From an optimization exercise on the open Yosys and OpenROAD flow, aimed at small area and a short achievable clock period; shortcuts taken in it are not production practice. At most, simulation tests tie the RTL to the original design; equivalence was not proved. Not every run is shown, and edits may drop behaviour that the tests do not exercise. The RTL of run 2 was laid out without a check of its function. Power figures rest on the tool's default switching activity, not on a simulated workload.

Figure 1. Metal layers overlaid (run 1).
Scale bar: 100 um.
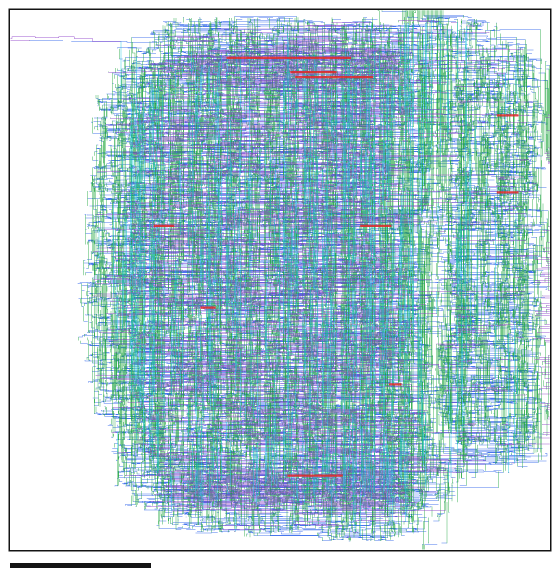
Figure 2. Local utilization (run 1).
Scale bar: 100 um. The die is cut into 38 by 38 equal tiles; dark blue is low, red is high, 0 to 100% covered.
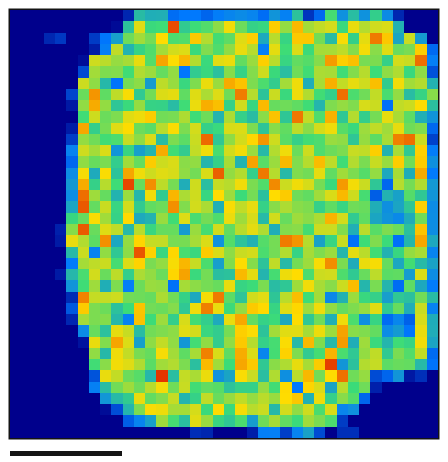
Figure 3. Clock nets (run 1).
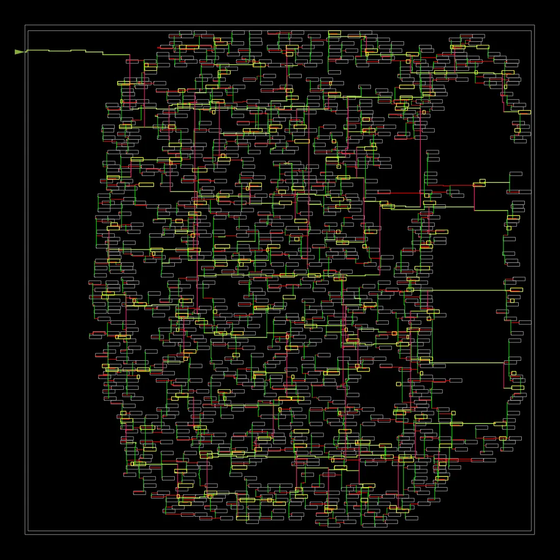
==> flow/design.v <==
module ALU #(parameter WIDTH=32)
(		 
output reg 	[WIDTH -1: 0] 	y,
input		[WIDTH -1: 0]	a, b,
input		[2: 0]	select
);
always @ (*)
begin
y= 32'h00000000;
case (select)
3'b000:	y = a + b;
3'b001:	y = a - b;
3'b010:	y = a & b;
3'b011:  y = a | b;
3'b100:	y = a + (~b);
3'b101:	y= 32'h00000000;
3'b110:	y = a ^ b;
3'b111:	y = a & (~b);
default:		y = 32'h00000000;
endcase
end
endmodule
module Mux4to1
#(
	parameter WIDTH = 32
)
(
	input [WIDTH-1:0] data_1, data_3, data_4,
	input [1:0]	selector,
	output [WIDTH-1:0] data_o
);
reg [WIDTH-1:0] data;
localparam [WIDTH-1:0] constant = 32'h1;
always @(*)
begin
case (selector)
	2'b00: begin
	data = data_1;
	end
	2'b01: begin
	data = constant;
	end
	2'b10: begin
	data = data_3;
	end
	2'b11: begin
	data = data_4;
	end
endcase
end
assign data_o = data; 
endmodule
module Reg_Direct(
    input clk, reset,
    input [31:0] data_in,
    output reg [31:0] data_out
);
    always @(posedge clk or negedge reset) 
	 begin 
        if (!reset)
            data_out <= 32'h0;
        else
            data_out <= data_in;
    end
endmodule
module Reg_Enable(
    input clk, reset, enable,
    input [31:0] data_in,
    output reg [31:0] data_out
);
    always @(posedge clk or negedge reset) begin 
        if (!reset)
            data_out <= 32'h0;
        else if (enable) 
				data_out <= data_in;
    end
endmodule
module Reg_Double(
    input clk, reset,
    input  [31:0] data_A_in, data_B_in,
    output [31:0] data_A_out, data_B_out
);
    Reg_Direct RA(.clk(clk), .reset(reset), .data_in(data_A_in), .data_out(data_A_out));
    Reg_Direct RB(.clk(clk), .reset(reset), .data_in(data_B_in), .data_out(data_B_out));
endmodule
module Wrap_Reg_Double(
    input clk, reset,
    input  [31:0] data_A_in, data_B_in,
    output [31:0] data_A_out, data_B_out
);
    Reg_Double RD(.clk(clk), .reset(reset), .data_A_in(data_A_in), .data_A_out(data_A_out), .data_B_in(data_B_in), .data_B_out(data_B_out));   
endmodule
module ff_d(d, clk, reset, enable, q);
input [31:0] d;
input clk, reset, enable;
output reg [31:0] q;
	always @ (posedge clk or negedge reset) begin
		if (!reset) begin
			q <= 0;
		end
		else begin
			if (enable) begin
				q <= d;
			end
		end
	end
endmodule 
module encoder(
input [4:0] a,                                  
input en,                                        
output [31:0] enc );                         
wire [3:0] w;                                 
decoder2x4 x1(w,a[4:3],en);      
decoder3x8 x2(enc[7:0], a[2:0],w[0]);   
decoder3x8 x3(enc[15:8], a[2:0],w[1]);
decoder3x8 x4(enc[23:16], a[2:0],w[2]);
decoder3x8 x5(enc[31:24], a[2:0],w[3]);
endmodule
module decoder2x4(
output reg [3:0] enc,
input [1:0] a,
input en);
always @(a,en)                
if(en)
case(a)
2'b00: enc=4'b0001;     
2'b01: enc=4'b0010;
2'b10: enc=4'b0100;
2'b11: enc=4'b1000;
default: enc=0;
endcase
else enc=0;               
endmodule
module decoder3x8(
output reg [7:0] enc,
input [2:0] a,
input en);
always @(a,en)
if(en)
case(a)                                   
0: enc =8'b00000001;            
1: enc =8'b00000010;            
2: enc =8'b00000100;
3: enc =8'b00001000;
4: enc =8'b00010000;
5: enc =8'b00100000;
6: enc =8'b01000000;
7: enc =8'b10000000;
default: enc=0;
endcase
else enc=0;         
endmodule
module mux_32(I0,I1,I2,I3,I4,I5,I6,I7,I8,I9,I10,I11,I12,I13,I14,I15,I16,I17,I18,I19,I20,I21,I22,I23,I24,
				 I25,I26,I27,I28,I29,I30,I31, Sel, Data);
input [31:0] I0,I1,I2,I3,I4,I5,I6,I7,I8,I9,I10,I11,I12,I13,I14,I15,I16,I17,I18,I19,I20,I21,I22,I23,I24,
				 I25,I26,I27,I28,I29,I30,I31;
input [4:0] Sel;
output [31:0] Data;
reg [31:0] Data_out;
always @(*) begin 
case(Sel)
5'b00000: Data_out = I0;
5'b00001: Data_out = I1;
5'b00010: Data_out = I2;
5'b00011: Data_out = I3;
5'b00100: Data_out = I4;
5'b00101: Data_out = I5;
5'b00110: Data_out = I6;
5'b00111: Data_out = I7;
5'b01000: Data_out = I8;
5'b01001: Data_out = I9;
5'b01010: Data_out = I10;
5'b01011: Data_out = I11;
5'b01100: Data_out = I12;
5'b01101: Data_out = I13;
5'b01110: Data_out = I14;
5'b01111: Data_out = I15;
5'b10000: Data_out = I16;
5'b10001: Data_out = I17;
5'b10010: Data_out = I18;
5'b10011: Data_out = I19;
5'b10100: Data_out = I20;
5'b10101: Data_out = I21;
5'b10110: Data_out = I22;
5'b10111: Data_out = I23;
5'b11000: Data_out = I24;
5'b11001: Data_out = I25;
5'b11010: Data_out = I26;
5'b11011: Data_out = I27;
5'b11100: Data_out = I28;
5'b11101: Data_out = I29;
5'b11110: Data_out = I30;
5'b11111: Data_out = I31;
endcase 
end 
assign Data = Data_out;
endmodule 
module Register_File #(parameter N = 32)(
	input 		clk,
	input 		reset,
	input 		Reg_Write_i,
	input [4:0] Write_Register_i,
	input [4:0] Read_Register_1_i,
	input [4:0] Read_Register_2_i,
	input [N-1:0] Write_Data_i,
	output [N-1:0] Read_Data_1_o,
	output [N-1:0] Read_Data_2_o
	);
	localparam enb = 1'b1;
	wire [N-1:0] enc;
	wire [N-1:0] q0, q1, q2, q3, q4, q5, q6, q7, q8, q9, q10, q11, q12, q13, q14, q15, q16, q17, q18, q19, q20, q21, q22, q23, 
				    q24, q25, q26, q27, q28, q29, q30, q31;
	encoder E0 (.a(Write_Register_i),.en(enb),.enc(enc));
	assign q0 = {N{1'b0}};
	ff_d  R1(.d(Write_Data_i), .clk(clk), .reset(reset), .enable(enc[1]&Reg_Write_i),  .q(q1));
	ff_d  R2(.d(Write_Data_i), .clk(clk), .reset(reset), .enable(enc[2]&Reg_Write_i),  .q(q2));
	ff_d  R3(.d(Write_Data_i), .clk(clk), .reset(reset), .enable(enc[3]&Reg_Write_i),  .q(q3));
	ff_d  R4(.d(Write_Data_i), .clk(clk), .reset(reset), .enable(enc[4]&Reg_Write_i),  .q(q4));
	ff_d  R5(.d(Write_Data_i), .clk(clk), .reset(reset), .enable(enc[5]&Reg_Write_i),  .q(q5));
	ff_d  R6(.d(Write_Data_i), .clk(clk), .reset(reset), .enable(enc[6]&Reg_Write_i),  .q(q6));
	ff_d  R7(.d(Write_Data_i), .clk(clk), .reset(reset), .enable(enc[7]&Reg_Write_i),  .q(q7));
	ff_d  R8(.d(Write_Data_i), .clk(clk), .reset(reset), .enable(enc[8]&Reg_Write_i),  .q(q8));
	ff_d  R9(.d(Write_Data_i), .clk(clk), .reset(reset), .enable(enc[9]&Reg_Write_i),  .q(q9));
	ff_d R10(.d(Write_Data_i), .clk(clk), .reset(reset), .enable(enc[10]&Reg_Write_i), .q(q10));
	ff_d R11(.d(Write_Data_i), .clk(clk), .reset(reset), .enable(enc[11]&Reg_Write_i), .q(q11));
	ff_d R12(.d(Write_Data_i), .clk(clk), .reset(reset), .enable(enc[12]&Reg_Write_i), .q(q12));
	ff_d R13(.d(Write_Data_i), .clk(clk), .reset(reset), .enable(enc[13]&Reg_Write_i), .q(q13));
	ff_d R14(.d(Write_Data_i), .clk(clk), .reset(reset), .enable(enc[14]&Reg_Write_i), .q(q14));
	ff_d R15(.d(Write_Data_i), .clk(clk), .reset(reset), .enable(enc[15]&Reg_Write_i), .q(q15));
	ff_d R16(.d(Write_Data_i), .clk(clk), .reset(reset), .enable(enc[16]&Reg_Write_i), .q(q16));
	ff_d R17(.d(Write_Data_i), .clk(clk), .reset(reset), .enable(enc[17]&Reg_Write_i), .q(q17));
	ff_d R18(.d(Write_Data_i), .clk(clk), .reset(reset), .enable(enc[18]&Reg_Write_i), .q(q18));
	ff_d R19(.d(Write_Data_i), .clk(clk), .reset(reset), .enable(enc[19]&Reg_Write_i), .q(q19));
	ff_d R20(.d(Write_Data_i), .clk(clk), .reset(reset), .enable(enc[20]&Reg_Write_i), .q(q20));
	ff_d R21(.d(Write_Data_i), .clk(clk), .reset(reset), .enable(enc[21]&Reg_Write_i), .q(q21));
	ff_d R22(.d(Write_Data_i), .clk(clk), .reset(reset), .enable(enc[22]&Reg_Write_i), .q(q22));
	ff_d R23(.d(Write_Data_i), .clk(clk), .reset(reset), .enable(enc[23]&Reg_Write_i), .q(q23));
	ff_d R24(.d(Write_Data_i), .clk(clk), .reset(reset), .enable(enc[24]&Reg_Write_i), .q(q24));
	ff_d R25(.d(Write_Data_i), .clk(clk), .reset(reset), .enable(enc[25]&Reg_Write_i), .q(q25));
	ff_d R26(.d(Write_Data_i), .clk(clk), .reset(reset), .enable(enc[26]&Reg_Write_i), .q(q26));
	ff_d R27(.d(Write_Data_i), .clk(clk), .reset(reset), .enable(enc[27]&Reg_Write_i), .q(q27));
	ff_d R28(.d(Write_Data_i), .clk(clk), .reset(reset), .enable(enc[28]&Reg_Write_i), .q(q28));
	ff_d R29(.d(Write_Data_i), .clk(clk), .reset(reset), .enable(enc[29]&Reg_Write_i), .q(q29));
	ff_d R30(.d(Write_Data_i), .clk(clk), .reset(reset), .enable(enc[30]&Reg_Write_i), .q(q30));
	ff_d R31(.d(Write_Data_i), .clk(clk), .reset(reset), .enable(enc[31]&Reg_Write_i), .q(q31));
	mux_32 RD1(.I0(q0), .I1(q1), .I2(q2), .I3(q3), .I4(q4), .I5(q5), .I6(q6), .I7(q7), .I8(q8), .I9(q9), .I10(q10), .I11(q11),
	           .I12(q12), .I13(q13), .I14(q14), .I15(q15), .I16(q16), .I17(q17), .I18(q18), .I19(q19), .I20(q20), .I21(q21),
		   .I22(q22), .I23(q23), .I24(q24), .I25(q25), .I26(q26), .I27(q27), .I28(q28), .I29(q29), .I30(q30), .I31(q31),
		        .Sel(Read_Register_1_i), .Data(Read_Data_1_o));
	mux_32 RD2(.I0(q0), .I1(q1), .I2(q2), .I3(q3), .I4(q4), .I5(q5), .I6(q6), .I7(q7), .I8(q8), .I9(q9), .I10(q10), .I11(q11),
	           .I12(q12), .I13(q13), .I14(q14), .I15(q15), .I16(q16), .I17(q17), .I18(q18), .I19(q19), .I20(q20), .I21(q21),
		   .I22(q22), .I23(q23), .I24(q24), .I25(q25), .I26(q26), .I27(q27), .I28(q28), .I29(q29), .I30(q30), .I31(q31),
		        .Sel(Read_Register_2_i),.Data(Read_Data_2_o));
endmodule
module Wrap_Register_File #(parameter N = 32)(
	input 		clk,
	input 		reset,
	input 		Reg_Write_i,
	input [4:0] Write_Register_i,
	input [4:0] Read_Register_1_i,
	input [4:0] Read_Register_2_i,
	input [N-1:0] Write_Data_i,
	output [N-1:0] Read_Data_1_o,
	output [N-1:0] Read_Data_2_o
	);
	Register_File #(.N(N)) RF (.clk(clk), .reset(reset), .Reg_Write_i(Reg_Write_i), .Write_Register_i(Write_Register_i), .Read_Register_1_i(Read_Register_1_i), .Read_Register_2_i(Read_Register_2_i), .Write_Data_i(Write_Data_i), .Read_Data_1_o(Read_Data_1_o), .Read_Data_2_o(Read_Data_2_o));
endmodule
module Sign_Extend
(
	input [15:0] SE_I,
	output wire [31:0] SE_O
);
assign	SE_O = {{16{SE_I[15]}},SE_I};
endmodule
module muxselect #(parameter WIDTH = 32)(
output [WIDTH-1:0] O,
input [WIDTH-1:0] S0, S1,
input I);
assign O=(I) ? S1:S0;
endmodule
module MIPS_Single_Cycle
#(	
	parameter DATA_WIDTH 	= 32
)
(
	input clk,
	input reset,
	input PCWrite, IorD, IRWrite, MemtoReg, RegWrite, ALUSrcA, CUS,
	input [1:0] ALUSrcB,
	input [3:0] ALUControl,
	input PCSrc,
	input  [31:0] mem_rdata,
	output [31:0] mem_addr,
	output [31:0] mem_wdata
	);
	wire [31:0] PCW_i, PCW_O, ALUOut, ADR, MS_O, RI_O, RD_O, WD3_W, RD1_W, RD2_W, 
	SignImm_W, A_W, B_W, SrcA_W, SrcB_W, ALUResult;
	wire [4:0] A1, A2, A3;
	Reg_Enable PCReg (.clk(clk), .reset(reset), .enable(PCWrite), .data_in(PCW_i), .data_out(PCW_O));
	muxselect #(.WIDTH(32)) IorDMux (.S0(PCW_O), .S1(ALUOut), .I(IorD), .O(ADR));
	assign mem_addr  = ADR;
	assign mem_wdata = B_W;
	assign MS_O      = mem_rdata;
	Reg_Enable InstrReg (.clk(clk), .reset(reset), .enable(IRWrite), .data_in(MS_O), .data_out(RI_O));
	Reg_Direct DataReg (.clk(clk), .reset(reset), .data_in(MS_O), .data_out(RD_O));
	assign A1 = RI_O[25:21];
	assign A2 = RI_O[20:16];
	muxselect #(.WIDTH(5)) RegDataMux (.S0(RI_O[20:16]), .S1(RI_O[15:11]), .I(CUS), .O(A3));
	muxselect #(.WIDTH(32)) MemtoRegDMux (.S0(RD_O), .S1(ALUOut), .I(MemtoReg), .O(WD3_W));
	Wrap_Register_File #(.N(DATA_WIDTH)) RF (.clk(clk), .reset(reset), .Reg_Write_i(RegWrite),.Write_Register_i(A3), .Read_Register_1_i(A1), .Read_Register_2_i(A2),	.Write_Data_i(WD3_W), .Read_Data_1_o(RD1_W), .Read_Data_2_o(RD2_W));
	Sign_Extend SE (.SE_I(RI_O [15:0]), .SE_O(SignImm_W));
	Wrap_Reg_Double RD (.clk(clk), .reset(reset), .data_A_in(RD1_W), .data_A_out(A_W), .data_B_in(RD2_W), .data_B_out(B_W));   
	muxselect #(.WIDTH(32)) ALUSrc_A (.S0(A_W), .S1(PCW_O), .I(ALUSrcA), .O(SrcA_W));
	Mux4to1 #(.WIDTH(DATA_WIDTH)) ALUSrc_B (.data_1(B_W), .data_3(SignImm_W), .data_4({SignImm_W[29:0], 2'b00}), .selector(ALUSrcB), .data_o(SrcB_W));
	ALU #(.WIDTH(DATA_WIDTH)) Alu (.a(SrcA_W), .b(SrcB_W), .select(ALUControl[2:0]), .y(ALUResult));
	Reg_Direct AluOut (.clk(clk), .reset(reset), .data_in(ALUResult), .data_out(ALUOut));
	muxselect #(.WIDTH(32)) ALUOUT (.S0(ALUResult), .S1(ALUOut), .I(PCSrc), .O(PCW_i));
endmodule
==> flow/run.sh <==
#!/bin/bash
# synth_recipe.tcl (not shown) runs the flow's synth.tcl, then flattens the netlist and writes it again
# the make line also repeats each setting of config.mk as NAME=value (left out here)
make -C /OpenROAD-flow-scripts/flow DESIGN_CONFIG=/design/flow/config.mk WORK_HOME=/design/flow/orfs CLKGATE_MAP_FILE= SYNTH_SCRIPT=/design/flow/synth_recipe.tcl finish
==> flow/config.mk <==
export PLATFORM = sky130hd
export DESIGN_NAME = MIPS_Single_Cycle
export DESIGN_NICKNAME = MIPS_Single_Cycle
export VERILOG_FILES = /design/flow/design.v
export SDC_FILE = /design/flow/constraint.sdc
export NUM_CORES = 4
export LEC_CHECK = 0
export CAP_MARGIN = 20
export CORE_MARGIN = 2
export CORE_UTILIZATION = 40
export SLEW_MARGIN = 20
==> flow/constraint.sdc <==
create_clock -name core_clock -period 5.0 [get_ports {clk}]
set_input_delay 1.0000 -clock core_clock [delete_from_list [all_inputs] [get_ports {clk}]]
set_output_delay 1.0000 -clock core_clock [all_outputs]
set_load 0.01 [all_outputs]
==> key figures, run 1 <==
Clock network
  – Hold Buf Count CTS: 0
  – CTS clk-pin slew, worst paths: 0.06 ns
  – Clk buf depth: 3
  – Clk latency of the worst-skew pair: 0.80 ns
  – CTS tree: built
  – Clock H-tree levels: 3
  – Clock root cell: clkbuf_16

Global route
  – Initial antenna violation count: 19
  – Pin count of the biggest net entering global routing: 131
  – First-pass GRT wire length: 407.4 mm
  – Total congestion overflow: 0
  – Vias in the first global route: 53423
  – Total GRT Usage: 39.08%

Worst setup path
  – CP Cell Sequence: dlymetal6s2s_1, buf_6, mux2_2, a22o_1, or2_4, or4_4, nor4_4, nor2_1, xnor2_1, ha_1, and3_4, a221o_1, a221oi_4, o211ai_1, a31oi_1, xor2_1, a21oi_2, a221o_1
  – Critical Path RT: 5.67 ns
  – Worst setup path category: input port to flop
  – CP Capture Type: flop
  – CP Launch Type: input port
  – Worst reg2reg setup slack: 0.30 ns
  – Reg2reg start: InstrReg.data_out[6]$_DFFE_PN0P_
  – Worst path most repeated cell: a221o_1
  – CP max stage delay: 0.54 ns
  – R2R Path End: PCReg.data_out[20]$_DFFE_PN0P_
  – Crit-path max FO: 5
  – Slowest CP cell: or4_4

Timing
  – RSZ-0062 raised after global routing: no
  – Final Max Tran Viols: 0
  – FMAX: 210.5 MHz
  – Period utilization: 95.00%
  – Least-Margin Pin Slew: 1.357 ns
  – Setup slack after layout: 0.2501 ns
  – Normalized max-slew margin: 9.308%
  – Final setup fails: 0
  – Final hold vios: 0
  – Hold Slack: 0.2889 ns
  – Final Critical Period: 4.750 ns

Synthesis
  – Yosys top cell by area: dfrtp_1
  – Async S/R FF share, synth: 100.0%
  – Distinct cell type count after synthesis: 69
  – Xor/xnor share of the synthesized area: 0.7801%
  – Top-count cell post-synth: dfrtp_1
  – Adder-cell area share of the yosys netlist: 1.433%
  – Cells after synthesis: 6121
  – Simple-gate area share of the yosys netlist: 13.12%
  – Mapped Area: 57260 um^2
  – Multiplexer share of the synthesized area: 2.878%
  – Synth area leaders: dfrtp_1, a21oi_1, a22oi_1
  – Number of synthesized flops with an enable pin: 0
  – YS warnings: 8
  – Register area share after synthesis: 51.48%

Layout
  – Layout cells sized above 1: 14.22%
  – Design area: 68250 um^2
  – Area delta synth->final: 19.19%
  – Final-stage net count: 6353

Die
  – Io pins: 112
  – Core area: 141800 um^2
  – Die Span Y: 382.4 um
  – Core Rows: 138
  – Die X: 382.4 um
  – Starting Density: 40.39%

Placed design
  – Post-DP HPWL: 175.0 mm
  – Port buffer count: 110
  – Dpl ws: -1.163 ns
  – Final RePlAce weighted congestion: 0.9903

Drt
  – Detail Route Antenna Nets: 0
  – 1st-pass router iterations: 13
  – DRT iter0 DRCs: 10004
  – Routed vias: 57292
  – Drt via density: 6.944

Outcome
  – Run status: no timing/DRC/antenna violations

Job
  – Max Cap Viol: 0

Power
  – PwrDens: 576.7 nW/um^2
  – Design Power: 0.03936 W
  – Static leakage: 28.80 nW
-- Figure 1 (at the start) --
| colour | layer | wire length |
|---|---|---|
| red | M5 | 286 um |
| green | M2 | 117 mm |
| purple | M3 | 49.5 mm |
| blue | M1 | 102 mm |
| cyan | M4 | 23.6 mm |
mean routed wirelength per cell: 35.44 um
DRT Wirelength: 292.3 mm

-- Figure 2 (at the start) --
mean over tiles: 45%
tiles over 75% full: 8.2%
emptiest ninth of the die: south-west
fullest tile: 94%
nearly empty tiles: 19%

-- Figure 3 (at the start) --
clk_skew: 0.03975 ns
CLK BUF: 159
clock sink count: 1178

## run 1: how the worst max path moves through the flow
stage | from | end | slack [ns]
6_report | ALUSrcB[0] | PCReg.data_out[20]$_DFFE_PN0P_ | 0.25
5_1_grt | ALUSrcB[0] | PCReg.data_out[20]$_DFFE_PN0P_ | 0.07
4_1_cts | ALUSrcB[0] | PCReg.data_out[30]$_DFFE_PN0P_ | 0.02
3_5_place_dp | ALUSrcB[0] | PCReg.data_out[29]$_DFFE_PN0P_ | -1.16
3_3_place_gp | ALUSrcB[0] | PCReg.data_out[29]$_DFFE_PN0P_ | -1.12
2_1_floorplan | ALUSrcB[0] | PCReg.data_out[20]$_DFFE_PN0P_ | 0.03
## run 1: cell usage in the layout, fill, tap and decap left out, types with 13 or more instances in the layout
cell,n
dfrtp_1,1178
a21oi_1,936
nor2_1,889
a22oi_1,594
buf_4,372
nand2_1,306
o21ai_0,268
a22o_1,165
a221oi_1,154
nand3_1,150
clkbuf_16,125
nand4_1,104
clkdlybuf4s50_1,100
nor2_4,87
mux2_2,73
a222oi_1,65
ha_1,64
inv_1,63
buf_12,59
or4_1,47
mux2i_1,46
xnor2_1,36
nand2b_1,32
or3_1,30
clkinv_2,24
clkbuf_8,24
mux2i_2,21
a21o_1,20
clkinvlp_4,19
a31oi_1,17
diode_2,16
xor2_1,15
nor3_1,14
bufinv_16,14
a211oi_1,13
## run 1: timing repair
action	in CTS	in global routing
buffers inserted	0	7
resized for setup	15	17
endpoints found under the setup margin	18	20
pin swaps	2	16
## run 1: through the flow
stage / TNS, ns / utilization [%] / std cells
after floorplan: 0 / - / 6121
after global placement: -28.99 / 44.72 / 7986
after detailed placement: -29.43 / 44.81 / 7991
after CTS: 0 / 47.87 / 8218
after global routing: 0 / 48.12 / 8234
final: 0 / 48.14 / 8250
## run 1: worst max-delay path, delay by kind of cell
kind / cells / cell delay (ns)
AOI/OAI and AO/OA: 7 / 1.81
xor gates and xnor gates: 2 / 0.33
and+or+nand+nor: 5 / 1.42
buffers and inverters: 2 / 0.23
adders and majority gates: 1 / 0.29
muxes: 1 / 0.32
## run 1: layer usage
layer	GRT usage [%]	share of wire, %	vias to the layer above
li1	-	-	22798
met5	0.6283	0.097	-
met2	54.74	40	5293
met4	23.63	8.1	21
met3	18.73	17	1623
met1	48.36	35	27557
## run 1: final cells by class
| type | instances | area (um^2) | area share (%) |
|---|---|---|---|
| sequential | 1178 | 29480 | 43.19 |
| inverter | 63 | 236.5 | 0.3465 |
| tap | 1890 | 2365 | 3.465 |
| clock buffer | 159 | 3475 | 5.091 |
| clock inverter | 68 | 794.5 | 1.164 |
| multi-input combinational | 4323 | 26490 | 38.82 |
| antenna | 16 | 40.04 | 0.05867 |
| timing repair buffer | 553 | 5368 | 7.865 |
## run 1: power breakdown
part	switching [W]	leakage [nW]	total [W]	internal, W
clock network	0.00423	2.06	0.00984	0.00562
registers	0.00439	14.4	0.0182	0.0138
logic	0.00650	12.4	0.0113	0.00479
## run 1: kinds of logic (layout without fill, tap and decap cells)
kind of cell / count (synthesis) / after routing
compound gates: 2321 / 2321
simple gates: 1731 / 1731
flops: 1178 / 1178
buf+inv: 620 / 843
mux: 155 / 155
fa+ha+maj: 65 / 65
xor+xnor: 51 / 51
other cells: 0 / 16
==> run 2: changes to the inputs <==
--- a/flow/design.v
+++ b/flow/design.v
@@ -1,24 +1,84 @@
-module ALU #(parameter WIDTH=32)
-(		 
-output reg 	[WIDTH -1: 0] 	y,
-input		[WIDTH -1: 0]	a, b,
-input		[2: 0]	select
+module alu_opnd (
+	input  [31:0] A, PC, B, SE,
+	input         srca,
+	input  [1:0]  srcb,
+	input         binv,
+	output [31:0] sa,
+	output [31:0] bx
 );
-always @ (*)
-begin
-y= 32'h00000000;
-case (select)
-3'b000:	y = a + b;
-3'b001:	y = a - b;
-3'b010:	y = a & b;
-3'b011:  y = a | b;
-3'b100:	y = a + (~b);
-3'b101:	y= 32'h00000000;
-3'b110:	y = a ^ b;
-3'b111:	y = a & (~b);
-default:		y = 32'h00000000;
-endcase
-end
+	reg [31:0] sb;
+	always @(*) begin
+		case (srcb)
+			2'b00: sb = B;
+			2'b01: sb = 32'h1;
+			2'b10: sb = SE;
+			2'b11: sb = {SE[29:0], 2'b00};
+		endcase
+	end
+	assign sa = srca ? PC : A;
+	assign bx = sb ^ {32{binv}};
+endmodule
+module alu_xnor (
+	input  [31:0] a, b,
+	output [31:0] pn
+);
+	assign pn = ~(a ^ b);
+endmodule
+module alu_gen (
+	input  [31:0] a, b,
+	input         cin,
+	output [31:0] gn
+);
+	assign gn[31:1] = ~(a[31:1] & b[31:1]);
+	assign gn[0]    = ~((a[0] & b[0]) | ((a[0] | b[0]) & cin));
+endmodule
+module ks_n2p #(parameter D = 1) (
+	input  [31:0] gn, pn,
+	output [31:0] g, p
+);
+	genvar i;
+	generate
+		for (i = 0; i < 32; i = i + 1) begin : b
+			if (i >= D) begin : c
+				assign g[i] = ~(gn[i] & (pn[i] | gn[i-D]));
+			end else begin : t
+				assign g[i] = ~gn[i];
+			end
+			if (i >= 2*D) begin : pp
+				assign p[i] = ~(pn[i] | pn[i-D]);
+			end else begin : pz
+				assign p[i] = 1'b0;
+			end
+		end
+	endgenerate
+endmodule
+module ks_p2n #(parameter D = 2) (
+	input  [31:0] g, p,
+	output [31:0] gn, pn
+);
+	genvar i;
+	generate
+		for (i = 0; i < 32; i = i + 1) begin : b
+			if (i >= D) begin : c
+				assign gn[i] = ~(g[i] | (p[i] & g[i-D]));
+			end else begin : t
+				assign gn[i] = ~g[i];
+			end
+			if (i >= 2*D) begin : pp
+				assign pn[i] = ~(p[i] & p[i-D]);
+			end else begin : pz
+				assign pn[i] = 1'b1;
+			end
+		end
+	endgenerate
+endmodule
+module alu_tail (
+	input  [31:0] c,
+	input  [31:0] r0, r1, q0, q1,
+	output [31:0] r, q
+);
+	assign r = (r1 & c) | (r0 & ~c);
+	assign q = (q1 & c) | (q0 & ~c);
 endmodule
 module Mux4to1
 #(
@@ -279,7 +339,7 @@
 assign O=(I) ? S1:S0;
 endmodule
 module MIPS_Single_Cycle
-#(	
+#(
 	parameter DATA_WIDTH 	= 32
 )
 (
@@ -293,26 +353,99 @@
 	output [31:0] mem_addr,
 	output [31:0] mem_wdata
 	);
-	wire [31:0] PCW_i, PCW_O, ALUOut, ADR, MS_O, RI_O, RD_O, WD3_W, RD1_W, RD2_W, 
-	SignImm_W, A_W, B_W, SrcA_W, SrcB_W, ALUResult;
-	wire [4:0] A1, A2, A3;
-	Reg_Enable PCReg (.clk(clk), .reset(reset), .enable(PCWrite), .data_in(PCW_i), .data_out(PCW_O));
-	muxselect #(.WIDTH(32)) IorDMux (.S0(PCW_O), .S1(ALUOut), .I(IorD), .O(ADR));
-	assign mem_addr  = ADR;
-	assign mem_wdata = B_W;
-	assign MS_O      = mem_rdata;
-	Reg_Enable InstrReg (.clk(clk), .reset(reset), .enable(IRWrite), .data_in(MS_O), .data_out(RI_O));
-	Reg_Direct DataReg (.clk(clk), .reset(reset), .data_in(MS_O), .data_out(RD_O));
-	assign A1 = RI_O[25:21];
-	assign A2 = RI_O[20:16];
-	muxselect #(.WIDTH(5)) RegDataMux (.S0(RI_O[20:16]), .S1(RI_O[15:11]), .I(CUS), .O(A3));
-	muxselect #(.WIDTH(32)) MemtoRegDMux (.S0(RD_O), .S1(ALUOut), .I(MemtoReg), .O(WD3_W));
-	Wrap_Register_File #(.N(DATA_WIDTH)) RF (.clk(clk), .reset(reset), .Reg_Write_i(RegWrite),.Write_Register_i(A3), .Read_Register_1_i(A1), .Read_Register_2_i(A2),	.Write_Data_i(WD3_W), .Read_Data_1_o(RD1_W), .Read_Data_2_o(RD2_W));
-	Sign_Extend SE (.SE_I(RI_O [15:0]), .SE_O(SignImm_W));
-	Wrap_Reg_Double RD (.clk(clk), .reset(reset), .data_A_in(RD1_W), .data_A_out(A_W), .data_B_in(RD2_W), .data_B_out(B_W));   
-	muxselect #(.WIDTH(32)) ALUSrc_A (.S0(A_W), .S1(PCW_O), .I(ALUSrcA), .O(SrcA_W));
-	Mux4to1 #(.WIDTH(DATA_WIDTH)) ALUSrc_B (.data_1(B_W), .data_3(SignImm_W), .data_4({SignImm_W[29:0], 2'b00}), .selector(ALUSrcB), .data_o(SrcB_W));
-	ALU #(.WIDTH(DATA_WIDTH)) Alu (.a(SrcA_W), .b(SrcB_W), .select(ALUControl[2:0]), .y(ALUResult));
-	Reg_Direct AluOut (.clk(clk), .reset(reset), .data_in(ALUResult), .data_out(ALUOut));
-	muxselect #(.WIDTH(32)) ALUOUT (.S0(ALUResult), .S1(ALUOut), .I(PCSrc), .O(PCW_i));
+	reg [31:0] PC, IR, MDR, A, B, ALUOut;
+	reg [32*32-1:32] rf;
+	reg [31:1]      rf_valid;
+	wire [4:0]  ra1 = IR[25:21];
+	wire [4:0]  ra2 = IR[20:16];
+	wire [4:0]  wa  = CUS ? IR[15:11] : IR[20:16];
+	wire [31:0] wd  = MemtoReg ? ALUOut : MDR;
+	reg  [31:1] we, sel1, sel2;
+	wire [31:0] rd1, rd2;
+	integer i;
+	always @(*) begin
+		for (i = 1; i < 32; i = i + 1) begin
+			we[i]   = RegWrite & (wa == i);
+			sel1[i] = rf_valid[i] & (ra1 == i);
+			sel2[i] = rf_valid[i] & (ra2 == i);
+		end
+	end
+	rf_read u_rd1 (.q(rf), .sel(sel1), .d(rd1));
+	rf_read u_rd2 (.q(rf), .sel(sel2), .d(rd2));
+	reg [32*32-1:32] rf_next;
+	always @(*) begin
+		for (i = 1; i < 32; i = i + 1)
+			rf_next[i*32 +: 32] = (wd & {32{we[i]}}) | (rf[i*32 +: 32] & {32{~we[i]}});
+	end
+	always @(posedge clk)
+		rf <= rf_next;
+	always @(posedge clk or negedge reset) begin
+		if (!reset)
+			rf_valid <= 31'h0;
+		else
+			rf_valid <= rf_valid | we;
+	end
+	wire [31:0] SignImm = {{16{IR[15]}}, IR[15:0]};
+	wire [2:0]  op    = ALUControl[2:0];
+	wire        binv  = (op == 3'b001) | (op == 3'b100) | (op == 3'b111);
+	wire        cin   = (op == 3'b001);
+	wire        s_sum = (op == 3'b000) | (op == 3'b001) | (op == 3'b100);
+	wire        s_g   = (op == 3'b010) | (op == 3'b111) | (op == 3'b011);
+	wire        s_p   = (op == 3'b110) | (op == 3'b011);
+	wire [31:0] sa, bx, pn, gn;
+	alu_opnd u_opnd (.A(A), .PC(PC), .B(B), .SE(SignImm), .srca(ALUSrcA),
+	                 .srcb(ALUSrcB), .binv(binv), .sa(sa), .bx(bx));
+	alu_xnor u_xnor (.a(sa), .b(bx), .pn(pn));
+	alu_gen  u_gen  (.a(sa), .b(bx), .cin(cin), .gn(gn));
+	wire [31:0] g1, p1, g2n, p2n, g3, p3, g4n, p4n, g5, p5;
+	ks_n2p #(.D(1))  u_l1 (.gn(gn),  .pn(pn),  .g(g1),  .p(p1));
+	ks_p2n #(.D(2))  u_l2 (.g(g1),   .p(p1),   .gn(g2n), .pn(p2n));
+	ks_n2p #(.D(4))  u_l3 (.gn(g2n), .pn(p2n), .g(g3),  .p(p3));
+	ks_p2n #(.D(8))  u_l4 (.g(g3),   .p(p3),   .gn(g4n), .pn(p4n));
+	ks_n2p #(.D(16)) u_l5 (.gn(g4n), .pn(p4n), .g(g5),  .p(p5));
+	wire [31:0] carry = {g5[30:0], cin};
+	wire [31:0] p = ~pn;
+	wire [31:0] g = {~gn[31:1], sa[0] & bx[0]};
+	wire [31:0] r_lo = (g & {32{s_g}}) | (p & {32{s_p}});
+	wire [31:0] r_c0 = r_lo | (p & {32{s_sum}});
+	wire [31:0] r_c1 = r_lo | (pn & {32{s_sum}});
+	wire        pc_alu  = PCWrite & ~PCSrc;
+	wire        pc_out  = PCWrite & PCSrc;
+	wire [31:0] pc_hold = (ALUOut & {32{pc_out}}) | (PC & {32{~pc_out}});
+	wire [31:0] pc_c0   = (r_c0 & {32{pc_alu}}) | (pc_hold & {32{~pc_alu}});
+	wire [31:0] pc_c1   = (r_c1 & {32{pc_alu}}) | (pc_hold & {32{~pc_alu}});
+	wire [31:0] ALUResult, pc_next;
+	alu_tail u_tail (.c(carry), .r0(r_c0), .r1(r_c1), .q0(pc_c0), .q1(pc_c1),
+	                 .r(ALUResult), .q(pc_next));
+	always @(posedge clk or negedge reset) begin
+		if (!reset) begin
+			PC     <= 32'h0;
+			IR     <= 32'h0;
+			MDR    <= 32'h0;
+			A      <= 32'h0;
+			B      <= 32'h0;
+			ALUOut <= 32'h0;
+		end else begin
+			PC     <= pc_next;
+			if (IRWrite) IR <= mem_rdata;
+			MDR    <= mem_rdata;
+			A      <= rd1;
+			B      <= rd2;
+			ALUOut <= ALUResult;
+		end
+	end
+	assign mem_addr  = IorD ? ALUOut : PC;
+	assign mem_wdata = B;
+endmodule
+module rf_read (
+	input  [32*32-1:32] q,
+	input  [31:1]       sel,
+	output reg [31:0]   d
+);
+	integer i;
+	always @(*) begin
+		d = 32'h0;
+		for (i = 1; i < 32; i = i + 1)
+			d = d | (q[i*32 +: 32] & {32{sel[i]}});
+	end
 endmodule
--- a/flow/config.mk
+++ b/flow/config.mk
@@ -8,4 +8,6 @@
 export CAP_MARGIN = 20
 export CORE_MARGIN = 2
 export CORE_UTILIZATION = 40
+export SETUP_SLACK_MARGIN = 2.2
 export SLEW_MARGIN = 20
+export SYNTH_HIERARCHICAL = 1
Figure 4. Clock nets (run 2).
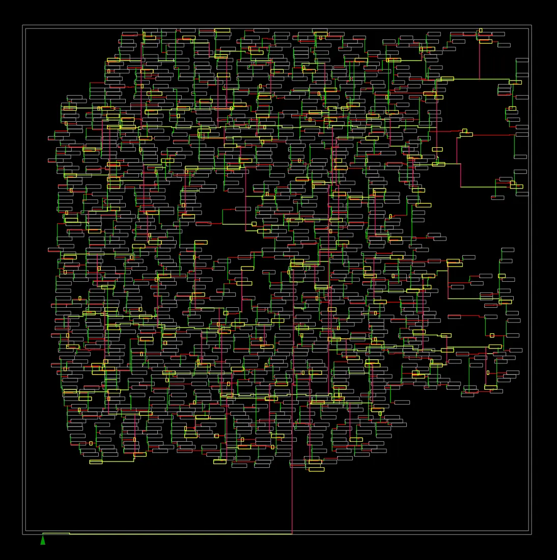
clock sink count: 1209
clk_skew: 0.03361 ns
clk latency of the worst-skew pair: 0.78 ns
FFs & Latches: 1209
Num CTS Buffers: 133

Figure 5. Metal layers overlaid (run 2).
Scale bar: 100 um.
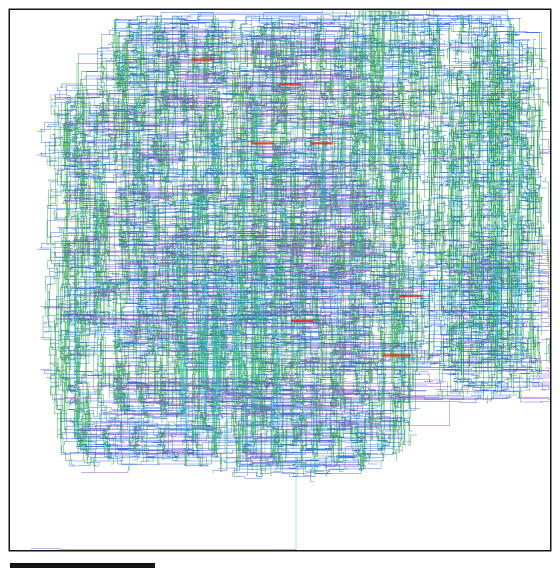
| colour | layer | wire length |
|---|---|---|
| green | M2 | 89.3 mm |
| blue | M1 | 80.5 mm |
| cyan | M4 | 8990 um |
| purple | M3 | 27.2 mm |
| red | M5 | 99.4 um |
routed vias: 40608
DRT Wirelength: 206.1 mm
mean routed wirelength per cell: 34.64 um
Total GRT Usage: 28.98%

==> run 2 against run 1 <==
- fmax rose by 55%
- utilization rose by 0.35 points
- design area fell by 4.0%
- cell count fell by 28%
- sequential power fell by about 30%
- still clean
- die area fell by 5.1%
- clock power fell by 2%
==> key figures, run 2 <==
Outcome
  – Run status: no timing/DRC/antenna violations

Clock network
  – Clock H-tree levels: 4
  – CTS clk-pin slew, worst paths: 0.06 ns
  – CTS tree: built
  – Clk buf depth: 3
  – Clock root cell: clkbuf_16

Worst setup path
  – Crit-path max FO: 6
  – R2R Path End: PC[26]$_DFF_PN0_
  – CP Capture Type: flop
  – CP Launch Type: input port
  – Critical Path RT: 5.64 ns
  – Worst reg2reg setup slack: 1.99 ns
  – Worst setup path category: input port to flop
  – R2R cell count: 12
  – CP Data Arrival Time: 3.69 ns
  – Reg2reg start: IR[15]$_DFFE_PN0P_

Layout
  – Area delta synth->final: 20.66%
  – Fill cells: 11572
  – Storage cell area: 35250 um^2
  – Design area: 65530 um^2
  – Final-stage net count: 4102
  – Most common cell after layout, fill and taps aside: edfxtp_1
  – Most frequent cells in the layout: edfxtp_1, a22oi_1, dfrtp_1, nand3_1, buf_4
  – Area of the multi-input gates: 20320 um^2
  – Layout cells sized above 1: 26.21%

Min path
  – Worst hold path type: input port to asynchronous set/reset pin

Die
  – Die X: 372.5 um
  – Core area: 135100 um^2
  – Core Rows: 135
  – Io pins: 112
  – Die Span Y: 372.5 um
  – DIE AREA: 138700 um^2

Drt
  – Top Layer Used: met5
  – Drt via density: 6.826
  – DRT iter0 DRCs: 6406
  – DRC Markers: 0
  – Met3 wire len: 27.19 mm
  – Detail Route Antenna Nets: 0
  – Metal-1 WL: 80.53 mm
  – 1st-pass router iterations: 10
  – Metal2 WL: 89.26 mm

Timing
  – Post-route setup TNS: 0 ns
  – Period utilization: 61.17%
  – Final Critical Period: 3.058 ns
  – FMAX: 327.0 MHz
  – Least-Margin Pin Slew: 0.9970 ns
  – Final setup fails: 0
  – Normalized max-slew margin: 33.53%
  – RSZ-0062 raised after global routing: yes
  – Final hold vios: 0
  – Final Max Tran Viols: 0
  – Setup slack after layout: 1.942 ns

Placed design
  – Post-DP HPWL: 124.5 mm
  – Final RePlAce weighted congestion: 0.9332
  – Dpl ws: 0.6509 ns
  – Port buffer count: 110
  – Post-DP Area: 58720 um^2

Global route
  – First-pass GRT wire length: 283.6 mm
  – Pin count of the biggest net entering global routing: 113
  – Initial antenna violation count: 19
  – Vias in the first global route: 38259
  – Total congestion overflow: 0

Synthesis
  – Cells after synthesis: 3870
  – Mapped Area: 54310 um^2
  – Avg Cell Area, Syn: 14.03 um^2
  – YS warnings: 9

Power
  – Peak supply drop: 0.0003593 V
  – Static leakage: 22.64 nW
  – PwrDens: 453.1 nW/um^2

Job
  – Max Cap Viol: 0
Figure 6. Local utilization (run 2).
Scale bar: 100 um. The die is cut into 37 by 37 equal tiles; dark blue is low, red is high, 0 to 100% covered.
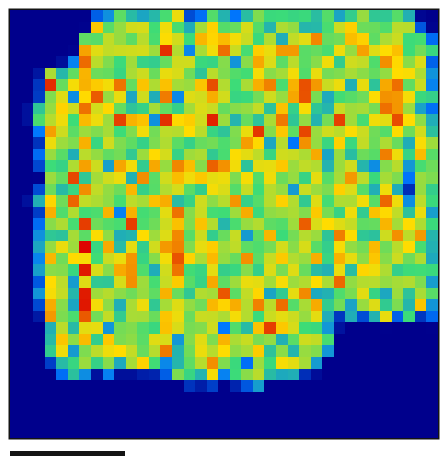
Starting Density: 40.19%
Util after Layout: 48.50%

Figure 7. Met1 routing (run 2).
Supply wires on this layer in grey. Cells faint in the background.
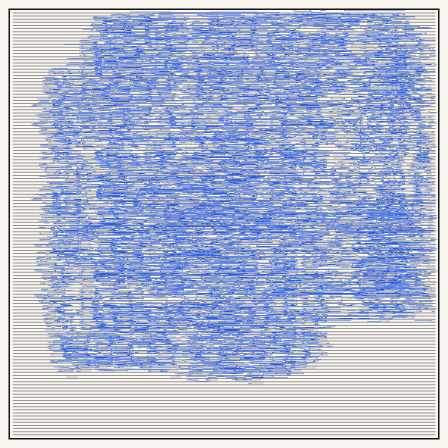
wire length on this layer: 80.5 mm
share of all routed wire: 39%
longest straight run: 164 um
main direction: horizontal
nets with wire on the layer: 3874

==> run 2: power breakdown <==
group	switching [W]	total (W)	internal, W
Combinational	0.00450	0.00727	0.00277
Sequential	0.000569	0.0127	0.0122
Clock	0.00414	0.00969	0.00555
==> run 2: how the worst max path moves through the flow <==
stage,end,slack [ns],start
floorplan,ALUOut[27]$_DFF_PN0_,1.57,ALUControl[1]
global placement,PC[26]$_DFF_PN0_,0.63,ALUControl[0]
detailed placement,PC[25]$_DFF_PN0_,0.65,ALUControl[0]
CTS,PC[28]$_DFF_PN0_,2.09,ALUControl[1]
global route,PC[25]$_DFF_PN0_,1.93,ALUSrcB[0]
finish,PC[25]$_DFF_PN0_,1.94,ALUControl[1]
==> run 2: layout make-up <==
cell class                 count  area share, %
tap                         1781          3.400
sequential                  1209          53.78
multi-input combinational   2358          31.01
clock inverter                65         0.9165
antenna                       10        0.03819
inverter                      35         0.2043
timing repair buffer         317          5.111
clock buffer                 174          5.535
==> run 2: through the flow <==
stage	power, W	hold WS [ns]	cells
floorplan	0.01632	0.4393	3870
global placement	0.01882	0.4532	5627
detailed placement	0.01891	0.4573	5627
CTS	0.02914	0.3240	5915
global route	0.03053	0.3571	5939
finish	0.02969	0.3206	5949
==> run 2: per-layer routing <==
| metal | GRT usage (%) | vias up |
|---|---|---|
| li1 | - | 16415 |
| met1 | 39.58 | 20808 |
| met2 | 42.87 | 2827 |
| met3 | 9.092 | 544 |
| met4 | 11.67 | 14 |
| met5 | 0 | - |
==> run 2: worst max-delay path, stage by stage <==
cell      delay (ns)
buf_12          0.10
buf_12          0.11
nand2b_4        0.15
nand3_4         0.07
o21ai_4         0.06
buf_12          0.14
buf_12          0.13
buf_16          0.16
xor2_4          0.21
xnor2_4         0.20
nor2_4          0.25
buf_12          0.14
nand2_4         0.07
o21ai_4         0.20
a21oi_4         0.07
o21ai_4         0.27
mux2_4          0.33
==> run 2: what timing repair did <==
item	4_1_cts	5_1_grt
pin swaps	65	39
setup endpoints to repair	1134	129
endpoints found under the hold margin	0	0
gates cloned	7	0
hold buffers	0	0
resized for setup	394	188
buffers inserted	42	24
==> run 3: changes to the inputs <==
--- a/flow/design.v
+++ b/flow/design.v
@@ -1,8 +1,24 @@
+module alu_ctl (
+	input  [2:0] op,
+	output       binv, cin, s_sum, s_g, s_p
+);
+	assign binv  = (op[0] & ~op[1]) | (op[2] & ~op[1]) | (op[2] & op[0]);
+	assign cin   = op[0] & ~op[2];
+	assign s_sum = (op == 3'b000) | (op == 3'b001) | (op == 3'b100);
+	assign s_g   = (op == 3'b010) | (op == 3'b111) | (op == 3'b011);
+	assign s_p   = (op == 3'b110) | (op == 3'b011);
+endmodule
+module alu_binv (
+	input  [2:0] op,
+	output       binv
+);
+	assign binv = (op[0] & ~op[1]) | (op[2] & ~op[1]) | (op[2] & op[0]);
+endmodule
 module alu_opnd (
 	input  [31:0] A, PC, B, SE,
 	input         srca,
 	input  [1:0]  srcb,
-	input         binv,
+	input  [31:0] binv,
 	output [31:0] sa,
 	output [31:0] bx
 );
@@ -16,7 +32,7 @@
 		endcase
 	end
 	assign sa = srca ? PC : A;
-	assign bx = sb ^ {32{binv}};
+	assign bx = sb ^ binv;
 endmodule
 module alu_xnor (
 	input  [31:0] a, b,
@@ -72,13 +88,38 @@
 		end
 	endgenerate
 endmodule
+module nand_vv (
+	input  [31:0] a, b,
+	output [31:0] y
+);
+	assign y = ~(a & b);
+endmodule
+module nand_vs (
+	input  [31:0] a,
+	input         s,
+	output [31:0] y
+);
+	assign y = ~(a & {32{s}});
+endmodule
+module inv_v (
+	input  [31:0] a,
+	output [31:0] y
+);
+	assign y = ~a;
+endmodule
 module alu_tail (
 	input  [31:0] c,
 	input  [31:0] r0, r1, q0, q1,
 	output [31:0] r, q
 );
-	assign r = (r1 & c) | (r0 & ~c);
-	assign q = (q1 & c) | (q0 & ~c);
+	wire [31:0] cn, r1n, r0n, q1n, q0n;
+	inv_v   u_cn (.a(c), .y(cn));
+	nand_vv u_r1 (.a(r1), .b(c),  .y(r1n));
+	nand_vv u_r0 (.a(r0), .b(cn), .y(r0n));
+	nand_vv u_r  (.a(r1n), .b(r0n), .y(r));
+	nand_vv u_q1 (.a(q1), .b(c),  .y(q1n));
+	nand_vv u_q0 (.a(q0), .b(cn), .y(q0n));
+	nand_vv u_q  (.a(q1n), .b(q0n), .y(q));
 endmodule
 module Mux4to1
 #(
@@ -386,15 +427,20 @@
 			rf_valid <= rf_valid | we;
 	end
 	wire [31:0] SignImm = {{16{IR[15]}}, IR[15:0]};
-	wire [2:0]  op    = ALUControl[2:0];
-	wire        binv  = (op == 3'b001) | (op == 3'b100) | (op == 3'b111);
-	wire        cin   = (op == 3'b001);
-	wire        s_sum = (op == 3'b000) | (op == 3'b001) | (op == 3'b100);
-	wire        s_g   = (op == 3'b010) | (op == 3'b111) | (op == 3'b011);
-	wire        s_p   = (op == 3'b110) | (op == 3'b011);
+	wire [3:0] binv_q;
+	wire       binv, cin, s_sum, s_g, s_p;
+	alu_ctl u_ctl (.op(ALUControl[2:0]), .binv(binv), .cin(cin),
+	               .s_sum(s_sum), .s_g(s_g), .s_p(s_p));
+	genvar gq;
+	generate
+		for (gq = 0; gq < 4; gq = gq + 1) begin : bq
+			alu_binv u (.op(ALUControl[2:0]), .binv(binv_q[gq]));
+		end
+	endgenerate
+	wire [31:0] binv_v = {{8{binv_q[3]}}, {8{binv_q[2]}}, {8{binv_q[1]}}, {8{binv_q[0]}}};
 	wire [31:0] sa, bx, pn, gn;
 	alu_opnd u_opnd (.A(A), .PC(PC), .B(B), .SE(SignImm), .srca(ALUSrcA),
-	                 .srcb(ALUSrcB), .binv(binv), .sa(sa), .bx(bx));
+	                 .srcb(ALUSrcB), .binv(binv_v), .sa(sa), .bx(bx));
 	alu_xnor u_xnor (.a(sa), .b(bx), .pn(pn));
 	alu_gen  u_gen  (.a(sa), .b(bx), .cin(cin), .gn(gn));
 	wire [31:0] g1, p1, g2n, p2n, g3, p3, g4n, p4n, g5, p5;
@@ -434,18 +480,52 @@
 			ALUOut <= ALUResult;
 		end
 	end
-	assign mem_addr  = IorD ? ALUOut : PC;
+	wire [31:0] addr_o, addr_p;
+	wire        iord_n = ~IorD;
+	nand_vs u_am_o (.a(ALUOut), .s(IorD),   .y(addr_o));
+	nand_vs u_am_p (.a(PC),     .s(iord_n), .y(addr_p));
+	nand_vv u_am   (.a(addr_o), .b(addr_p), .y(mem_addr));
 	assign mem_wdata = B;
 endmodule
 module rf_read (
 	input  [32*32-1:32] q,
 	input  [31:1]       sel,
-	output reg [31:0]   d
+	output [31:0]       d
 );
-	integer i;
+	wire [32*11-1:0] yn;
+	genvar k;
+	generate
+		for (k = 0; k < 10; k = k + 1) begin : grp
+			rd_grp3 u (.q0(q[(3*k+1)*32 +: 32]), .q1(q[(3*k+2)*32 +: 32]),
+			           .q2(q[(3*k+3)*32 +: 32]), .s0(sel[3*k+1]),
+			           .s1(sel[3*k+2]), .s2(sel[3*k+3]), .yn(yn[k*32 +: 32]));
+		end
+	endgenerate
+	rd_one u_31 (.q(q[31*32 +: 32]), .s(sel[31]), .yn(yn[10*32 +: 32]));
+	rd_or11 u_or (.yn(yn), .d(d));
+endmodule
+module rd_grp3 (
+	input  [31:0] q0, q1, q2,
+	input         s0, s1, s2,
+	output [31:0] yn
+);
+	assign yn = ~((q0 & {32{s0}}) | (q1 & {32{s1}}) | (q2 & {32{s2}}));
+endmodule
+module rd_one (
+	input  [31:0] q,
+	input         s,
+	output [31:0] yn
+);
+	assign yn = ~(q & {32{s}});
+endmodule
+module rd_or11 (
+	input  [32*11-1:0] yn,
+	output reg [31:0]  d
+);
+	integer k;
 	always @(*) begin
 		d = 32'h0;
-		for (i = 1; i < 32; i = i + 1)
-			d = d | (q[i*32 +: 32] & {32{sel[i]}});
+		for (k = 0; k < 11; k = k + 1)
+			d = d | ~yn[k*32 +: 32];
 	end
 endmodule
--- a/flow/config.mk
+++ b/flow/config.mk
@@ -8,6 +8,6 @@
 export CAP_MARGIN = 20
 export CORE_MARGIN = 2
 export CORE_UTILIZATION = 40
-export SETUP_SLACK_MARGIN = 2.2
+export SETUP_SLACK_MARGIN = 2.4
 export SLEW_MARGIN = 20
 export SYNTH_HIERARCHICAL = 1
Figure 8. Met1 routing (run 3).
Supply wires on this layer in grey. Cells faint in the background.
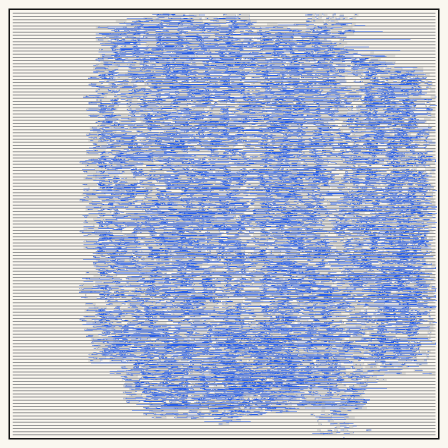
nets with wire on the layer: 3966
share of all routed wire: 34%
main direction: horizontal
wire length on this layer: 72.7 mm
longest straight run: 139 um
routed vias: 41866
met1 Use GR: 35.65%

Figure 9. Clock nets (run 3).
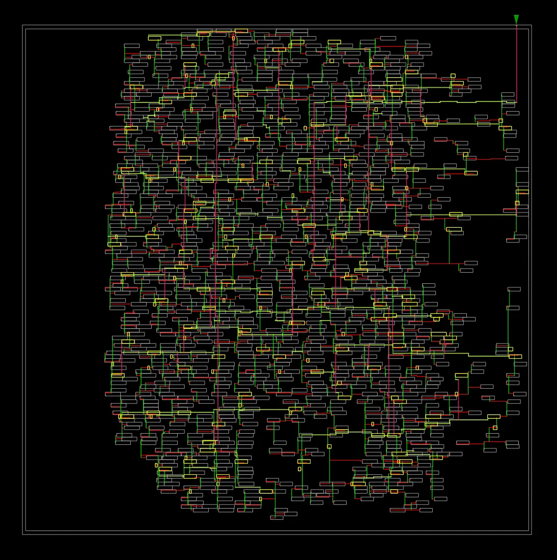
clk_skew: 0.03793 ns
Num CTS Buffers: 119

==> run 3 against run 2 <==
- still clean on timing, DRC and antenna
- power up 1.6%
- utilization up 1.2 points
- non-clock buffer count up 101
- cell count up 0.66%
- via count up 3.1%
- largest power group unchanged
- highest routed layer unchanged
==> key figures, run 3 <==
Worst setup path
  – CP Data Arrival Time: 1.85 ns
  – R2R Path End: B[3]$_DFF_PN0_
  – Critical Path RT: 4.00 ns
  – CP max stage delay: 0.15 ns
  – R2R cell count: 6
  – CP Capture Type: output pin
  – Crit path buf inv count: 6
  – Worst reg2reg setup slack: 2.20 ns
  – Crit-path max FO: 5
  – Worst setup path category: input port to output pin
  – Reg2reg start: IR[18]$_DFFE_PN0P_
  – Slowest CP cell: buf_12
  – CP Launch Type: input port
  – CP Cell Sequence: buf_8, clkinvlp_4, buf_12, buf_12, buf_16, nand2_4, nand2_4, buf_6
  – Largest delay share family, worst path: buffers and inverters

Timing
  – Setup slack after layout: 2.146 ns
  – Normalized max-slew margin: 18.73%
  – Final setup fails: 0
  – Final Max Tran Viols: 0
  – Least-Margin Pin Slew: 1.219 ns
  – RSZ-0062 raised after global routing: yes
  – Period utilization: 57.07%
  – Post-route setup TNS: 0 ns
  – FMAX: 350.4 MHz
  – Final hold vios: 0
  – Final Critical Period: 2.854 ns

Job
  – Max Cap Viol: 0

Placed design
  – Port buffer count: 110
  – Dpl ws: 0.8052 ns
  – Final RePlAce weighted congestion: 0.9219
  – Post-DP HPWL: 116.8 mm

Die
  – Io pins: 112
  – Core Rows: 134
  – Starting Density: 40.22%
  – DIE AREA: 137000 um^2
  – Die Span Y: 370.1 um
  – Die X: 370.1 um

Synthesis
  – YS warnings: 9
  – Cells after synthesis: 3833
  – Avg Cell Area, Syn: 13.99 um^2
  – Mapped Area: 53610 um^2

Global route
  – Total congestion overflow: 0
  – First-pass GRT wire length: 277.5 mm
  – Pin count of the biggest net entering global routing: 109
  – Vias in the first global route: 39089
  – Initial antenna violation count: 12

Min path
  – Worst hold path type: input port to asynchronous set/reset pin

Layout
  – Area delta synth->final: 23.60%
  – Most common cell after layout, fill and taps aside: edfxtp_1
  – Final-stage net count: 4159
  – Layout cells sized above 1: 27.72%
  – Most frequent cells in the layout: edfxtp_1, a222oi_1, nand2_1, dfrtp_1, buf_4

Drt
  – DRC Markers: 0
  – Detail Route Antenna Nets: 0
  – Drt via density: 6.992
  – 1st-pass router iterations: 14
  – DRT iter0 DRCs: 9705

Clock network
  – Clk latency of the worst-skew pair: 0.77 ns
  – CTS tree: built
  – Clock root cell: clkbuf_16
  – CTS clk-pin slew, worst paths: 0.07 ns
  – Hold Buf Count CTS: 0
  – Clock sink count: 1209
  – Clock H-tree levels: 3
  – Clk buf depth: 3

Outcome
  – Run status: no timing/DRC/antenna violations

Power
  – Peak supply drop: 0.0003096 V
  – PwrDens: 455.2 nW/um^2
  – Static leakage: 23.72 nW
Figure 10. Local utilization (run 3).
Scale bar: 100 um. The die is cut into 37 by 37 equal tiles; dark blue is low, red is high, 0 to 100% covered.
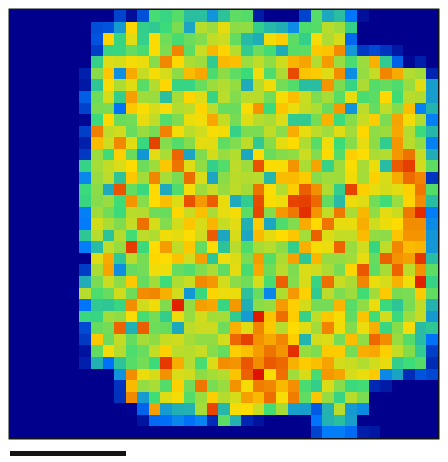
emptiest ninth of the die: south-west
mean over tiles: 47%
nearly empty tiles: 24%
fullest tile: 98%
Util after Layout: 49.71%
core area: 133300 um^2

Figure 11. Metal layers overlaid (run 3).
Scale bar: 100 um.
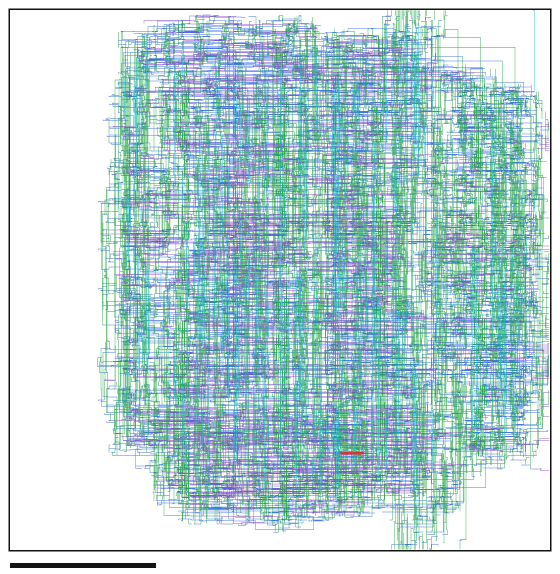
| colour | layer | wire length |
|---|---|---|
| purple | M3 | 30.6 mm |
| cyan | M4 | 14700 um |
| green | M2 | 96.5 mm |
| blue | M1 | 72.7 mm |
| red | M5 | 13.8 um |
mean routed wirelength per cell: 35.82 um
DRT Wirelength: 214.5 mm
Total GRT Usage: 28.23%

## run 3: where the power goes
| group | internal, W | switching [W] | total [W] | leakage, nW |
|---|---|---|---|---|
| logic | 0.00313 | 0.00545 | 0.00858 | 10.3 |
| registers | 0.0121 | 0.000566 | 0.0126 | 11.5 |
| clock network | 0.00491 | 0.00403 | 0.00894 | 1.84 |
## run 3: area by class of cell
class                           instances  area (um^2)
Fill cell                           11189        67030
Clock buffer                          157         3182
Tap cell                             1768         2212
Timing Repair Buffer                  418         5169
Antenna cell                            6        15.01
Clock inverter                         67        638.1
Inverter                              102        391.6
Sequential cell                      1209        35250
Multi-Input combinational cell       2261        19400
## run 3: how the worst max path moves through the flow
stage / slack (ns) / cells past startpoint / to / startpoint
floorplan: 2.03 / 4 / flop / CUS
global placement: 0.86 / 12 / ALUOut[29]$_DFF_PN0_ / ALUControl[2]
detailed placement: 0.81 / 12 / ALUOut[29]$_DFF_PN0_ / ALUControl[2]
CTS: 2.14 / 8 / mem_addr[29] / IorD
global route: 2.12 / 8 / mem_addr[29] / IorD
finish: 2.15 / 8 / mem_addr[29] / IorD
## run 3: routing by layer
layer / up-vias / part of all wire, % / GRT usage, %
met5: - / 0.0061 / 0
met4: 2 / 6.8 / 14.93
met3: 693 / 14 / 7.574
met2: 3530 / 45 / 44.44
met1: 20984 / 34 / 35.65
li1: 16657 / - / -
## run 3: per-stage QoR
stage | std cells | hold WS (ns) | power [W] | instance area, um^2
2_1_floorplan | 3833 | 0.4416 | 0.01630 | 54510
3_3_place_gp | 5554 | 0.4541 | 0.01869 | 56480
3_5_place_dp | 5554 | 0.4631 | 0.01878 | 56480
4_1_cts | 5851 | 0.3405 | 0.02837 | 62670
5_1_grt | 5982 | 0.3491 | 0.03100 | 66240
6_report | 5988 | 0.2758 | 0.03016 | 66260
## run 3: repair_timing
| action | in CTS | in global routing |
|---|---|---|
| setup buffers | 61 | 101 |
| setup endpoints to repair | 1175 | 480 |
| pin swaps | 112 | 273 |
| gates resized for setup | 594 | 491 |
| cloned | 12 | 29 |
==> run 4: changes to the inputs <==
--- a/flow/config.mk
+++ b/flow/config.mk
@@ -8,6 +8,10 @@
 export CAP_MARGIN = 20
 export CORE_MARGIN = 2
 export CORE_UTILIZATION = 40
+export CTS_BUF_LIST = sky130_fd_sc_hd__clkbuf_16
+export CTS_CLUSTER_DIAMETER = 65
+export CTS_CLUSTER_SIZE = 28
 export SETUP_SLACK_MARGIN = 2.4
 export SLEW_MARGIN = 20
 export SYNTH_HIERARCHICAL = 1
+export TNS_END_PERCENT = 5
Figure 12. Clock nets (run 4).
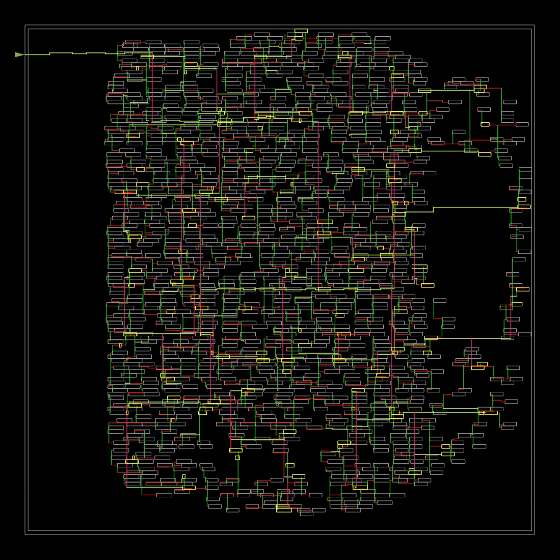
clk_skew: 0.06348 ns
Clk power: 0.00723 W
clk latency of the worst-skew pair: 0.72 ns
Num CTS Buffers: 77
CLK BUF: 78

Figure 13. Local utilization (run 4).
Scale bar: 100 um. The die is cut into 37 by 37 equal tiles; dark blue is low, red is high, 0 to 100% covered.
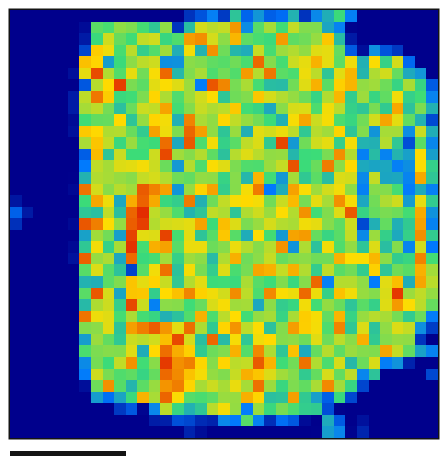
fullest tile: 95%
densest ninth of the die: centre
emptiest ninth of the die: south-west
mean over tiles: 44%
nearly empty tiles: 24%
Util after Layout: 46.91%
Starting Density: 40.22%

==> run 4 against run 3 <==
- still clean on timing, DRC and antenna
- via count down 3.5%
- synthesized cell count unchanged
- synthesized area unchanged
- utilization down 2.8 points
- die area unchanged
- design area down 5.6%
- sequential cell count unchanged
- critical endpoint is now B[2]$_DFF_PN0_
- largest power group unchanged
- highest routed layer unchanged
==> key figures, run 4 <==
Layout
  – Layout cells sized above 1: 20.84%
  – Storage cell area: 35240 um^2
  – Area delta synth->final: 16.64%
  – Design area: 62530 um^2
  – Most frequent cells in the layout: edfxtp_1, a222oi_1, nand2_1, dfrtp_1, o21ai_0
  – Area of the multi-input gates: 18120 um^2
  – Final-stage net count: 4050
  – Fill cells: 11614
  – Most common cell after layout, fill and taps aside: edfxtp_1

Placed design
  – Dpl ws: 0.6531 ns
  – Post-DP HPWL: 116.4 mm
  – Final RePlAce weighted congestion: 0.9713
  – Port buffer count: 110
  – Post-DP Area: 56140 um^2

Job
  – Max Cap Viol: 0

Timing
  – Post-route setup TNS: 0 ns
  – Least-Margin Pin Slew: 1.145 ns
  – Hold Slack: 0.3042 ns
  – Normalized max-slew margin: 23.67%
  – FMAX: 333.8 MHz
  – Final setup fails: 0
  – Final Max Tran Viols: 0
  – RSZ-0062 raised after global routing: yes
  – Final Critical Period: 2.995 ns
  – Setup slack after layout: 2.005 ns
  – Final hold vios: 0
  – Period utilization: 59.91%

Min path
  – Worst hold path type: input port to asynchronous set/reset pin

Die
  – DIE AREA: 137000 um^2
  – Io pins: 112
  – Die Span Y: 370.1 um
  – Core Rows: 134
  – Die X: 370.1 um
  – Core area: 133300 um^2

Global route
  – Total GRT Usage: 27.04%
  – Initial antenna violation count: 12
  – Total congestion overflow: 0
  – First-pass GRT wire length: 267.5 mm
  – Pin count of the biggest net entering global routing: 100
  – Vias in the first global route: 37572

Drt
  – DRT Wirelength: 204.9 mm
  – Detail Route Antenna Nets: 0
  – Routed vias: 40419
  – Drt via density: 6.918
  – Mean routed wirelength per cell: 35.06 um
  – DRC Markers: 0
  – 1st-pass router iterations: 13
  – DRT iter0 DRCs: 8901

Worst setup path
  – CP Launch Type: flop
  – Critical Path RT: 5.59 ns
  – Crit-path max FO: 16
  – CP Capture Type: flop
  – CP Data Arrival Time: 3.58 ns
  – Worst setup path category: flop to flop

Clock network
  – Clk buf depth: 3
  – CTS clk-pin slew, worst paths: 0.09 ns
  – Hold Buf Count CTS: 0
  – Clock root cell: clkbuf_16
  – Clock H-tree levels: 3
  – CTS tree: built
  – Clock sink count: 1209

Synthesis
  – Avg Cell Area, Syn: 13.99 um^2
  – Mapped Area: 53610 um^2
  – Cells after synthesis: 3833
  – YS warnings: 9

Power
  – PwrDens: 432.8 nW/um^2
  – Peak supply drop: 0.0002805 V
  – Static leakage: 22.17 nW

Outcome
  – Run status: no timing/DRC/antenna violations
Figure 14. Metal layers overlaid (run 4).
Scale bar: 100 um.
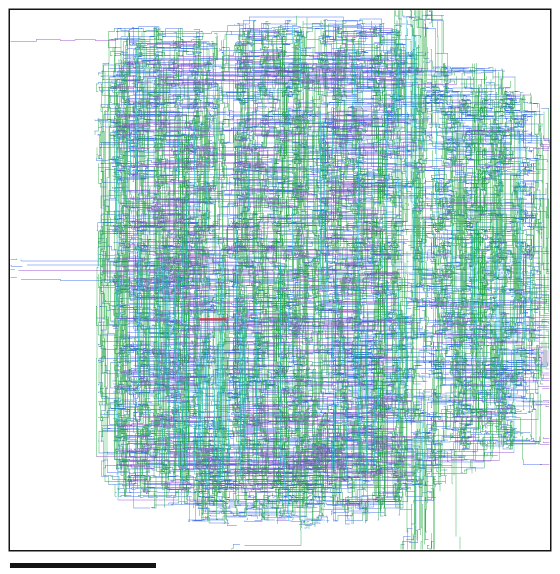
| colour | layer | wire length |
|---|---|---|
| blue | M1 | 69.5 mm |
| green | M2 | 97.2 mm |
| red | M5 | 16.6 um |
| purple | M3 | 26.9 mm |
| cyan | M4 | 11300 um |

Figure 15. Met1 routing (run 4).
Supply wires on this layer in grey. Cells faint in the background.
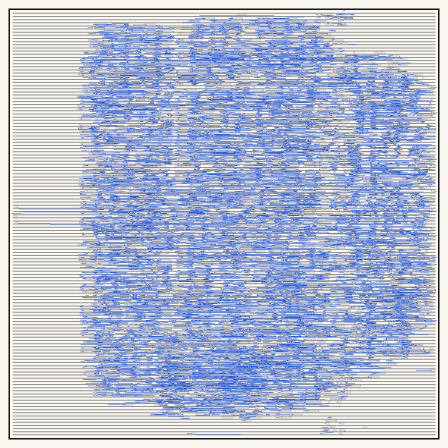
longest straight run: 109 um
nets with wire on the layer: 3863
main direction: horizontal
wire length on this layer: 69.5 mm

==> run 4: final cells by class <==
| class | instances | area share [%] |
|---|---|---|
| antenna | 11 | 0.04402 |
| clock buffer | 78 | 3.121 |
| clock inverter | 63 | 1.263 |
| inverter | 102 | 0.6183 |
| multi-input combinational | 2271 | 28.99 |
| sequential | 1209 | 56.36 |
| tap | 1768 | 3.538 |
| timing repair buffer | 341 | 6.075 |
==> run 4: path summary, 6_finish.rpt <==
check | cells after the start | to | from | slack, ns
setup / recovery | 7 | B[2]$_DFF_PN0_ | IR[17]$_DFFE_PN0P_ | 2.00
hold / removal | 1 | PC[7]$_DFF_PN0_ | reset | 0.30
setup reg to reg | 7 | B[2]$_DFF_PN0_ | IR[17]$_DFFE_PN0P_ | 2.00
hold reg to reg | 2 | rf_valid[24]$_DFF_PN0_ | rf_valid[24]$_DFF_PN0_ | 0.49
max in group asynchronous | 2 | IR[15]$_DFFE_PN0P_ | reset | 3.62
min in group core_clock | 2 | rf_valid[24]$_DFF_PN0_ | rf_valid[24]$_DFF_PN0_ | 0.49
==> run 4: critical path, stage by stage, from the launching register on <==
cell and delay [ns]:
dfrtp_2 0.43, buf_12 0.14, buf_4 0.15, nor3b_4 0.65, and3_2 0.76, a222oi_1 0.20
nand4_1 0.32, or3_1 0.23
==> run 4: metal layers <==
layer / vias to the layer above / wire [um] / global-route usage (%)
li1: 16418 / - / -
met1: 20319 / 69480 / 34.00
met2: 3136 / 97160 / 44.48
met3: 544 / 26880 / 6.811
met4: 2 / 11340 / 11.21
met5: - / 16 / 0
==> run 4: per-stage QoR <==
| step | power (W) | cells |
|---|---|---|
| 3_3_place_gp | 0.01848 | 5562 |
| 5_1_grt | 0.02792 | 5832 |
| 4_1_cts | 0.02667 | 5759 |
| 6_report | 0.02706 | 5843 |
| 3_5_place_dp | 0.01855 | 5563 |
| 2_1_floorplan | 0.01607 | 3833 |
==> run 4: what timing repair did <==
action / CTS / global route
buffers inserted: 51 / 46
gates resized for setup: 549 / 184
hold endpoints to repair: 0 / 0
gates cloned: 4 / 27
pin swaps: 95 / 103
endpoints found under the setup margin: 1198 / 1147
==> run 4: report_power, final <==
group | total (W) | leakage [nW] | internal [W] | switching [W]
clock | 0.00723 | 1.35 | 0.00328 | 0.00395
combinational | 0.00725 | 9.28 | 0.00248 | 0.00477
sequential | 0.0126 | 11.5 | 0.0121 | 0.000535
==> run 5: changes to the inputs <==
--- a/flow/design.v
+++ b/flow/design.v
@@ -12,7 +12,21 @@
 	input  [2:0] op,
 	output       binv
 );
-	assign binv = (op[0] & ~op[1]) | (op[2] & ~op[1]) | (op[2] & op[0]);
+	wire [2:0] t;
+	nand3_stage u_t (.a({op[0], ~op[1], ~op[1]}), .b({op[2], op[0], op[2]}), .y(t));
+	nand3_1 u_b (.a(t), .y(binv));
+endmodule
+module nand3_stage (
+	input  [2:0] a, b,
+	output [2:0] y
+);
+	assign y = ~(a & b);
+endmodule
+module nand3_1 (
+	input  [2:0] a,
+	output       y
+);
+	assign y = ~&a;
 endmodule
 module alu_opnd (
 	input  [31:0] A, PC, B, SE,
@@ -481,9 +495,17 @@
 		end
 	end
 	wire [31:0] addr_o, addr_p;
-	wire        iord_n = ~IorD;
-	nand_vs u_am_o (.a(ALUOut), .s(IorD),   .y(addr_o));
-	nand_vs u_am_p (.a(PC),     .s(iord_n), .y(addr_p));
+	wire [3:0]  iord_n, iord_p;
+	inv_s u_in0 (.a(IorD), .y(iord_n[0]));
+	inv_s u_in1 (.a(IorD), .y(iord_n[1]));
+	inv_s u_in2 (.a(IorD), .y(iord_n[2]));
+	inv_s u_in3 (.a(IorD), .y(iord_n[3]));
+	inv_s u_ip0 (.a(iord_n[0]), .y(iord_p[0]));
+	inv_s u_ip1 (.a(iord_n[1]), .y(iord_p[1]));
+	inv_s u_ip2 (.a(iord_n[2]), .y(iord_p[2]));
+	inv_s u_ip3 (.a(iord_n[3]), .y(iord_p[3]));
+	nand_vv u_am_o (.a(ALUOut), .b({{8{iord_p[3]}}, {8{iord_p[2]}}, {8{iord_p[1]}}, {8{iord_p[0]}}}), .y(addr_o));
+	nand_vv u_am_p (.a(PC),     .b({{8{iord_n[3]}}, {8{iord_n[2]}}, {8{iord_n[1]}}, {8{iord_n[0]}}}), .y(addr_p));
 	nand_vv u_am   (.a(addr_o), .b(addr_p), .y(mem_addr));
 	assign mem_wdata = B;
 endmodule
@@ -520,12 +542,30 @@
 endmodule
 module rd_or11 (
 	input  [32*11-1:0] yn,
-	output reg [31:0]  d
+	output [31:0]      d
 );
-	integer k;
-	always @(*) begin
-		d = 32'h0;
-		for (k = 0; k < 11; k = k + 1)
-			d = d | ~yn[k*32 +: 32];
-	end
+	wire [31:0] o0, o1, o2, dn;
+	rd_nand4 u_o0 (.a(yn[0*32 +: 32]), .b(yn[1*32 +: 32]), .c(yn[2*32 +: 32]), .d(yn[3*32 +: 32]), .y(o0));
+	rd_nand4 u_o1 (.a(yn[4*32 +: 32]), .b(yn[5*32 +: 32]), .c(yn[6*32 +: 32]), .d(yn[7*32 +: 32]), .y(o1));
+	rd_nand4 u_o2 (.a(yn[8*32 +: 32]), .b(yn[9*32 +: 32]), .c(yn[10*32 +: 32]), .d(32'hffffffff), .y(o2));
+	rd_nor3  u_n  (.a(o0), .b(o1), .c(o2), .y(dn));
+	inv_v    u_i  (.a(dn), .y(d));
+endmodule
+module rd_nand4 (
+	input  [31:0] a, b, c, d,
+	output [31:0] y
+);
+	assign y = ~(a & b & c & d);
+endmodule
+module rd_nor3 (
+	input  [31:0] a, b, c,
+	output [31:0] y
+);
+	assign y = ~(a | b | c);
+endmodule
+module inv_s (
+	input  a,
+	output y
+);
+	assign y = ~a;
 endmodule
--- a/flow/config.mk
+++ b/flow/config.mk
@@ -11,7 +11,7 @@
 export CTS_BUF_LIST = sky130_fd_sc_hd__clkbuf_16
 export CTS_CLUSTER_DIAMETER = 65
 export CTS_CLUSTER_SIZE = 28
-export SETUP_SLACK_MARGIN = 2.4
+export SETUP_SLACK_MARGIN = 2.5
 export SLEW_MARGIN = 20
 export SYNTH_HIERARCHICAL = 1
 export TNS_END_PERCENT = 5
Figure 16. Metal layers overlaid (run 5).
Scale bar: 100 um.
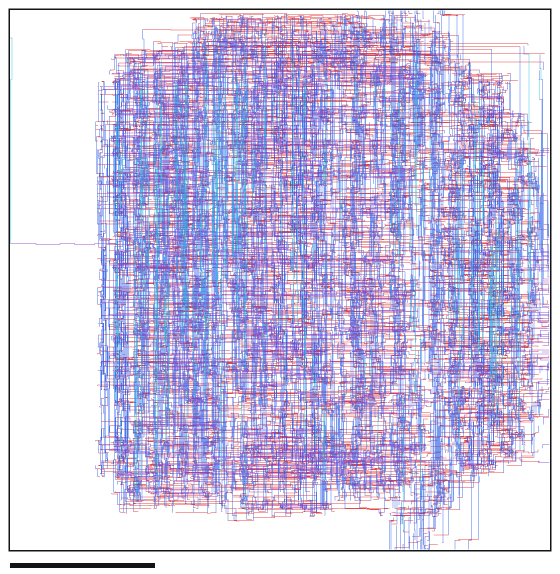
routed vias: 40653
DRT Wirelength: 204.0 mm

Figure 17. Met1 routing (run 5).
Supply wires on this layer in grey. Cells faint in the background.
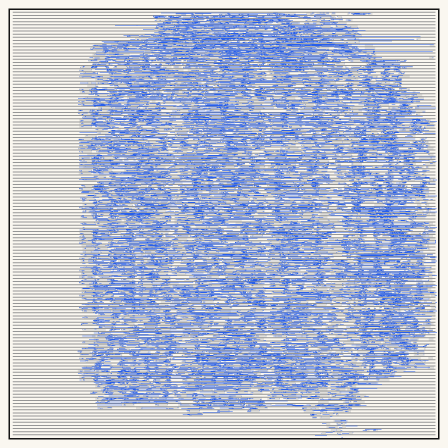
longest straight run: 96.6 um
wire length on this layer: 71.1 mm
nets with wire on the layer: 4093
share of all routed wire: 35%
main direction: horizontal
met1 Use GR: 33.72%

==> run 5 against run 4 <==
- clock skew fell by 0.024 ns
- first-iteration DRC count down 5.6%
- routed wire length down 0.44%
- design area rose by 3.5%
- largest cell class unchanged
- die area increased by 1.0%
- clock power up 4.4%
- critical endpoint is now A[13]$_DFF_PN0_
- non-clock buffer count is 62 higher
- critical path type unchanged
- power rose by 1.3%
- sequential power barely moved
- register-to-register slack gained 0.20 ns
- sequential cell count unchanged
- via count grew 0.58%
==> key figures, run 5 <==
Placed design
  – Post-DP HPWL: 118.7 mm
  – Port buffer count: 110
  – Final RePlAce weighted congestion: 0.9625
  – Post-DP Area: 57180 um^2
  – Post-Place Cells: 5749

Clock network
  – Clock H-tree levels: 3
  – Clock root cell: clkbuf_16
  – CTS tree: built
  – CTS clk-pin slew, worst paths: 0.10 ns
  – Clk buf depth: 3
  – Hold Buf Count CTS: 0
  – Clk latency of the worst-skew pair: 0.72 ns
  – Clock sink count: 1209

Global route
  – Pin count of the biggest net entering global routing: 94
  – Total GRT Usage: 26.91%
  – Vias in the first global route: 38303
  – First-pass GRT wire length: 268.5 mm
  – Total congestion overflow: 0
  – Initial antenna violation count: 7

Layout
  – Most common cell after layout, fill and taps aside: edfxtp_1
  – Layout cells sized above 1: 24.03%
  – Most frequent cells in the layout: edfxtp_1, a222oi_1, nand2_1, dfrtp_1, nand4_1
  – Layout Cells excl Fill: 6051
  – Design area: 64700 um^2
  – Final-stage net count: 4245
  – Fill cells: 11420
  – Util after Layout: 47.94%
  – Storage cell area: 35240 um^2
  – Area of the multi-input gates: 18890 um^2
  – Area delta synth->final: 19.47%

Timing
  – RSZ-0062 raised after global routing: yes
  – Normalized max-slew margin: 23.58%
  – Final Max Tran Viols: 0
  – Final Critical Period: 2.798 ns
  – Period utilization: 55.96%
  – Least-Margin Pin Slew: 1.146 ns
  – Hold Slack: 0.2916 ns
  – Final hold vios: 0
  – Final setup fails: 0
  – Post-route setup TNS: 0 ns
  – FMAX: 357.4 MHz

Worst setup path
  – R2R Path End: A[13]$_DFF_PN0_
  – Reg2reg start: IR[24]$_DFFE_PN0P_
  – CP max stage delay: 0.52 ns
  – Stages on worst setup path: 9
  – CP Cell Sequence: and2_4, buf_4, and3_4, buf_12, clkbuf_16, a222oi_1, nand4_1, nor3_2, inv_1
  – Worst setup path category: flop to flop
  – CP Capture Type: flop
  – CP Launch Point: IR[24]$_DFFE_PN0P_
  – Worst reg2reg setup slack: 2.20 ns
  – Crit-path max FO: 16
  – Crit path buf inv count: 4
  – CP Data Arrival Time: 3.40 ns
  – Crit path capture: A[13]$_DFF_PN0_
  – Largest delay share family, worst path: simple AND/OR/NAND/NOR gates
  – CP Launch Type: flop
  – Critical Path RT: 5.60 ns
  – Slowest CP cell: dfrtp_2
  – R2R cell count: 9

Min path
  – Worst hold path type: input port to asynchronous set/reset pin

Synthesis
  – Cells after synthesis: 3912
  – Avg Cell Area, Syn: 13.84 um^2
  – YS warnings: 8
  – Mapped Area: 54150 um^2

Die
  – Die Span Y: 372.0 um
  – Starting Density: 40.13%
  – Io pins: 112
  – DIE AREA: 138300 um^2
  – Core Rows: 135
  – Core area: 135000 um^2
  – Die X: 372.0 um

Drt
  – Detail Route Antenna Nets: 0
  – DRT iter0 DRCs: 8400
  – 1st-pass router iterations: 11
  – DRC Markers: 0
  – Mean routed wirelength per cell: 33.71 um
  – Drt via density: 6.718

Power
  – Peak supply drop: 0.0002605 V
  – Static leakage: 22.75 nW
  – PwrDens: 423.8 nW/um^2

Outcome
  – Run status: no timing/DRC/antenna violations

Job
  – Max Cap Viol: 0
Figure 18. Local utilization (run 5).
Scale bar: 100 um. The die is cut into 37 by 37 equal tiles; dark blue is low, red is high, 0 to 100% covered.
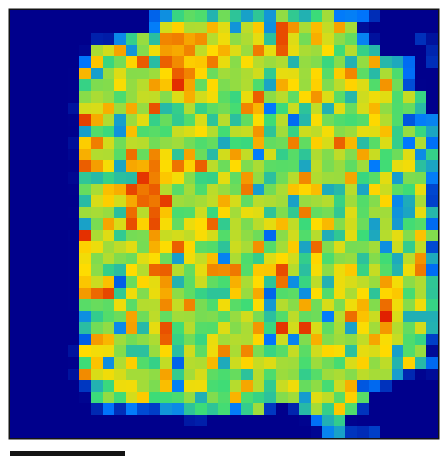
fullest tile: 96%
tiles over 75% full: 15%
mean over tiles: 45%

Figure 19. Clock nets (run 5).
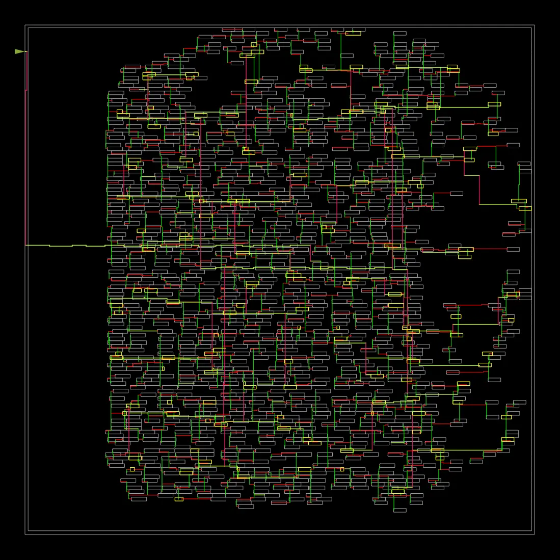
Clk power: 0.00755 W
clk_skew: 0.03960 ns
CLK BUF: 80
Num CTS Buffers: 79

## run 5: report_power, final
group / switching (W) / internal, W
Sequential: 0.000466 / 0.0120
Clock: 0.00416 / 0.00338
Combinational: 0.00487 / 0.00251
Total: 0.00950 / 0.0179
## run 5: worst min-delay path by stage
stage,startpoint,end,slack [ns],cells past startpoint
after CTS,reset,IR[4]$_DFFE_PN0P_,0.33,1
final,reset,ALUOut[4]$_DFF_PN0_,0.29,1
after global placement,rf_valid[27]$_DFF_PN0_,rf_valid[27]$_DFF_PN0_,0.46,2
after floorplan,rf_valid[10]$_DFF_PN0_,rf_valid[10]$_DFF_PN0_,0.44,2
after detailed placement,rf_valid[3]$_DFF_PN0_,rf_valid[3]$_DFF_PN0_,0.46,2
after global routing,reset,PC[2]$_DFF_PN0_,0.34,1
## run 5: area by class of cell
type / count / area share, %
Multi-Input combinational cell: 2331 / 29.20
Clock buffer: 80 / 3.094
Tap cell: 1781 / 3.444
Timing Repair Buffer: 403 / 7.231
Clock inverter: 66 / 1.458
Inverter: 173 / 1.064
Antenna cell: 8 / 0.03094
Sequential cell: 1209 / 54.47
## run 5: per-stage QoR
| stage | total power, W | setup WS [ns] |
|---|---|---|
| floorplan | 0.01597 | 2.028 |
| global placement | 0.01830 | 0.5001 |
| detailed placement | 0.01837 | 0.5228 |
| CTS | 0.02683 | 2.226 |
| global route | 0.02835 | 2.170 |
| finish | 0.02742 | 2.202 |
## run 5: routing by layer
metal | vias to the layer above | routed length (um) | track usage [%] | part of all wire (%)
met1 | 20552 | 71120 | 33.72 | 35
met2 | 2805 | 97010 | 44.37 | 48
met3 | 517 | 24490 | 6.049 | 12
li1 | 16779 | - | - | -
met5 | - | 0 | 0.7692 | 0
met4 | 0 | 11360 | 12.20 | 5.6
## run 5: timing repair
item	4_1_cts	5_1_grt
setup buffers	53	62
pin swaps	117	161
setup endpoints to repair	1185	959
cloned	4	28
hold endpoints to repair	0	0
resized for setup	578	278
==> run 6: changes to the inputs <==
--- a/flow/config.mk
+++ b/flow/config.mk
@@ -11,6 +11,7 @@
 export CTS_BUF_LIST = sky130_fd_sc_hd__clkbuf_16
 export CTS_CLUSTER_DIAMETER = 65
 export CTS_CLUSTER_SIZE = 28
+export PLACE_DENSITY = 0.7
 export SETUP_SLACK_MARGIN = 2.5
 export SLEW_MARGIN = 20
 export SYNTH_HIERARCHICAL = 1
Figure 20. Met1 routing (run 6).
Supply wires on this layer in grey. Cells faint in the background.
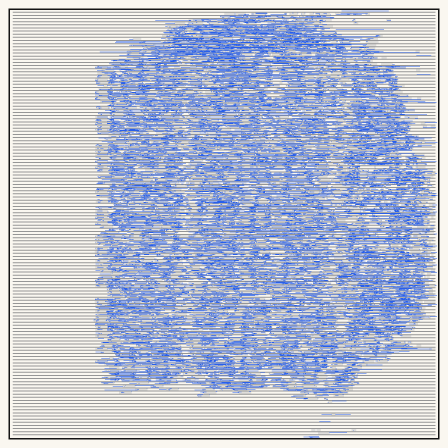
DRT Wirelength: 192.2 mm
met1 Use GR: 31.31%
routed vias: 40831

Figure 21. Local utilization (run 6).
Scale bar: 100 um. The die is cut into 37 by 37 equal tiles; dark blue is low, red is high, 0 to 100% covered.
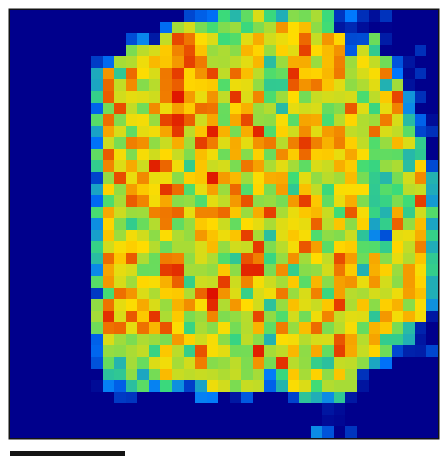
emptiest ninth of the die: south-west
tiles over 75% full: 23%
mean over tiles: 44%
core area: 135000 um^2
Util after Layout: 47.06%
Starting Density: 40.13%

==> run 6 against run 5 <==
- register-to-register slack barely moved
- design area fell by 1.8%
- first-iteration DRC count rose by 13%
- largest power group unchanged
- critical path type is now input port to output pin
==> key figures, run 6 <==
Die
  – Die X: 372.0 um
  – Die Span Y: 372.0 um
  – Io pins: 112
  – DIE AREA: 138300 um^2
  – Core Rows: 135

Global route
  – Total congestion overflow: 0
  – First-pass GRT wire length: 262.1 mm
  – Total GRT Usage: 25.89%
  – Initial antenna violation count: 4
  – Pin count of the biggest net entering global routing: 104
  – Vias in the first global route: 39168

Timing
  – RSZ-0062 raised after global routing: yes
  – Post-route setup TNS: 0 ns
  – Final setup fails: 0
  – Least-Margin Pin Slew: 1.155 ns
  – Final Max Tran Viols: 0
  – Normalized max-slew margin: 23.02%
  – FMAX: 354.1 MHz
  – Final hold vios: 0
  – Final Critical Period: 2.824 ns
  – Period utilization: 56.48%
  – Hold Slack: 0.3351 ns

Drt
  – 1st-pass router iterations: 13
  – DRT iter0 DRCs: 9496
  – Drt via density: 6.805
  – DRC Markers: 0
  – Mean routed wirelength per cell: 32.03 um
  – Detail Route Antenna Nets: 0

Worst setup path
  – CP Capture Type: output pin
  – Critical Path RT: 4.00 ns
  – Worst setup path category: input port to output pin
  – CP Data Arrival Time: 1.82 ns
  – Worst reg2reg setup slack: 2.19 ns
  – CP Launch Type: input port
  – Crit-path max FO: 4

Power
  – Peak supply drop: 0.0003067 V
  – PwrDens: 418.4 nW/um^2
  – Static leakage: 22.35 nW

Layout
  – Final-stage net count: 4211
  – Area delta synth->final: 17.27%
  – Most frequent cells in the layout: edfxtp_1, a222oi_1, nand2_1, dfrtp_1, nand4_1
  – Most common cell after layout, fill and taps aside: edfxtp_1
  – Layout cells sized above 1: 22.14%

Clock network
  – Clock H-tree levels: 3
  – CTS tree: built
  – CTS clk-pin slew, worst paths: 0.09 ns
  – Clock sink count: 1209
  – Clock root cell: clkbuf_16
  – Clk buf depth: 3
  – Hold Buf Count CTS: 0
  – Num CTS Buffers: 73

Min path
  – Worst hold path type: input port to asynchronous set/reset pin

Job
  – Max Cap Viol: 0

Synthesis
  – YS warnings: 8
  – Cells after synthesis: 3912
  – Avg Cell Area, Syn: 13.84 um^2
  – Mapped Area: 54150 um^2

Placed design
  – Post-DP HPWL: 115.1 mm
  – Final RePlAce weighted congestion: 0.9637
  – Port buffer count: 110

Outcome
  – Run status: no timing/DRC/antenna violations
Figure 22. Clock nets (run 6).
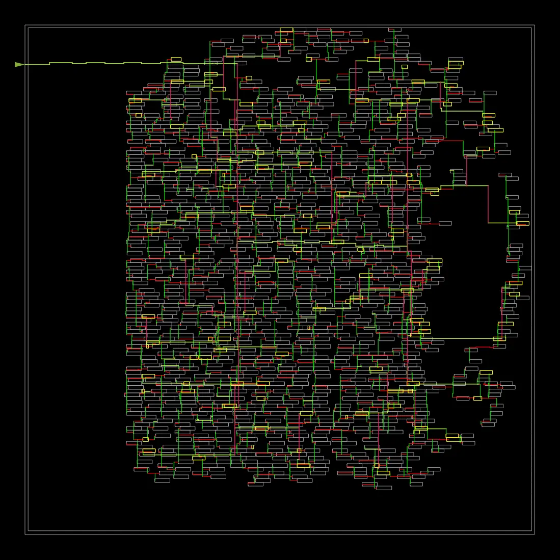
Clk power: 0.00703 W
clk_skew: 0.05105 ns
CLK BUF: 77
clk latency of the worst-skew pair: 0.71 ns

Figure 23. Metal layers overlaid (run 6).
Scale bar: 100 um.
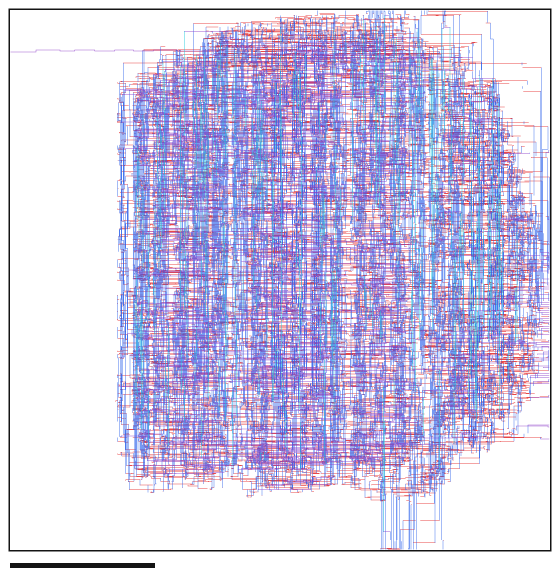
| colour | layer | wire length |
|---|---|---|
| blue | M2 | 89.6 mm |
| cyan | M4 | 11500 um |
| purple | M3 | 27.1 mm |
| red | M1 | 64.0 mm |

run 6: report_power, final:
part           internal, W  switching [W]
Combinational      0.00239        0.00465
Sequential          0.0120       0.000476
Clock              0.00317        0.00386
run 6: worst paths after layout:
path                                         from                endpoint  depth (start not counted)
max                                          IorD            mem_addr[17]                          7
min                                         reset         PC[4]$_DFF_PN0_                          1
max reg2reg                    IR[25]$_DFFE_PN0P_          A[2]$_DFF_PN0_                          7
min reg2reg                rf_valid[26]$_DFF_PN0_  rf_valid[26]$_DFF_PN0_                          2
max in group asynchronous                   reset      IR[22]$_DFFE_PN0P_                          2
min in group core_clock    rf_valid[26]$_DFF_PN0_  rf_valid[26]$_DFF_PN0_                          2
run 6: worst max-delay path, cell delays in order:
cell and delay (ns):
buf_16 0.13, clkinvlp_4 0.10, clkinvlp_4 0.13, buf_6 0.17, nand2_2 0.06, nand2_2 0.09, buf_6 0.13
run 6: final cells by class:
class / instances / area, um^2
Inverter: 173 / 695.7
Clock inverter: 49 / 701.9
Multi-Input combinational cell: 2334 / 18550
Tap cell: 1781 / 2228
Sequential cell: 1209 / 35240
Clock buffer: 77 / 1927
Timing Repair Buffer: 372 / 4154
Fill cell: 11391 / 71450
Antenna cell: 5 / 12.51
run 6: stage by stage:
stage	power [W]	setup WS [ns]	instance area [um^2]	util, %	instances
floorplan	0.01597	2.028	54840	-	3974
global placement	0.01813	0.6910	57230	42.40	5752
detailed placement	0.01826	0.6914	57230	42.40	5752
CTS	0.02621	2.204	62290	46.15	5946
global route	0.02738	2.172	63500	47.05	5999
finish	0.02657	2.176	63510	47.06	6000
run 6: repair_timing:
| action | in CTS | in global routing |
|---|---|---|
| gates cloned | 3 | 17 |
| buffers inserted | 65 | 32 |
| pin swaps | 114 | 99 |
| setup endpoints to repair | 1162 | 1176 |
| gates resized for setup | 625 | 166 |
run 6: routing by layer:
metal  share of wire, %  global-route usage, %  vias to the layer above  wire length, um
met5                  0                      0                        -                0
met1                 33                  31.31                    20118            63950
met4                6.0                  14.44                        0            11520
met3                 14                  6.671                      586            27100
met2                 47                  42.21                     3465            89640
li1                   -                      -                    16662                -
==> run 7: changes to the inputs <==
--- a/flow/config.mk
+++ b/flow/config.mk
@@ -11,7 +11,7 @@
 export CTS_BUF_LIST = sky130_fd_sc_hd__clkbuf_16
 export CTS_CLUSTER_DIAMETER = 65
 export CTS_CLUSTER_SIZE = 28
-export PLACE_DENSITY = 0.7
+export PLACE_DENSITY = 0.75
 export SETUP_SLACK_MARGIN = 2.5
 export SLEW_MARGIN = 20
 export SYNTH_HIERARCHICAL = 1
Figure 24. Clock nets (run 7).
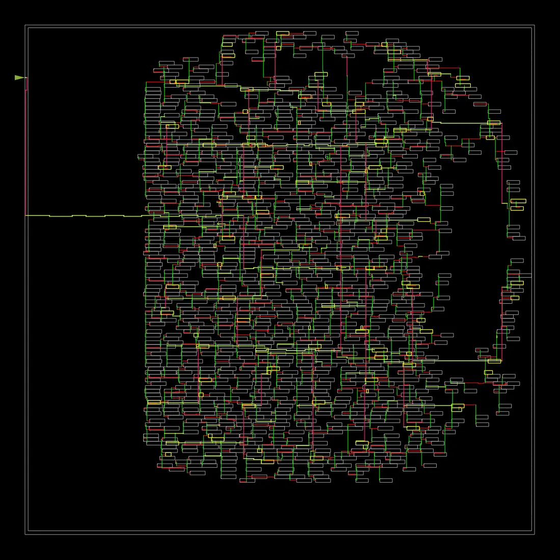
CLK BUF: 61
Clk power: 0.00598 W
clk_skew: 0.03923 ns

Figure 25. Local utilization (run 7).
Scale bar: 100 um. The die is cut into 37 by 37 equal tiles; dark blue is low, red is high, 0 to 100% covered.
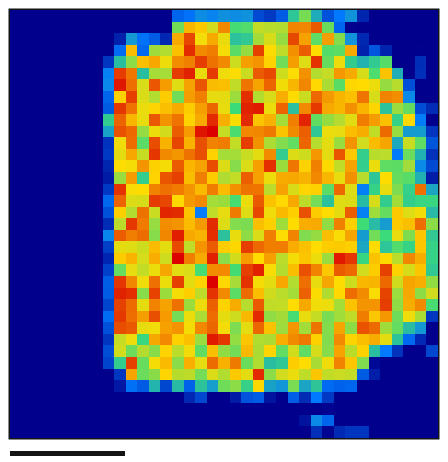
Util after Layout: 46.68%

==> run 7 against run 6 <==
- first-iteration DRC count is 5.2% higher
- sequential cell count stayed put
- sequential power hardly changed
- critical path type unchanged
- non-clock buffer count is 11 lower
- synthesized area stayed put
- highest routed layer is now met5
- cell count is 0.60% lower
- register-to-register slack better by 0.02 ns
- design area is 0.80% lower
- fmax is 1.9% lower
- count of clock-buffer cells in the layout is 16 lower
- sequential share of layout area is 0.44 points higher
==> key figures, run 7 <==
Die
  – Io pins: 112
  – DIE AREA: 138300 um^2
  – Starting Density: 40.13%
  – Core Rows: 135
  – Die Span Y: 372.0 um
  – Die X: 372.0 um
  – Core area: 135000 um^2

Placed design
  – Final RePlAce weighted congestion: 1.001
  – Port buffer count: 110
  – Dpl ws: 0.5633 ns
  – Post-DP HPWL: 113.8 mm

Drt
  – 1st-pass router iterations: 13
  – Drt via density: 6.953
  – DRC Markers: 0
  – Detail Route Antenna Nets: 0
  – DRT iter0 DRCs: 9993

Power
  – Peak supply drop: 0.0003340 V
  – Static leakage: 22.01 nW
  – PwrDens: 407.3 nW/um^2

Worst setup path
  – Crit path buf inv count: 5
  – Stages on worst setup path: 7
  – Largest delay share family, worst path: buffers and inverters
  – CP Capture Type: output pin
  – CP Cell Sequence: buf_12, clkinvlp_4, clkinvlp_4, buf_6, nand2_4, nand2_4, buf_6
  – R2R cell count: 8
  – Slowest CP cell: clkinvlp_4
  – Critical Path RT: 4.00 ns
  – Worst setup path category: input port to output pin
  – CP max stage delay: 0.22 ns
  – Crit-path max FO: 8
  – CP Launch Type: input port
  – CP Data Arrival Time: 1.88 ns

Timing
  – Final hold vios: 0
  – Final setup fails: 0
  – Final Max Tran Viols: 0
  – Setup slack after layout: 2.121 ns
  – Post-route setup TNS: 0 ns
  – Period utilization: 57.59%
  – RSZ-0062 raised after global routing: yes
  – Final Critical Period: 2.879 ns
  – Normalized max-slew margin: 23.09%
  – FMAX: 347.3 MHz
  – Least-Margin Pin Slew: 1.154 ns
  – Hold Slack: 0.2422 ns

Clock network
  – Num CTS Buffers: 61
  – Clock root cell: clkbuf_16
  – Clk latency of the worst-skew pair: 0.74 ns
  – Clk buf depth: 3
  – Clock H-tree levels: 2
  – CTS clk-pin slew, worst paths: 0.09 ns
  – Hold Buf Count CTS: 0
  – Clock sink count: 1209
  – CTS tree: built

Layout
  – Area delta synth->final: 16.33%
  – Most common cell after layout, fill and taps aside: edfxtp_1
  – Final-stage net count: 4188
  – Layout cells sized above 1: 22.00%
  – Most frequent cells in the layout: edfxtp_1, a222oi_1, nand2_1, dfrtp_1, nand4_1

Global route
  – Vias in the first global route: 39650
  – Total congestion overflow: 0
  – Most used routing layer: met2
  – GRT met2 Usage: 41.84%
  – Initial antenna violation count: 5
  – Pin count of the biggest net entering global routing: 100
  – First-pass GRT wire length: 261.1 mm
  – Met3 usage: 6.784%

Min path
  – Worst hold path type: input port to asynchronous set/reset pin

Outcome
  – Run status: no timing/DRC/antenna violations

Synthesis
  – Avg Cell Area, Syn: 13.84 um^2
  – Mapped Area: 54150 um^2
  – YS warnings: 8
  – Cells after synthesis: 3912

Job
  – Max Cap Viol: 0
Figure 26. Metal layers overlaid (run 7).
Scale bar: 100 um.
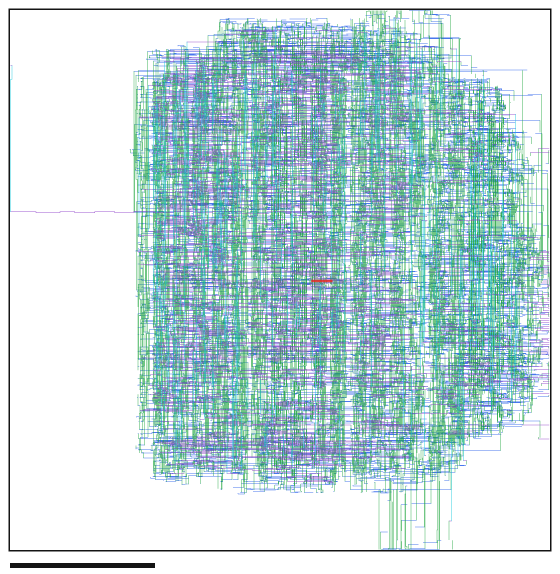
| colour | layer | wire length |
|---|---|---|
| blue | M1 | 61.5 mm |
| purple | M3 | 29.6 mm |
| green | M2 | 89.4 mm |
| cyan | M4 | 12800 um |
| red | M5 | 12.9 um |
mean routed wirelength per cell: 32.42 um
routed vias: 41466
DRT Wirelength: 193.3 mm
Total GRT Usage: 25.56%

Figure 27. Met1 routing (run 7).
Supply wires on this layer in grey. Cells faint in the background.
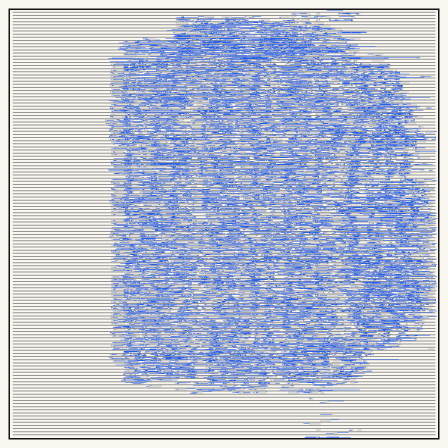
share of all routed wire: 32%
nets with wire on the layer: 4022
wire length on this layer: 61.5 mm
met1 Use GR: 30.93%

-- run 7: worst reg2reg max path: cells and delay by family (launching register included) --
family	cells	cell delay, ns
buffers and inverters	2	0.28
and+or+nand+nor	5	1.49
AOI/OAI and AO/OA	1	0.37
DFF	1	0.54
-- run 7: timing repair --
| item | 4_1_cts | 5_1_grt |
|---|---|---|
| setup buffers | 57 | 48 |
| gates cloned | 5 | 18 |
| gates resized for setup | 572 | 234 |
| endpoints found under the setup margin | 1204 | 1128 |
| pin swaps | 109 | 186 |
-- run 7: through the flow --
stage / total power, W / cells / area, um^2 / util, %
after floorplan: 0.01597 / 3974 / 54840 / -
after global placement: 0.01809 / 5730 / 57050 / 42.27
after detailed placement: 0.01822 / 5730 / 57050 / 42.27
after CTS: 0.02505 / 5896 / 61430 / 45.52
after global routing: 0.02642 / 5964 / 63000 / 46.68
final: 0.02566 / 5964 / 63000 / 46.68
-- run 7: path summary, 6_finish.rpt --
check | slack, ns | end | start
min in group core_clock | 0.50 | rf_valid[2]$_DFF_PN0_ | rf_valid[2]$_DFF_PN0_
worst max register to register | 2.21 | A[2]$_DFF_PN0_ | IR[24]$_DFFE_PN0P_
worst min register to register | 0.50 | rf_valid[2]$_DFF_PN0_ | rf_valid[2]$_DFF_PN0_
max in group asynchronous | 3.59 | B[12]$_DFF_PN0_ | reset
worst min-delay path | 0.24 | PC[6]$_DFF_PN0_ | reset
worst max-delay path | 2.12 | mem_addr[7] | IorD
-- run 7: final cells by class --
class | count | area [um^2]
fillers | 11356 | 71960
multi-input cells | 2334 | 18890
flip-flops and latches | 1209 | 35240
clock buffers | 61 | 1526
diodes | 2 | 5.005
well taps | 1781 | 2228
clock inverters | 43 | 523.0
repair buffers | 361 | 3897
inverters | 173 | 690.7
-- run 7: metal layers --
layer | routed length [um] | up-vias
li1 | - | 16605
met1 | 61500 | 20258
met2 | 89420 | 3871
met3 | 29600 | 730
met4 | 12810 | 2
met5 | 12 | -
-- run 7: report_power, final --
group	internal [W]	leakage (nW)	switching, W
Sequential	0.0120	11.4	0.000490
Clock	0.00241	1.01	0.00357
Combinational	0.00240	9.58	0.00477
Total	0.0168	22.0	0.00883
==> run 8: changes to the inputs <==
--- a/flow/config.mk
+++ b/flow/config.mk
@@ -11,7 +11,7 @@
 export CTS_BUF_LIST = sky130_fd_sc_hd__clkbuf_16
 export CTS_CLUSTER_DIAMETER = 65
 export CTS_CLUSTER_SIZE = 28
-export PLACE_DENSITY = 0.75
+export PLACE_DENSITY = 0.65
 export SETUP_SLACK_MARGIN = 2.5
 export SLEW_MARGIN = 20
 export SYNTH_HIERARCHICAL = 1
Figure 28. Clock nets (run 8).
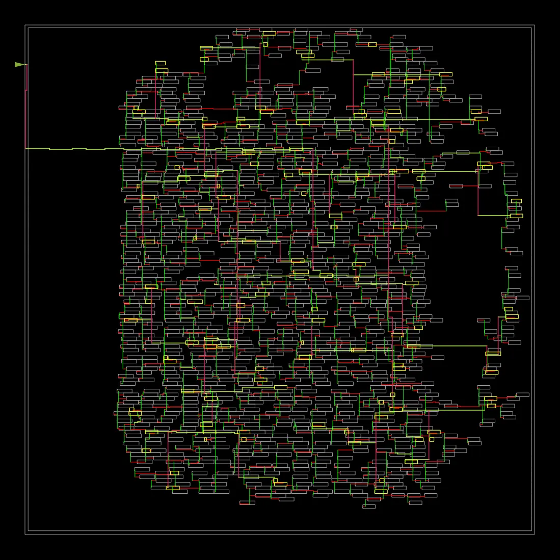
clk_skew: 0.04298 ns
Num CTS Buffers: 72

Figure 29. Metal layers overlaid (run 8).
Scale bar: 100 um.
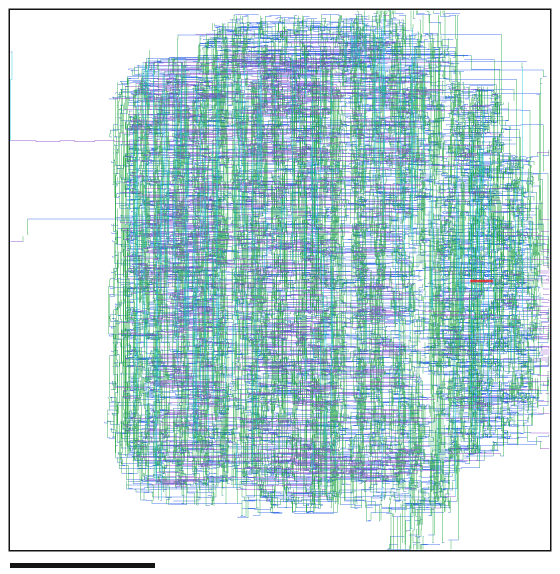
| colour | layer | wire length |
|---|---|---|
| green | M2 | 92.4 mm |
| blue | M1 | 68.4 mm |
| purple | M3 | 26.2 mm |
| red | M5 | 13.8 um |
| cyan | M4 | 11900 um |
mean routed wirelength per cell: 32.97 um
DRT Wirelength: 198.8 mm
routed vias: 40956

==> run 8 against run 7 <==
- count of clock-buffer cells in the layout grew 14
- die area unchanged
- non-clock buffer count rose by 32
- sequential power about the same
- critical endpoint unchanged
==> key figures, run 8 <==
Layout
  – Layout Cells excl Fill: 6030
  – Area delta synth->final: 17.96%
  – Layout cells sized above 1: 21.76%
  – Final-stage net count: 4233
  – Fill cells: 11413
  – Most common cell after layout, fill and taps aside: edfxtp_1
  – Most frequent cells in the layout: edfxtp_1, a222oi_1, nand2_1, dfrtp_1, nand4_1

Timing
  – Final Critical Period: 2.894 ns
  – Post-route setup TNS: 0 ns
  – Normalized max-slew margin: 21.78%
  – Final hold vios: 0
  – Final Max Tran Viols: 0
  – Hold Slack: 0.1253 ns
  – RSZ-0062 raised after global routing: yes
  – FMAX: 345.5 MHz
  – Least-Margin Pin Slew: 1.173 ns
  – Period utilization: 57.89%
  – Final setup fails: 0

Power
  – Peak supply drop: 0.0002731 V
  – Static leakage: 22.48 nW
  – PwrDens: 412.2 nW/um^2
  – Design Power: 0.02633 W

Drt
  – DRT iter0 DRCs: 8859
  – Drt via density: 6.792
  – 1st-pass router iterations: 11
  – Detail Route Antenna Nets: 0
  – DRC Markers: 0

Min path
  – Worst hold path type: input port to asynchronous set/reset pin

Global route
  – Initial antenna violation count: 5
  – Vias in the first global route: 38974
  – First-pass GRT wire length: 266.0 mm
  – Total congestion overflow: 0
  – Pin count of the biggest net entering global routing: 109
  – Total GRT Usage: 26.38%

Die
  – DIE AREA: 138300 um^2
  – Io pins: 112
  – Core Rows: 135
  – Core area: 135000 um^2
  – Die X: 372.0 um
  – Die Span Y: 372.0 um
  – Starting Density: 40.13%

Worst setup path
  – Largest delay share family, worst path: buffers and inverters
  – Crit-path max FO: 8
  – Worst setup path category: input port to output pin
  – CP Cell Sequence: buf_12, clkinv_4, buf_6, clkinvlp_4, buf_6, nand2_2, nand2_2, buf_6
  – Crit path buf inv count: 6
  – Worst path most repeated cell: buf_6
  – CP Data Arrival Time: 1.89 ns
  – Slowest CP cell: clkinvlp_4
  – Critical Path RT: 4.00 ns
  – CP Capture Type: output pin
  – CP Launch Type: input port
  – CP max stage delay: 0.19 ns

Clock network
  – Clock sink count: 1209
  – Clock H-tree levels: 3
  – Clk buf depth: 3
  – Clk latency of the worst-skew pair: 0.70 ns
  – Clock root cell: clkbuf_16
  – CTS clk-pin slew, worst paths: 0.09 ns
  – Hold Buf Count CTS: 0
  – CTS tree: built

Placed design
  – Port buffer count: 110
  – Post-Place Cells: 5734
  – Post-DP HPWL: 114.4 mm
  – Final RePlAce weighted congestion: 1.016

Synthesis
  – Cells after synthesis: 3912
  – Avg Cell Area, Syn: 13.84 um^2
  – YS warnings: 8
  – Mapped Area: 54150 um^2

Outcome
  – Run status: no timing/DRC/antenna violations

Job
  – Max Cap Viol: 0
Figure 30. Local utilization (run 8).
Scale bar: 100 um. The die is cut into 37 by 37 equal tiles; dark blue is low, red is high, 0 to 100% covered.
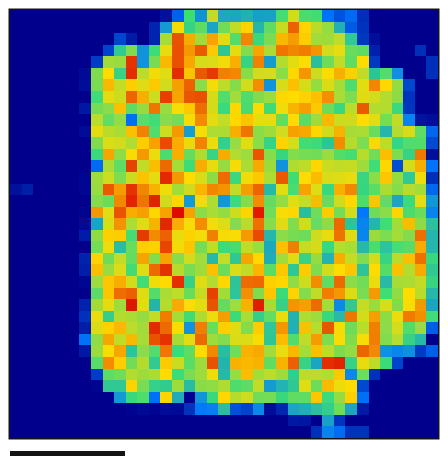
nearly empty tiles: 28%
fullest tile: 99%
mean over tiles: 45%
tiles over 75% full: 20%

Figure 31. Met1 routing (run 8).
Supply wires on this layer in grey. Cells faint in the background.
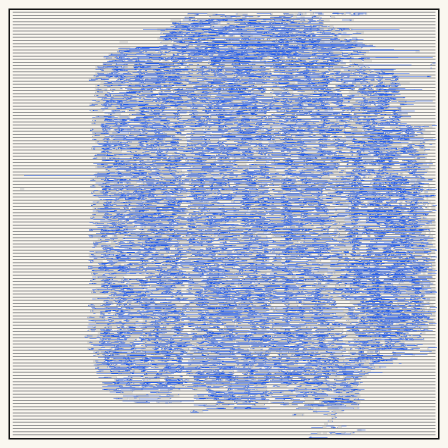
wire length on this layer: 68.4 mm
main direction: horizontal
longest straight run: 95.2 um
nets with wire on the layer: 4061
share of all routed wire: 34%
met1 Use GR: 32.61%

run 8: layout make-up:
cell class	count	area, um^2	share of cell area, %
Sequential cell	1209	35240	55.16
Inverter	173	674.4	1.056
Clock buffer	75	1877	2.938
Clock inverter	55	740.7	1.159
Timing Repair Buffer	393	4631	7.249
Antenna cell	8	20.02	0.03134
Tap cell	1781	2228	3.488
Multi-Input combinational cell	2336	18480	28.92
run 8: where the power goes:
part	internal, W	switching [W]	leakage (nW)
sequential	0.0120	0.000461	11.4
combinational	0.00231	0.00457	9.78
clock	0.00311	0.00386	1.28
total	0.0174	0.00889	22.5
run 8: routing by layer:
metal	track usage, %	vias up	wire [um]
met5	0	-	13
met4	13.05	2	11860
met3	6.393	570	26190
met2	43.25	3262	92370
met1	32.61	20381	68390
li1	-	16741	-
run 8: path summary, 6_finish.rpt:
path                       cells after the start                    end  slack (ns)             startpoint
max                                            8            mem_addr[7]        2.11                   IorD
min                                            1       PC[25]$_DFF_PN0_        0.13                  reset
max reg2reg                                    8        A[16]$_DFF_PN0_        2.26     IR[24]$_DFFE_PN0P_
min reg2reg                                    2  rf_valid[7]$_DFF_PN0_        0.50  rf_valid[7]$_DFF_PN0_
max in group asynchronous                      2     IR[21]$_DFFE_PN0P_        3.99                  reset
min in group core_clock                        2  rf_valid[7]$_DFF_PN0_        0.50  rf_valid[7]$_DFF_PN0_
run 8: timing repair:
action,CTS,global route
pin swaps,99,136
setup endpoints to repair,1198,1169
cloned,4,32
buffers inserted,68,54
hold endpoints to repair,0,0
resized for setup,508,243
run 8: stage by stage:
step / util [%] / worst slack [ns] / area [um^2]
6_report: 47.33 / 2.106 / 63880
5_1_grt: 47.32 / 2.072 / 63870
4_1_cts: 45.88 / 2.108 / 61910
3_5_place_dp: 42.32 / 0.6618 / 57110
3_3_place_gp: 42.32 / 0.6670 / 57110
2_1_floorplan: - / 2.028 / 54840
==> run 9: changes to the inputs <==
--- a/flow/design.v
+++ b/flow/design.v
@@ -121,6 +121,19 @@
 );
 	assign y = ~a;
 endmodule
+module alu_pre (
+	input  [31:0] pn, g, ALUOut, PC,
+	input         s_g, s_p, s_sum, pc_alu, pc_out_l, pc_keep,
+	output [31:0] r_c0, r_c1, pc_c0, pc_c1
+);
+	wire [31:0] p       = ~pn;
+	wire [31:0] r_lo    = (g & {32{s_g}}) | (p & {32{s_p}});
+	assign      r_c0    = r_lo | (p & {32{s_sum}});
+	assign      r_c1    = r_lo | (pn & {32{s_sum}});
+	wire [31:0] pc_hold = (ALUOut & {32{pc_out_l}}) | (PC & {32{pc_keep}});
+	assign      pc_c0   = pc_alu ? r_c0 : pc_hold;
+	assign      pc_c1   = pc_alu ? r_c1 : pc_hold;
+endmodule
 module alu_tail (
 	input  [31:0] c,
 	input  [31:0] r0, r1, q0, q1,
@@ -415,16 +428,17 @@
 	wire [4:0]  ra2 = IR[20:16];
 	wire [4:0]  wa  = CUS ? IR[15:11] : IR[20:16];
 	wire [31:0] wd  = MemtoReg ? ALUOut : MDR;
-	reg  [31:1] we, sel1, sel2;
+	reg  [31:1] we;
+	wire [31:1] sel1, sel2;
 	wire [31:0] rd1, rd2;
 	integer i;
 	always @(*) begin
 		for (i = 1; i < 32; i = i + 1) begin
 			we[i]   = RegWrite & (wa == i);
-			sel1[i] = rf_valid[i] & (ra1 == i);
-			sel2[i] = rf_valid[i] & (ra2 == i);
 		end
 	end
+	rd_dec u_dec1 (.ra(ra1), .valid(rf_valid), .sel(sel1));
+	rd_dec u_dec2 (.ra(ra2), .valid(rf_valid), .sel(sel2));
 	rf_read u_rd1 (.q(rf), .sel(sel1), .d(rd1));
 	rf_read u_rd2 (.q(rf), .sel(sel2), .d(rd2));
 	reg [32*32-1:32] rf_next;
@@ -464,16 +478,14 @@
 	ks_p2n #(.D(8))  u_l4 (.g(g3),   .p(p3),   .gn(g4n), .pn(p4n));
 	ks_n2p #(.D(16)) u_l5 (.gn(g4n), .pn(p4n), .g(g5),  .p(p5));
 	wire [31:0] carry = {g5[30:0], cin};
-	wire [31:0] p = ~pn;
 	wire [31:0] g = {~gn[31:1], sa[0] & bx[0]};
-	wire [31:0] r_lo = (g & {32{s_g}}) | (p & {32{s_p}});
-	wire [31:0] r_c0 = r_lo | (p & {32{s_sum}});
-	wire [31:0] r_c1 = r_lo | (pn & {32{s_sum}});
-	wire        pc_alu  = PCWrite & ~PCSrc;
-	wire        pc_out  = PCWrite & PCSrc;
-	wire [31:0] pc_hold = (ALUOut & {32{pc_out}}) | (PC & {32{~pc_out}});
-	wire [31:0] pc_c0   = (r_c0 & {32{pc_alu}}) | (pc_hold & {32{~pc_alu}});
-	wire [31:0] pc_c1   = (r_c1 & {32{pc_alu}}) | (pc_hold & {32{~pc_alu}});
+	wire        pc_alu = PCWrite & ~PCSrc;
+	wire        pc_out = PCWrite & PCSrc;
+	wire [31:0] r_c0, r_c1, pc_c0, pc_c1;
+	alu_pre u_pre (.pn(pn), .g(g), .ALUOut(ALUOut), .PC(PC),
+	               .s_g(s_g), .s_p(s_p), .s_sum(s_sum), .pc_alu(pc_alu),
+	               .pc_out_l(pc_out), .pc_keep(~pc_out),
+	               .r_c0(r_c0), .r_c1(r_c1), .pc_c0(pc_c0), .pc_c1(pc_c1));
 	wire [31:0] ALUResult, pc_next;
 	alu_tail u_tail (.c(carry), .r0(r_c0), .r1(r_c1), .q0(pc_c0), .q1(pc_c1),
 	                 .r(ALUResult), .q(pc_next));
@@ -569,3 +581,40 @@
 );
 	assign y = ~a;
 endmodule
+module rd_dec (
+	input  [4:0]  ra,
+	input  [31:1] valid,
+	output [31:1] sel
+);
+	wire [3:0] hi;
+	wire [7:0] lo;
+	predec2 u_hi (.a(ra[4:3]), .y(hi));
+	predec3 u_lo (.a(ra[2:0]), .y(lo));
+	wire [31:0] hi_x, lo_x;
+	genvar i;
+	generate
+		for (i = 0; i < 32; i = i + 1) begin : x
+			assign hi_x[i] = hi[i / 8];
+			assign lo_x[i] = lo[i % 8];
+		end
+	endgenerate
+	and3_v u_sel (.a(valid), .b(hi_x[31:1]), .c(lo_x[31:1]), .y(sel));
+endmodule
+module predec2 (
+	input  [1:0] a,
+	output [3:0] y
+);
+	assign y = 4'b0001 << a;
+endmodule
+module predec3 (
+	input  [2:0] a,
+	output [7:0] y
+);
+	assign y = 8'b00000001 << a;
+endmodule
+module and3_v (
+	input  [31:1] a, b, c,
+	output [31:1] y
+);
+	assign y = a & b & c;
+endmodule
--- a/flow/config.mk
+++ b/flow/config.mk
@@ -11,7 +11,6 @@
 export CTS_BUF_LIST = sky130_fd_sc_hd__clkbuf_16
 export CTS_CLUSTER_DIAMETER = 65
 export CTS_CLUSTER_SIZE = 28
-export PLACE_DENSITY = 0.65
 export SETUP_SLACK_MARGIN = 2.5
 export SLEW_MARGIN = 20
 export SYNTH_HIERARCHICAL = 1
Figure 32. Metal layers overlaid (run 9).
Scale bar: 100 um.
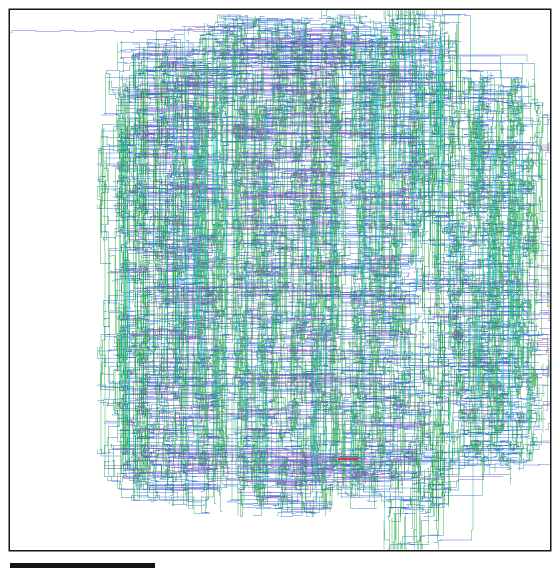
Total GRT Usage: 26.64%
routed vias: 39931
DRT Wirelength: 196.6 mm

Figure 33. Clock nets (run 9).
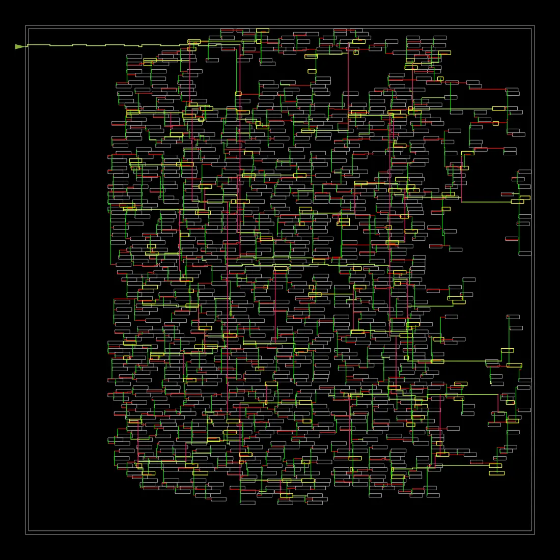
CLK BUF: 85
Clk power: 0.00774 W

==> run 9 against run 8 <==
- sequential share of layout area increased by 0.59 points
- fmax increased by 3.1%
- count of clock-buffer cells in the layout increased by 10
- design area decreased by 1.1%
- clock power increased by 11%
- non-clock buffer count decreased by 42
- sequential cell count unchanged
- via count decreased by 2.5%
- register-to-register slack got worse by 0.06 ns
- clock skew decreased by 0.0019 ns
- critical path type is now flop to output pin
==> key figures, run 9 <==
Outcome
  – Run status: no timing/DRC/antenna violations

Timing
  – Final hold vios: 0
  – RSZ-0062 raised after global routing: yes
  – Final setup fails: 0
  – Clk_skew: 0.04106 ns
  – Least-Margin Pin Slew: 1.030 ns
  – Period utilization: 56.13%
  – FMAX: 356.3 MHz
  – Normalized max-slew margin: 31.36%

Layout
  – Area of the multi-input gates: 18150 um^2
  – Most frequent cells in the layout: edfxtp_1, a222oi_1, nand2_1, dfrtp_1, nand4_1
  – Fill cells: 11606
  – Storage cell area: 35240 um^2
  – Final-stage net count: 4146
  – Layout cells sized above 1: 22.84%
  – Design area: 63210 um^2

Worst setup path
  – R2R Path End: A[29]$_DFF_PN0_
  – CP Launch Type: flop
  – Crit path buf inv count: 1
  – Crit-path max FO: 2
  – Slowest CP cell: clkdlybuf4s50_1
  – CP Capture Type: output pin
  – Stages on worst setup path: 1
  – CP Cell Sequence: clkdlybuf4s50_1
  – Worst setup path category: flop to output pin
  – Worst reg2reg setup slack: 2.20 ns
  – CP max stage delay: 0.60 ns
  – CP Data Arrival Time: 1.81 ns
  – Largest delay share family, worst path: buffers and inverters
  – R2R cell count: 8
  – Critical Path RT: 4.00 ns

Clock network
  – Num CTS Buffers: 81
  – CTS tree: built
  – Clk buf depth: 3
  – CTS clk-pin slew, worst paths: 0.10 ns
  – Clock root cell: clkbuf_16
  – Clock H-tree levels: 3
  – Clk latency of the worst-skew pair: 0.72 ns

Power
  – Peak supply drop: 0.0002241 V
  – Static leakage: 22.21 nW
  – PwrDens: 430.9 nW/um^2

Placed design
  – Post-DP Area: 56970 um^2
  – Final RePlAce weighted congestion: 0.9293
  – Port buffer count: 110
  – Post-DP HPWL: 117.2 mm

Die
  – Core Rows: 135
  – DIE AREA: 138500 um^2
  – Die X: 372.2 um
  – Io pins: 112
  – Starting Density: 40.17%

Global route
  – First-pass GRT wire length: 266.3 mm
  – Total congestion overflow: 0
  – Initial antenna violation count: 3
  – Pin count of the biggest net entering global routing: 92
  – Vias in the first global route: 38063

Min path
  – Worst hold path type: input port to asynchronous set/reset pin

Drt
  – DRC Markers: 0
  – Detail Route Antenna Nets: 0
  – Mean routed wirelength per cell: 33.06 um
  – 1st-pass router iterations: 14

Synthesis
  – Cells after synthesis: 3852
  – Mapped Area: 54220 um^2
  – Avg Cell Area, Syn: 14.08 um^2
  – YS warnings: 8
Figure 34. Met1 routing (run 9).
Supply wires on this layer in grey. Cells faint in the background.
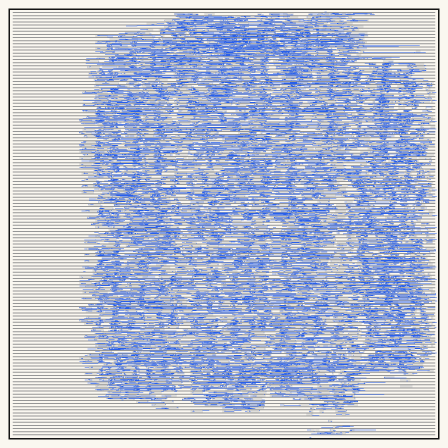
nets with wire on the layer: 3993
share of all routed wire: 35%
longest straight run: 86.0 um
wire length on this layer: 68.1 mm
main direction: horizontal

Figure 35. Local utilization (run 9).
Scale bar: 100 um. The die is cut into 37 by 37 equal tiles; dark blue is low, red is high, 0 to 100% covered.
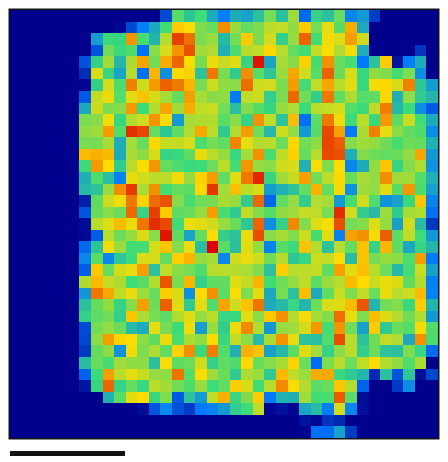
emptiest ninth of the die: south-west
nearly empty tiles: 25%
fullest tile: 100%
tiles over 75% full: 13%
mean over tiles: 44%

## run 9: repair_timing
item,in CTS,in global routing
buffers inserted,58,23
pin swaps,104,161
setup endpoints to repair,1209,1009
gates cloned,4,17
gates resized for setup,535,149
hold buffers,0,0
## run 9: worst max-delay path by stage
stage / endpoint / slack (ns) / from
2_1_floorplan: flop / 1.96 / CUS
3_3_place_gp: PC[11]$_DFF_PN0_ / 0.61 / ALUControl[2]
3_5_place_dp: PC[11]$_DFF_PN0_ / 0.52 / ALUControl[2]
4_1_cts: A[1]$_DFF_PN0_ / 2.14 / IR[22]$_DFFE_PN0P_
5_1_grt: flop / 2.17 / CUS
6_report: mem_wdata[23] / 2.19 / B[23]$_DFF_PN0_
## run 9: per-layer routing
layer,global-route usage [%],wire [um],vias up
met5,0,11,-
met4,13.79,11750,2
met3,6.690,24140,606
met2,43.67,92560,2942
met1,32.51,68140,19848
li1,-,-,16533
## run 9: layout make-up
type                            count  area share, %
Inverter                          183          1.136
Antenna cell                        1       0.003959
Clock inverter                     64          1.447
Tap cell                         1781          3.525
Sequential cell                  1209          55.75
Timing Repair Buffer              351          6.059
Multi-Input combinational cell   2272          28.71
Clock buffer                       85          3.365
## run 9: metrics by stage
step / utilization, % / total power (W) / setup slack, ns / instances / hold slack [ns]
after global routing: 46.84 / 0.02816 / 2.171 / 5946 / 0.3649
after detailed placement: 42.22 / 0.01843 / 0.5246 / 5693 / 0.4799
final: 46.84 / 0.02723 / 2.193 / 5946 / 0.3019
after global placement: 42.22 / 0.01833 / 0.6071 / 5693 / 0.4667
after floorplan: - / 0.01612 / 1.962 / 3914 / 0.4425
after CTS: 46.01 / 0.02697 / 2.139 / 5904 / 0.3175
## run 9: where the power goes
part           switching [W]  leakage [nW]  internal (W)  total [W]
sequential          0.000616          11.5        0.0121     0.0127
clock                0.00411          1.48       0.00362    0.00774
combinational        0.00449          9.24       0.00231    0.00679
==> run 10: changes to the inputs <==
--- a/flow/config.mk
+++ b/flow/config.mk
@@ -11,6 +11,7 @@
 export CTS_BUF_LIST = sky130_fd_sc_hd__clkbuf_16
 export CTS_CLUSTER_DIAMETER = 65
 export CTS_CLUSTER_SIZE = 28
+export PLACE_DENSITY = 0.7
 export SETUP_SLACK_MARGIN = 2.5
 export SLEW_MARGIN = 20
 export SYNTH_HIERARCHICAL = 1
Figure 36. Clock nets (run 10).
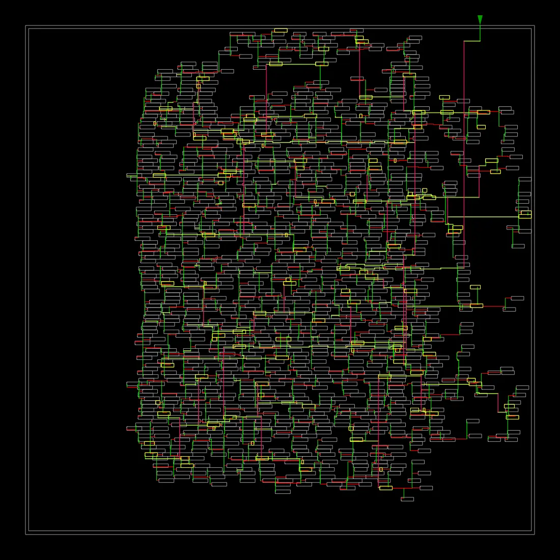
Num CTS Buffers: 68
Clk power: 0.00655 W
clk_skew: 0.06633 ns

Figure 37. Local utilization (run 10).
Scale bar: 100 um. The die is cut into 37 by 37 equal tiles; dark blue is low, red is high, 0 to 100% covered.
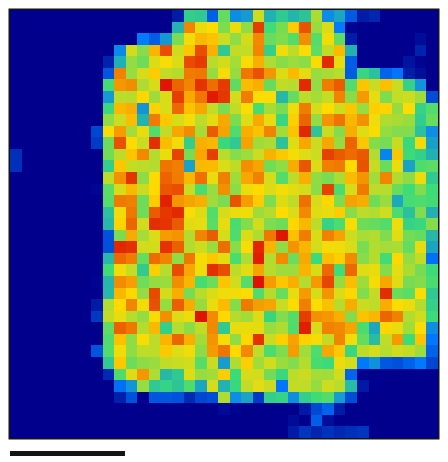
densest ninth of the die: centre
fullest tile: 98%
tiles over 75% full: 21%

==> run 10 against run 9 <==
- still clean
- sequential share of layout area about the same
- fmax decreased by 5.1%
- setup slack got worse by 0.15 ns
- global-route usage decreased by 0.97 points
- critical path depth increased by 7
- routed wire length decreased by 2.6%
- largest cell class unchanged
==> key figures, run 10 <==
Timing
  – Normalized max-slew margin: 28.99%
  – Post-route setup TNS: 0 ns
  – Final setup fails: 0
  – Least-Margin Pin Slew: 1.065 ns
  – Final hold vios: 0
  – FMAX: 338.1 MHz
  – Setup slack after layout: 2.042 ns
  – Final Max Tran Viols: 0
  – Final Critical Period: 2.958 ns
  – RSZ-0062 raised after global routing: yes
  – Period utilization: 59.16%

Clock network
  – Clock root cell: clkbuf_16
  – Clk buf depth: 3
  – CTS tree: built
  – Clock sink count: 1209
  – Clk latency of the worst-skew pair: 0.71 ns
  – Clock H-tree levels: 3
  – CTS clk-pin slew, worst paths: 0.10 ns
  – Hold Buf Count CTS: 0

Min path
  – Worst hold path type: input port to asynchronous set/reset pin

Outcome
  – Run status: no timing/DRC/antenna violations

Worst setup path
  – Critical Path RT: 4.00 ns
  – CP Launch Type: input port
  – CP Data Arrival Time: 1.96 ns
  – Worst setup path category: input port to output pin
  – CP Capture Type: output pin
  – Crit-path max FO: 4

Power
  – Static leakage: 22.18 nW
  – PwrDens: 413.5 nW/um^2
  – Peak supply drop: 0.0002641 V

Placed design
  – Port buffer count: 110
  – Dpl ws: 0.5316 ns
  – Post-DP Area: 56950 um^2
  – Post-DP HPWL: 116.4 mm
  – Final RePlAce weighted congestion: 0.9403

Global route
  – Vias in the first global route: 38719
  – Total GRT Usage: 25.67%
  – Initial antenna violation count: 4
  – First-pass GRT wire length: 261.1 mm
  – Total congestion overflow: 0
  – Pin count of the biggest net entering global routing: 105

Layout
  – Most common cell after layout, fill and taps aside: edfxtp_1
  – Fill cells: 11472
  – Area of the multi-input gates: 18490 um^2
  – Final-stage net count: 4160
  – Layout cells sized above 1: 23.72%
  – Storage cell area: 35240 um^2
  – Area delta synth->final: 16.65%
  – Most frequent cells in the layout: edfxtp_1, a222oi_1, nand2_1, dfrtp_1, nand4_1
  – Design area: 63240 um^2

Drt
  – DRT iter0 DRCs: 8961
  – DRC Markers: 0
  – 1st-pass router iterations: 17
  – Drt via density: 6.825
  – Detail Route Antenna Nets: 0

Synthesis
  – Mapped Area: 54220 um^2
  – YS warnings: 8
  – Cells after synthesis: 3852
  – Avg Cell Area, Syn: 14.08 um^2

Job
  – Max Cap Viol: 0

Die
  – Io pins: 112
  – Die Span Y: 372.2 um
  – Starting Density: 40.17%
  – Core area: 135000 um^2
  – Core Rows: 135
  – Die X: 372.2 um
  – DIE AREA: 138500 um^2
Figure 38. Metal layers overlaid (run 10).
Scale bar: 100 um.
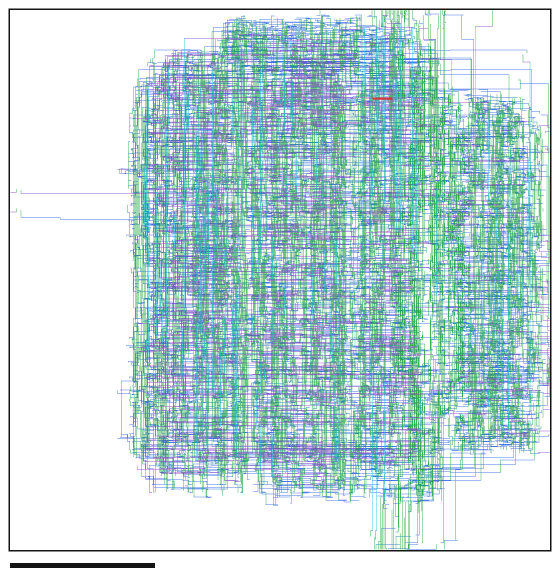
routed vias: 40574
mean routed wirelength per cell: 32.22 um
DRT Wirelength: 191.6 mm

Figure 39. Met1 routing (run 10).
Supply wires on this layer in grey. Cells faint in the background.
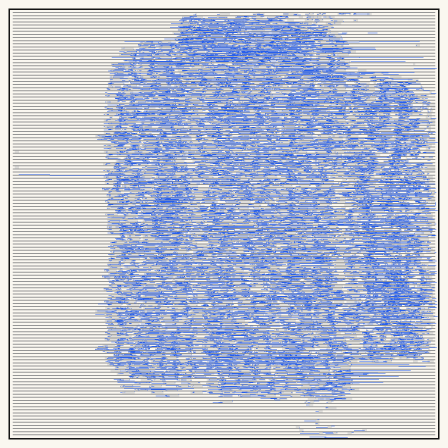
share of all routed wire: 34%
nets with wire on the layer: 3997
wire length on this layer: 64.3 mm
main direction: horizontal
longest straight run: 89.2 um
met1 Use GR: 31.95%

## run 10: metrics by stage
stage          total power [W]  util (%)  std cells  hold WS, ns
3_5_place_dp           0.01838     42.20       5689       0.4755
6_report               0.02615     46.86       5945       0.3697
5_1_grt                0.02701     46.86       5944       0.4271
2_1_floorplan          0.01612         -       3914       0.4425
3_3_place_gp           0.01823     42.20       5689       0.4658
4_1_cts                0.02582     45.86       5873       0.4109
## run 10: power breakdown
part | switching, W | total, W | internal [W]
logic | 0.00454 | 0.00690 | 0.00236
registers | 0.000615 | 0.0127 | 0.0121
clock network | 0.00366 | 0.00655 | 0.00288
## run 10: what timing repair did
action                                 in CTS  in global routing
setup endpoints to repair                1213               1171
gates resized for setup                   615                158
pin swaps                                 122                 84
setup buffers                              59                 50
cloned                                      6                 19
endpoints found under the hold margin       0                  0
## run 10: metal layers
| layer | track usage, % | up-vias | share of wire (%) |
|---|---|---|---|
| met5 | 0 | - | 0.0057 |
| met4 | 12.90 | 2 | 6.2 |
| met3 | 5.692 | 603 | 13 |
| met2 | 42.11 | 3258 | 47 |
| met1 | 31.95 | 20205 | 34 |
| li1 | - | 16506 | - |
## run 10: worst paths after layout
path | from | end | slack (ns) | cells past startpoint
min in group core_clock | rf_valid[28]$_DFF_PN0_ | rf_valid[28]$_DFF_PN0_ | 0.51 | 1
max | IorD | mem_addr[16] | 2.04 | 8
max reg2reg | IR[23]$_DFFE_PN0P_ | A[28]$_DFF_PN0_ | 2.23 | 9
max in group asynchronous | reset | IR[19]$_DFFE_PN0P_ | 3.45 | 2
min reg2reg | rf_valid[28]$_DFF_PN0_ | rf_valid[28]$_DFF_PN0_ | 0.51 | 1
min | reset | ALUOut[4]$_DFF_PN0_ | 0.37 | 1
## run 10: worst max-delay path: stages
cell	delay [ns]
buf_12	0.12
clkinvlp_4	0.11
clkinvlp_4	0.18
buf_6	0.17
buf_12	0.12
nand2_4	0.06
nand2_4	0.06
buf_6	0.12
## run 10: final cells by class
type | count | area share, %
Inverter | 183 | 1.132
Multi-Input combinational cell | 2271 | 29.23
Sequential cell | 1209 | 55.71
Tap cell | 1781 | 3.524
Timing Repair Buffer | 379 | 6.657
Clock inverter | 47 | 0.8804
Clock buffer | 72 | 2.849
Antenna cell | 3 | 0.01187

[afterwards: timing with drivers on the ports]
The results above use ideal ports. As a check the final layouts listed here were re-extracted and re-timed, cells and wires unchanged. Step 1: set_driving_cell puts a clkbuf_16 on clk and a buf_2 on each other input, an assumption about the parent block. Step 2 also shifts input and output timing later by t, the mid clock arrival at the registers, as if the neighbouring blocks saw the same clock. a / b / c = no drivers / after step 1 / after step 2; a / b = the first two.
run	t, ns	slack for setup (ns)
run 1	0.871	0.250 / 0.302 / -0.556
run 2	0.842	1.942 / 1.910 / 1.121
run 3	0.833	2.146 / 2.092 / 1.432
run 4	0.772	2.005 / 2.005 / 1.519
run 5	0.782	2.202 / 2.145 / 1.363
run 6	0.766	2.176 / 2.070 / 1.304
run 7	0.795	2.121 / 2.072 / 1.296
run 8	0.758	2.106 / 2.057 / 1.346
run 9	0.778	2.193 / 2.107 / 1.350
run 10	0.747	2.042 / 1.992 / 1.273
Met with ideal ports but missed after step 2: setup timing in run 1.
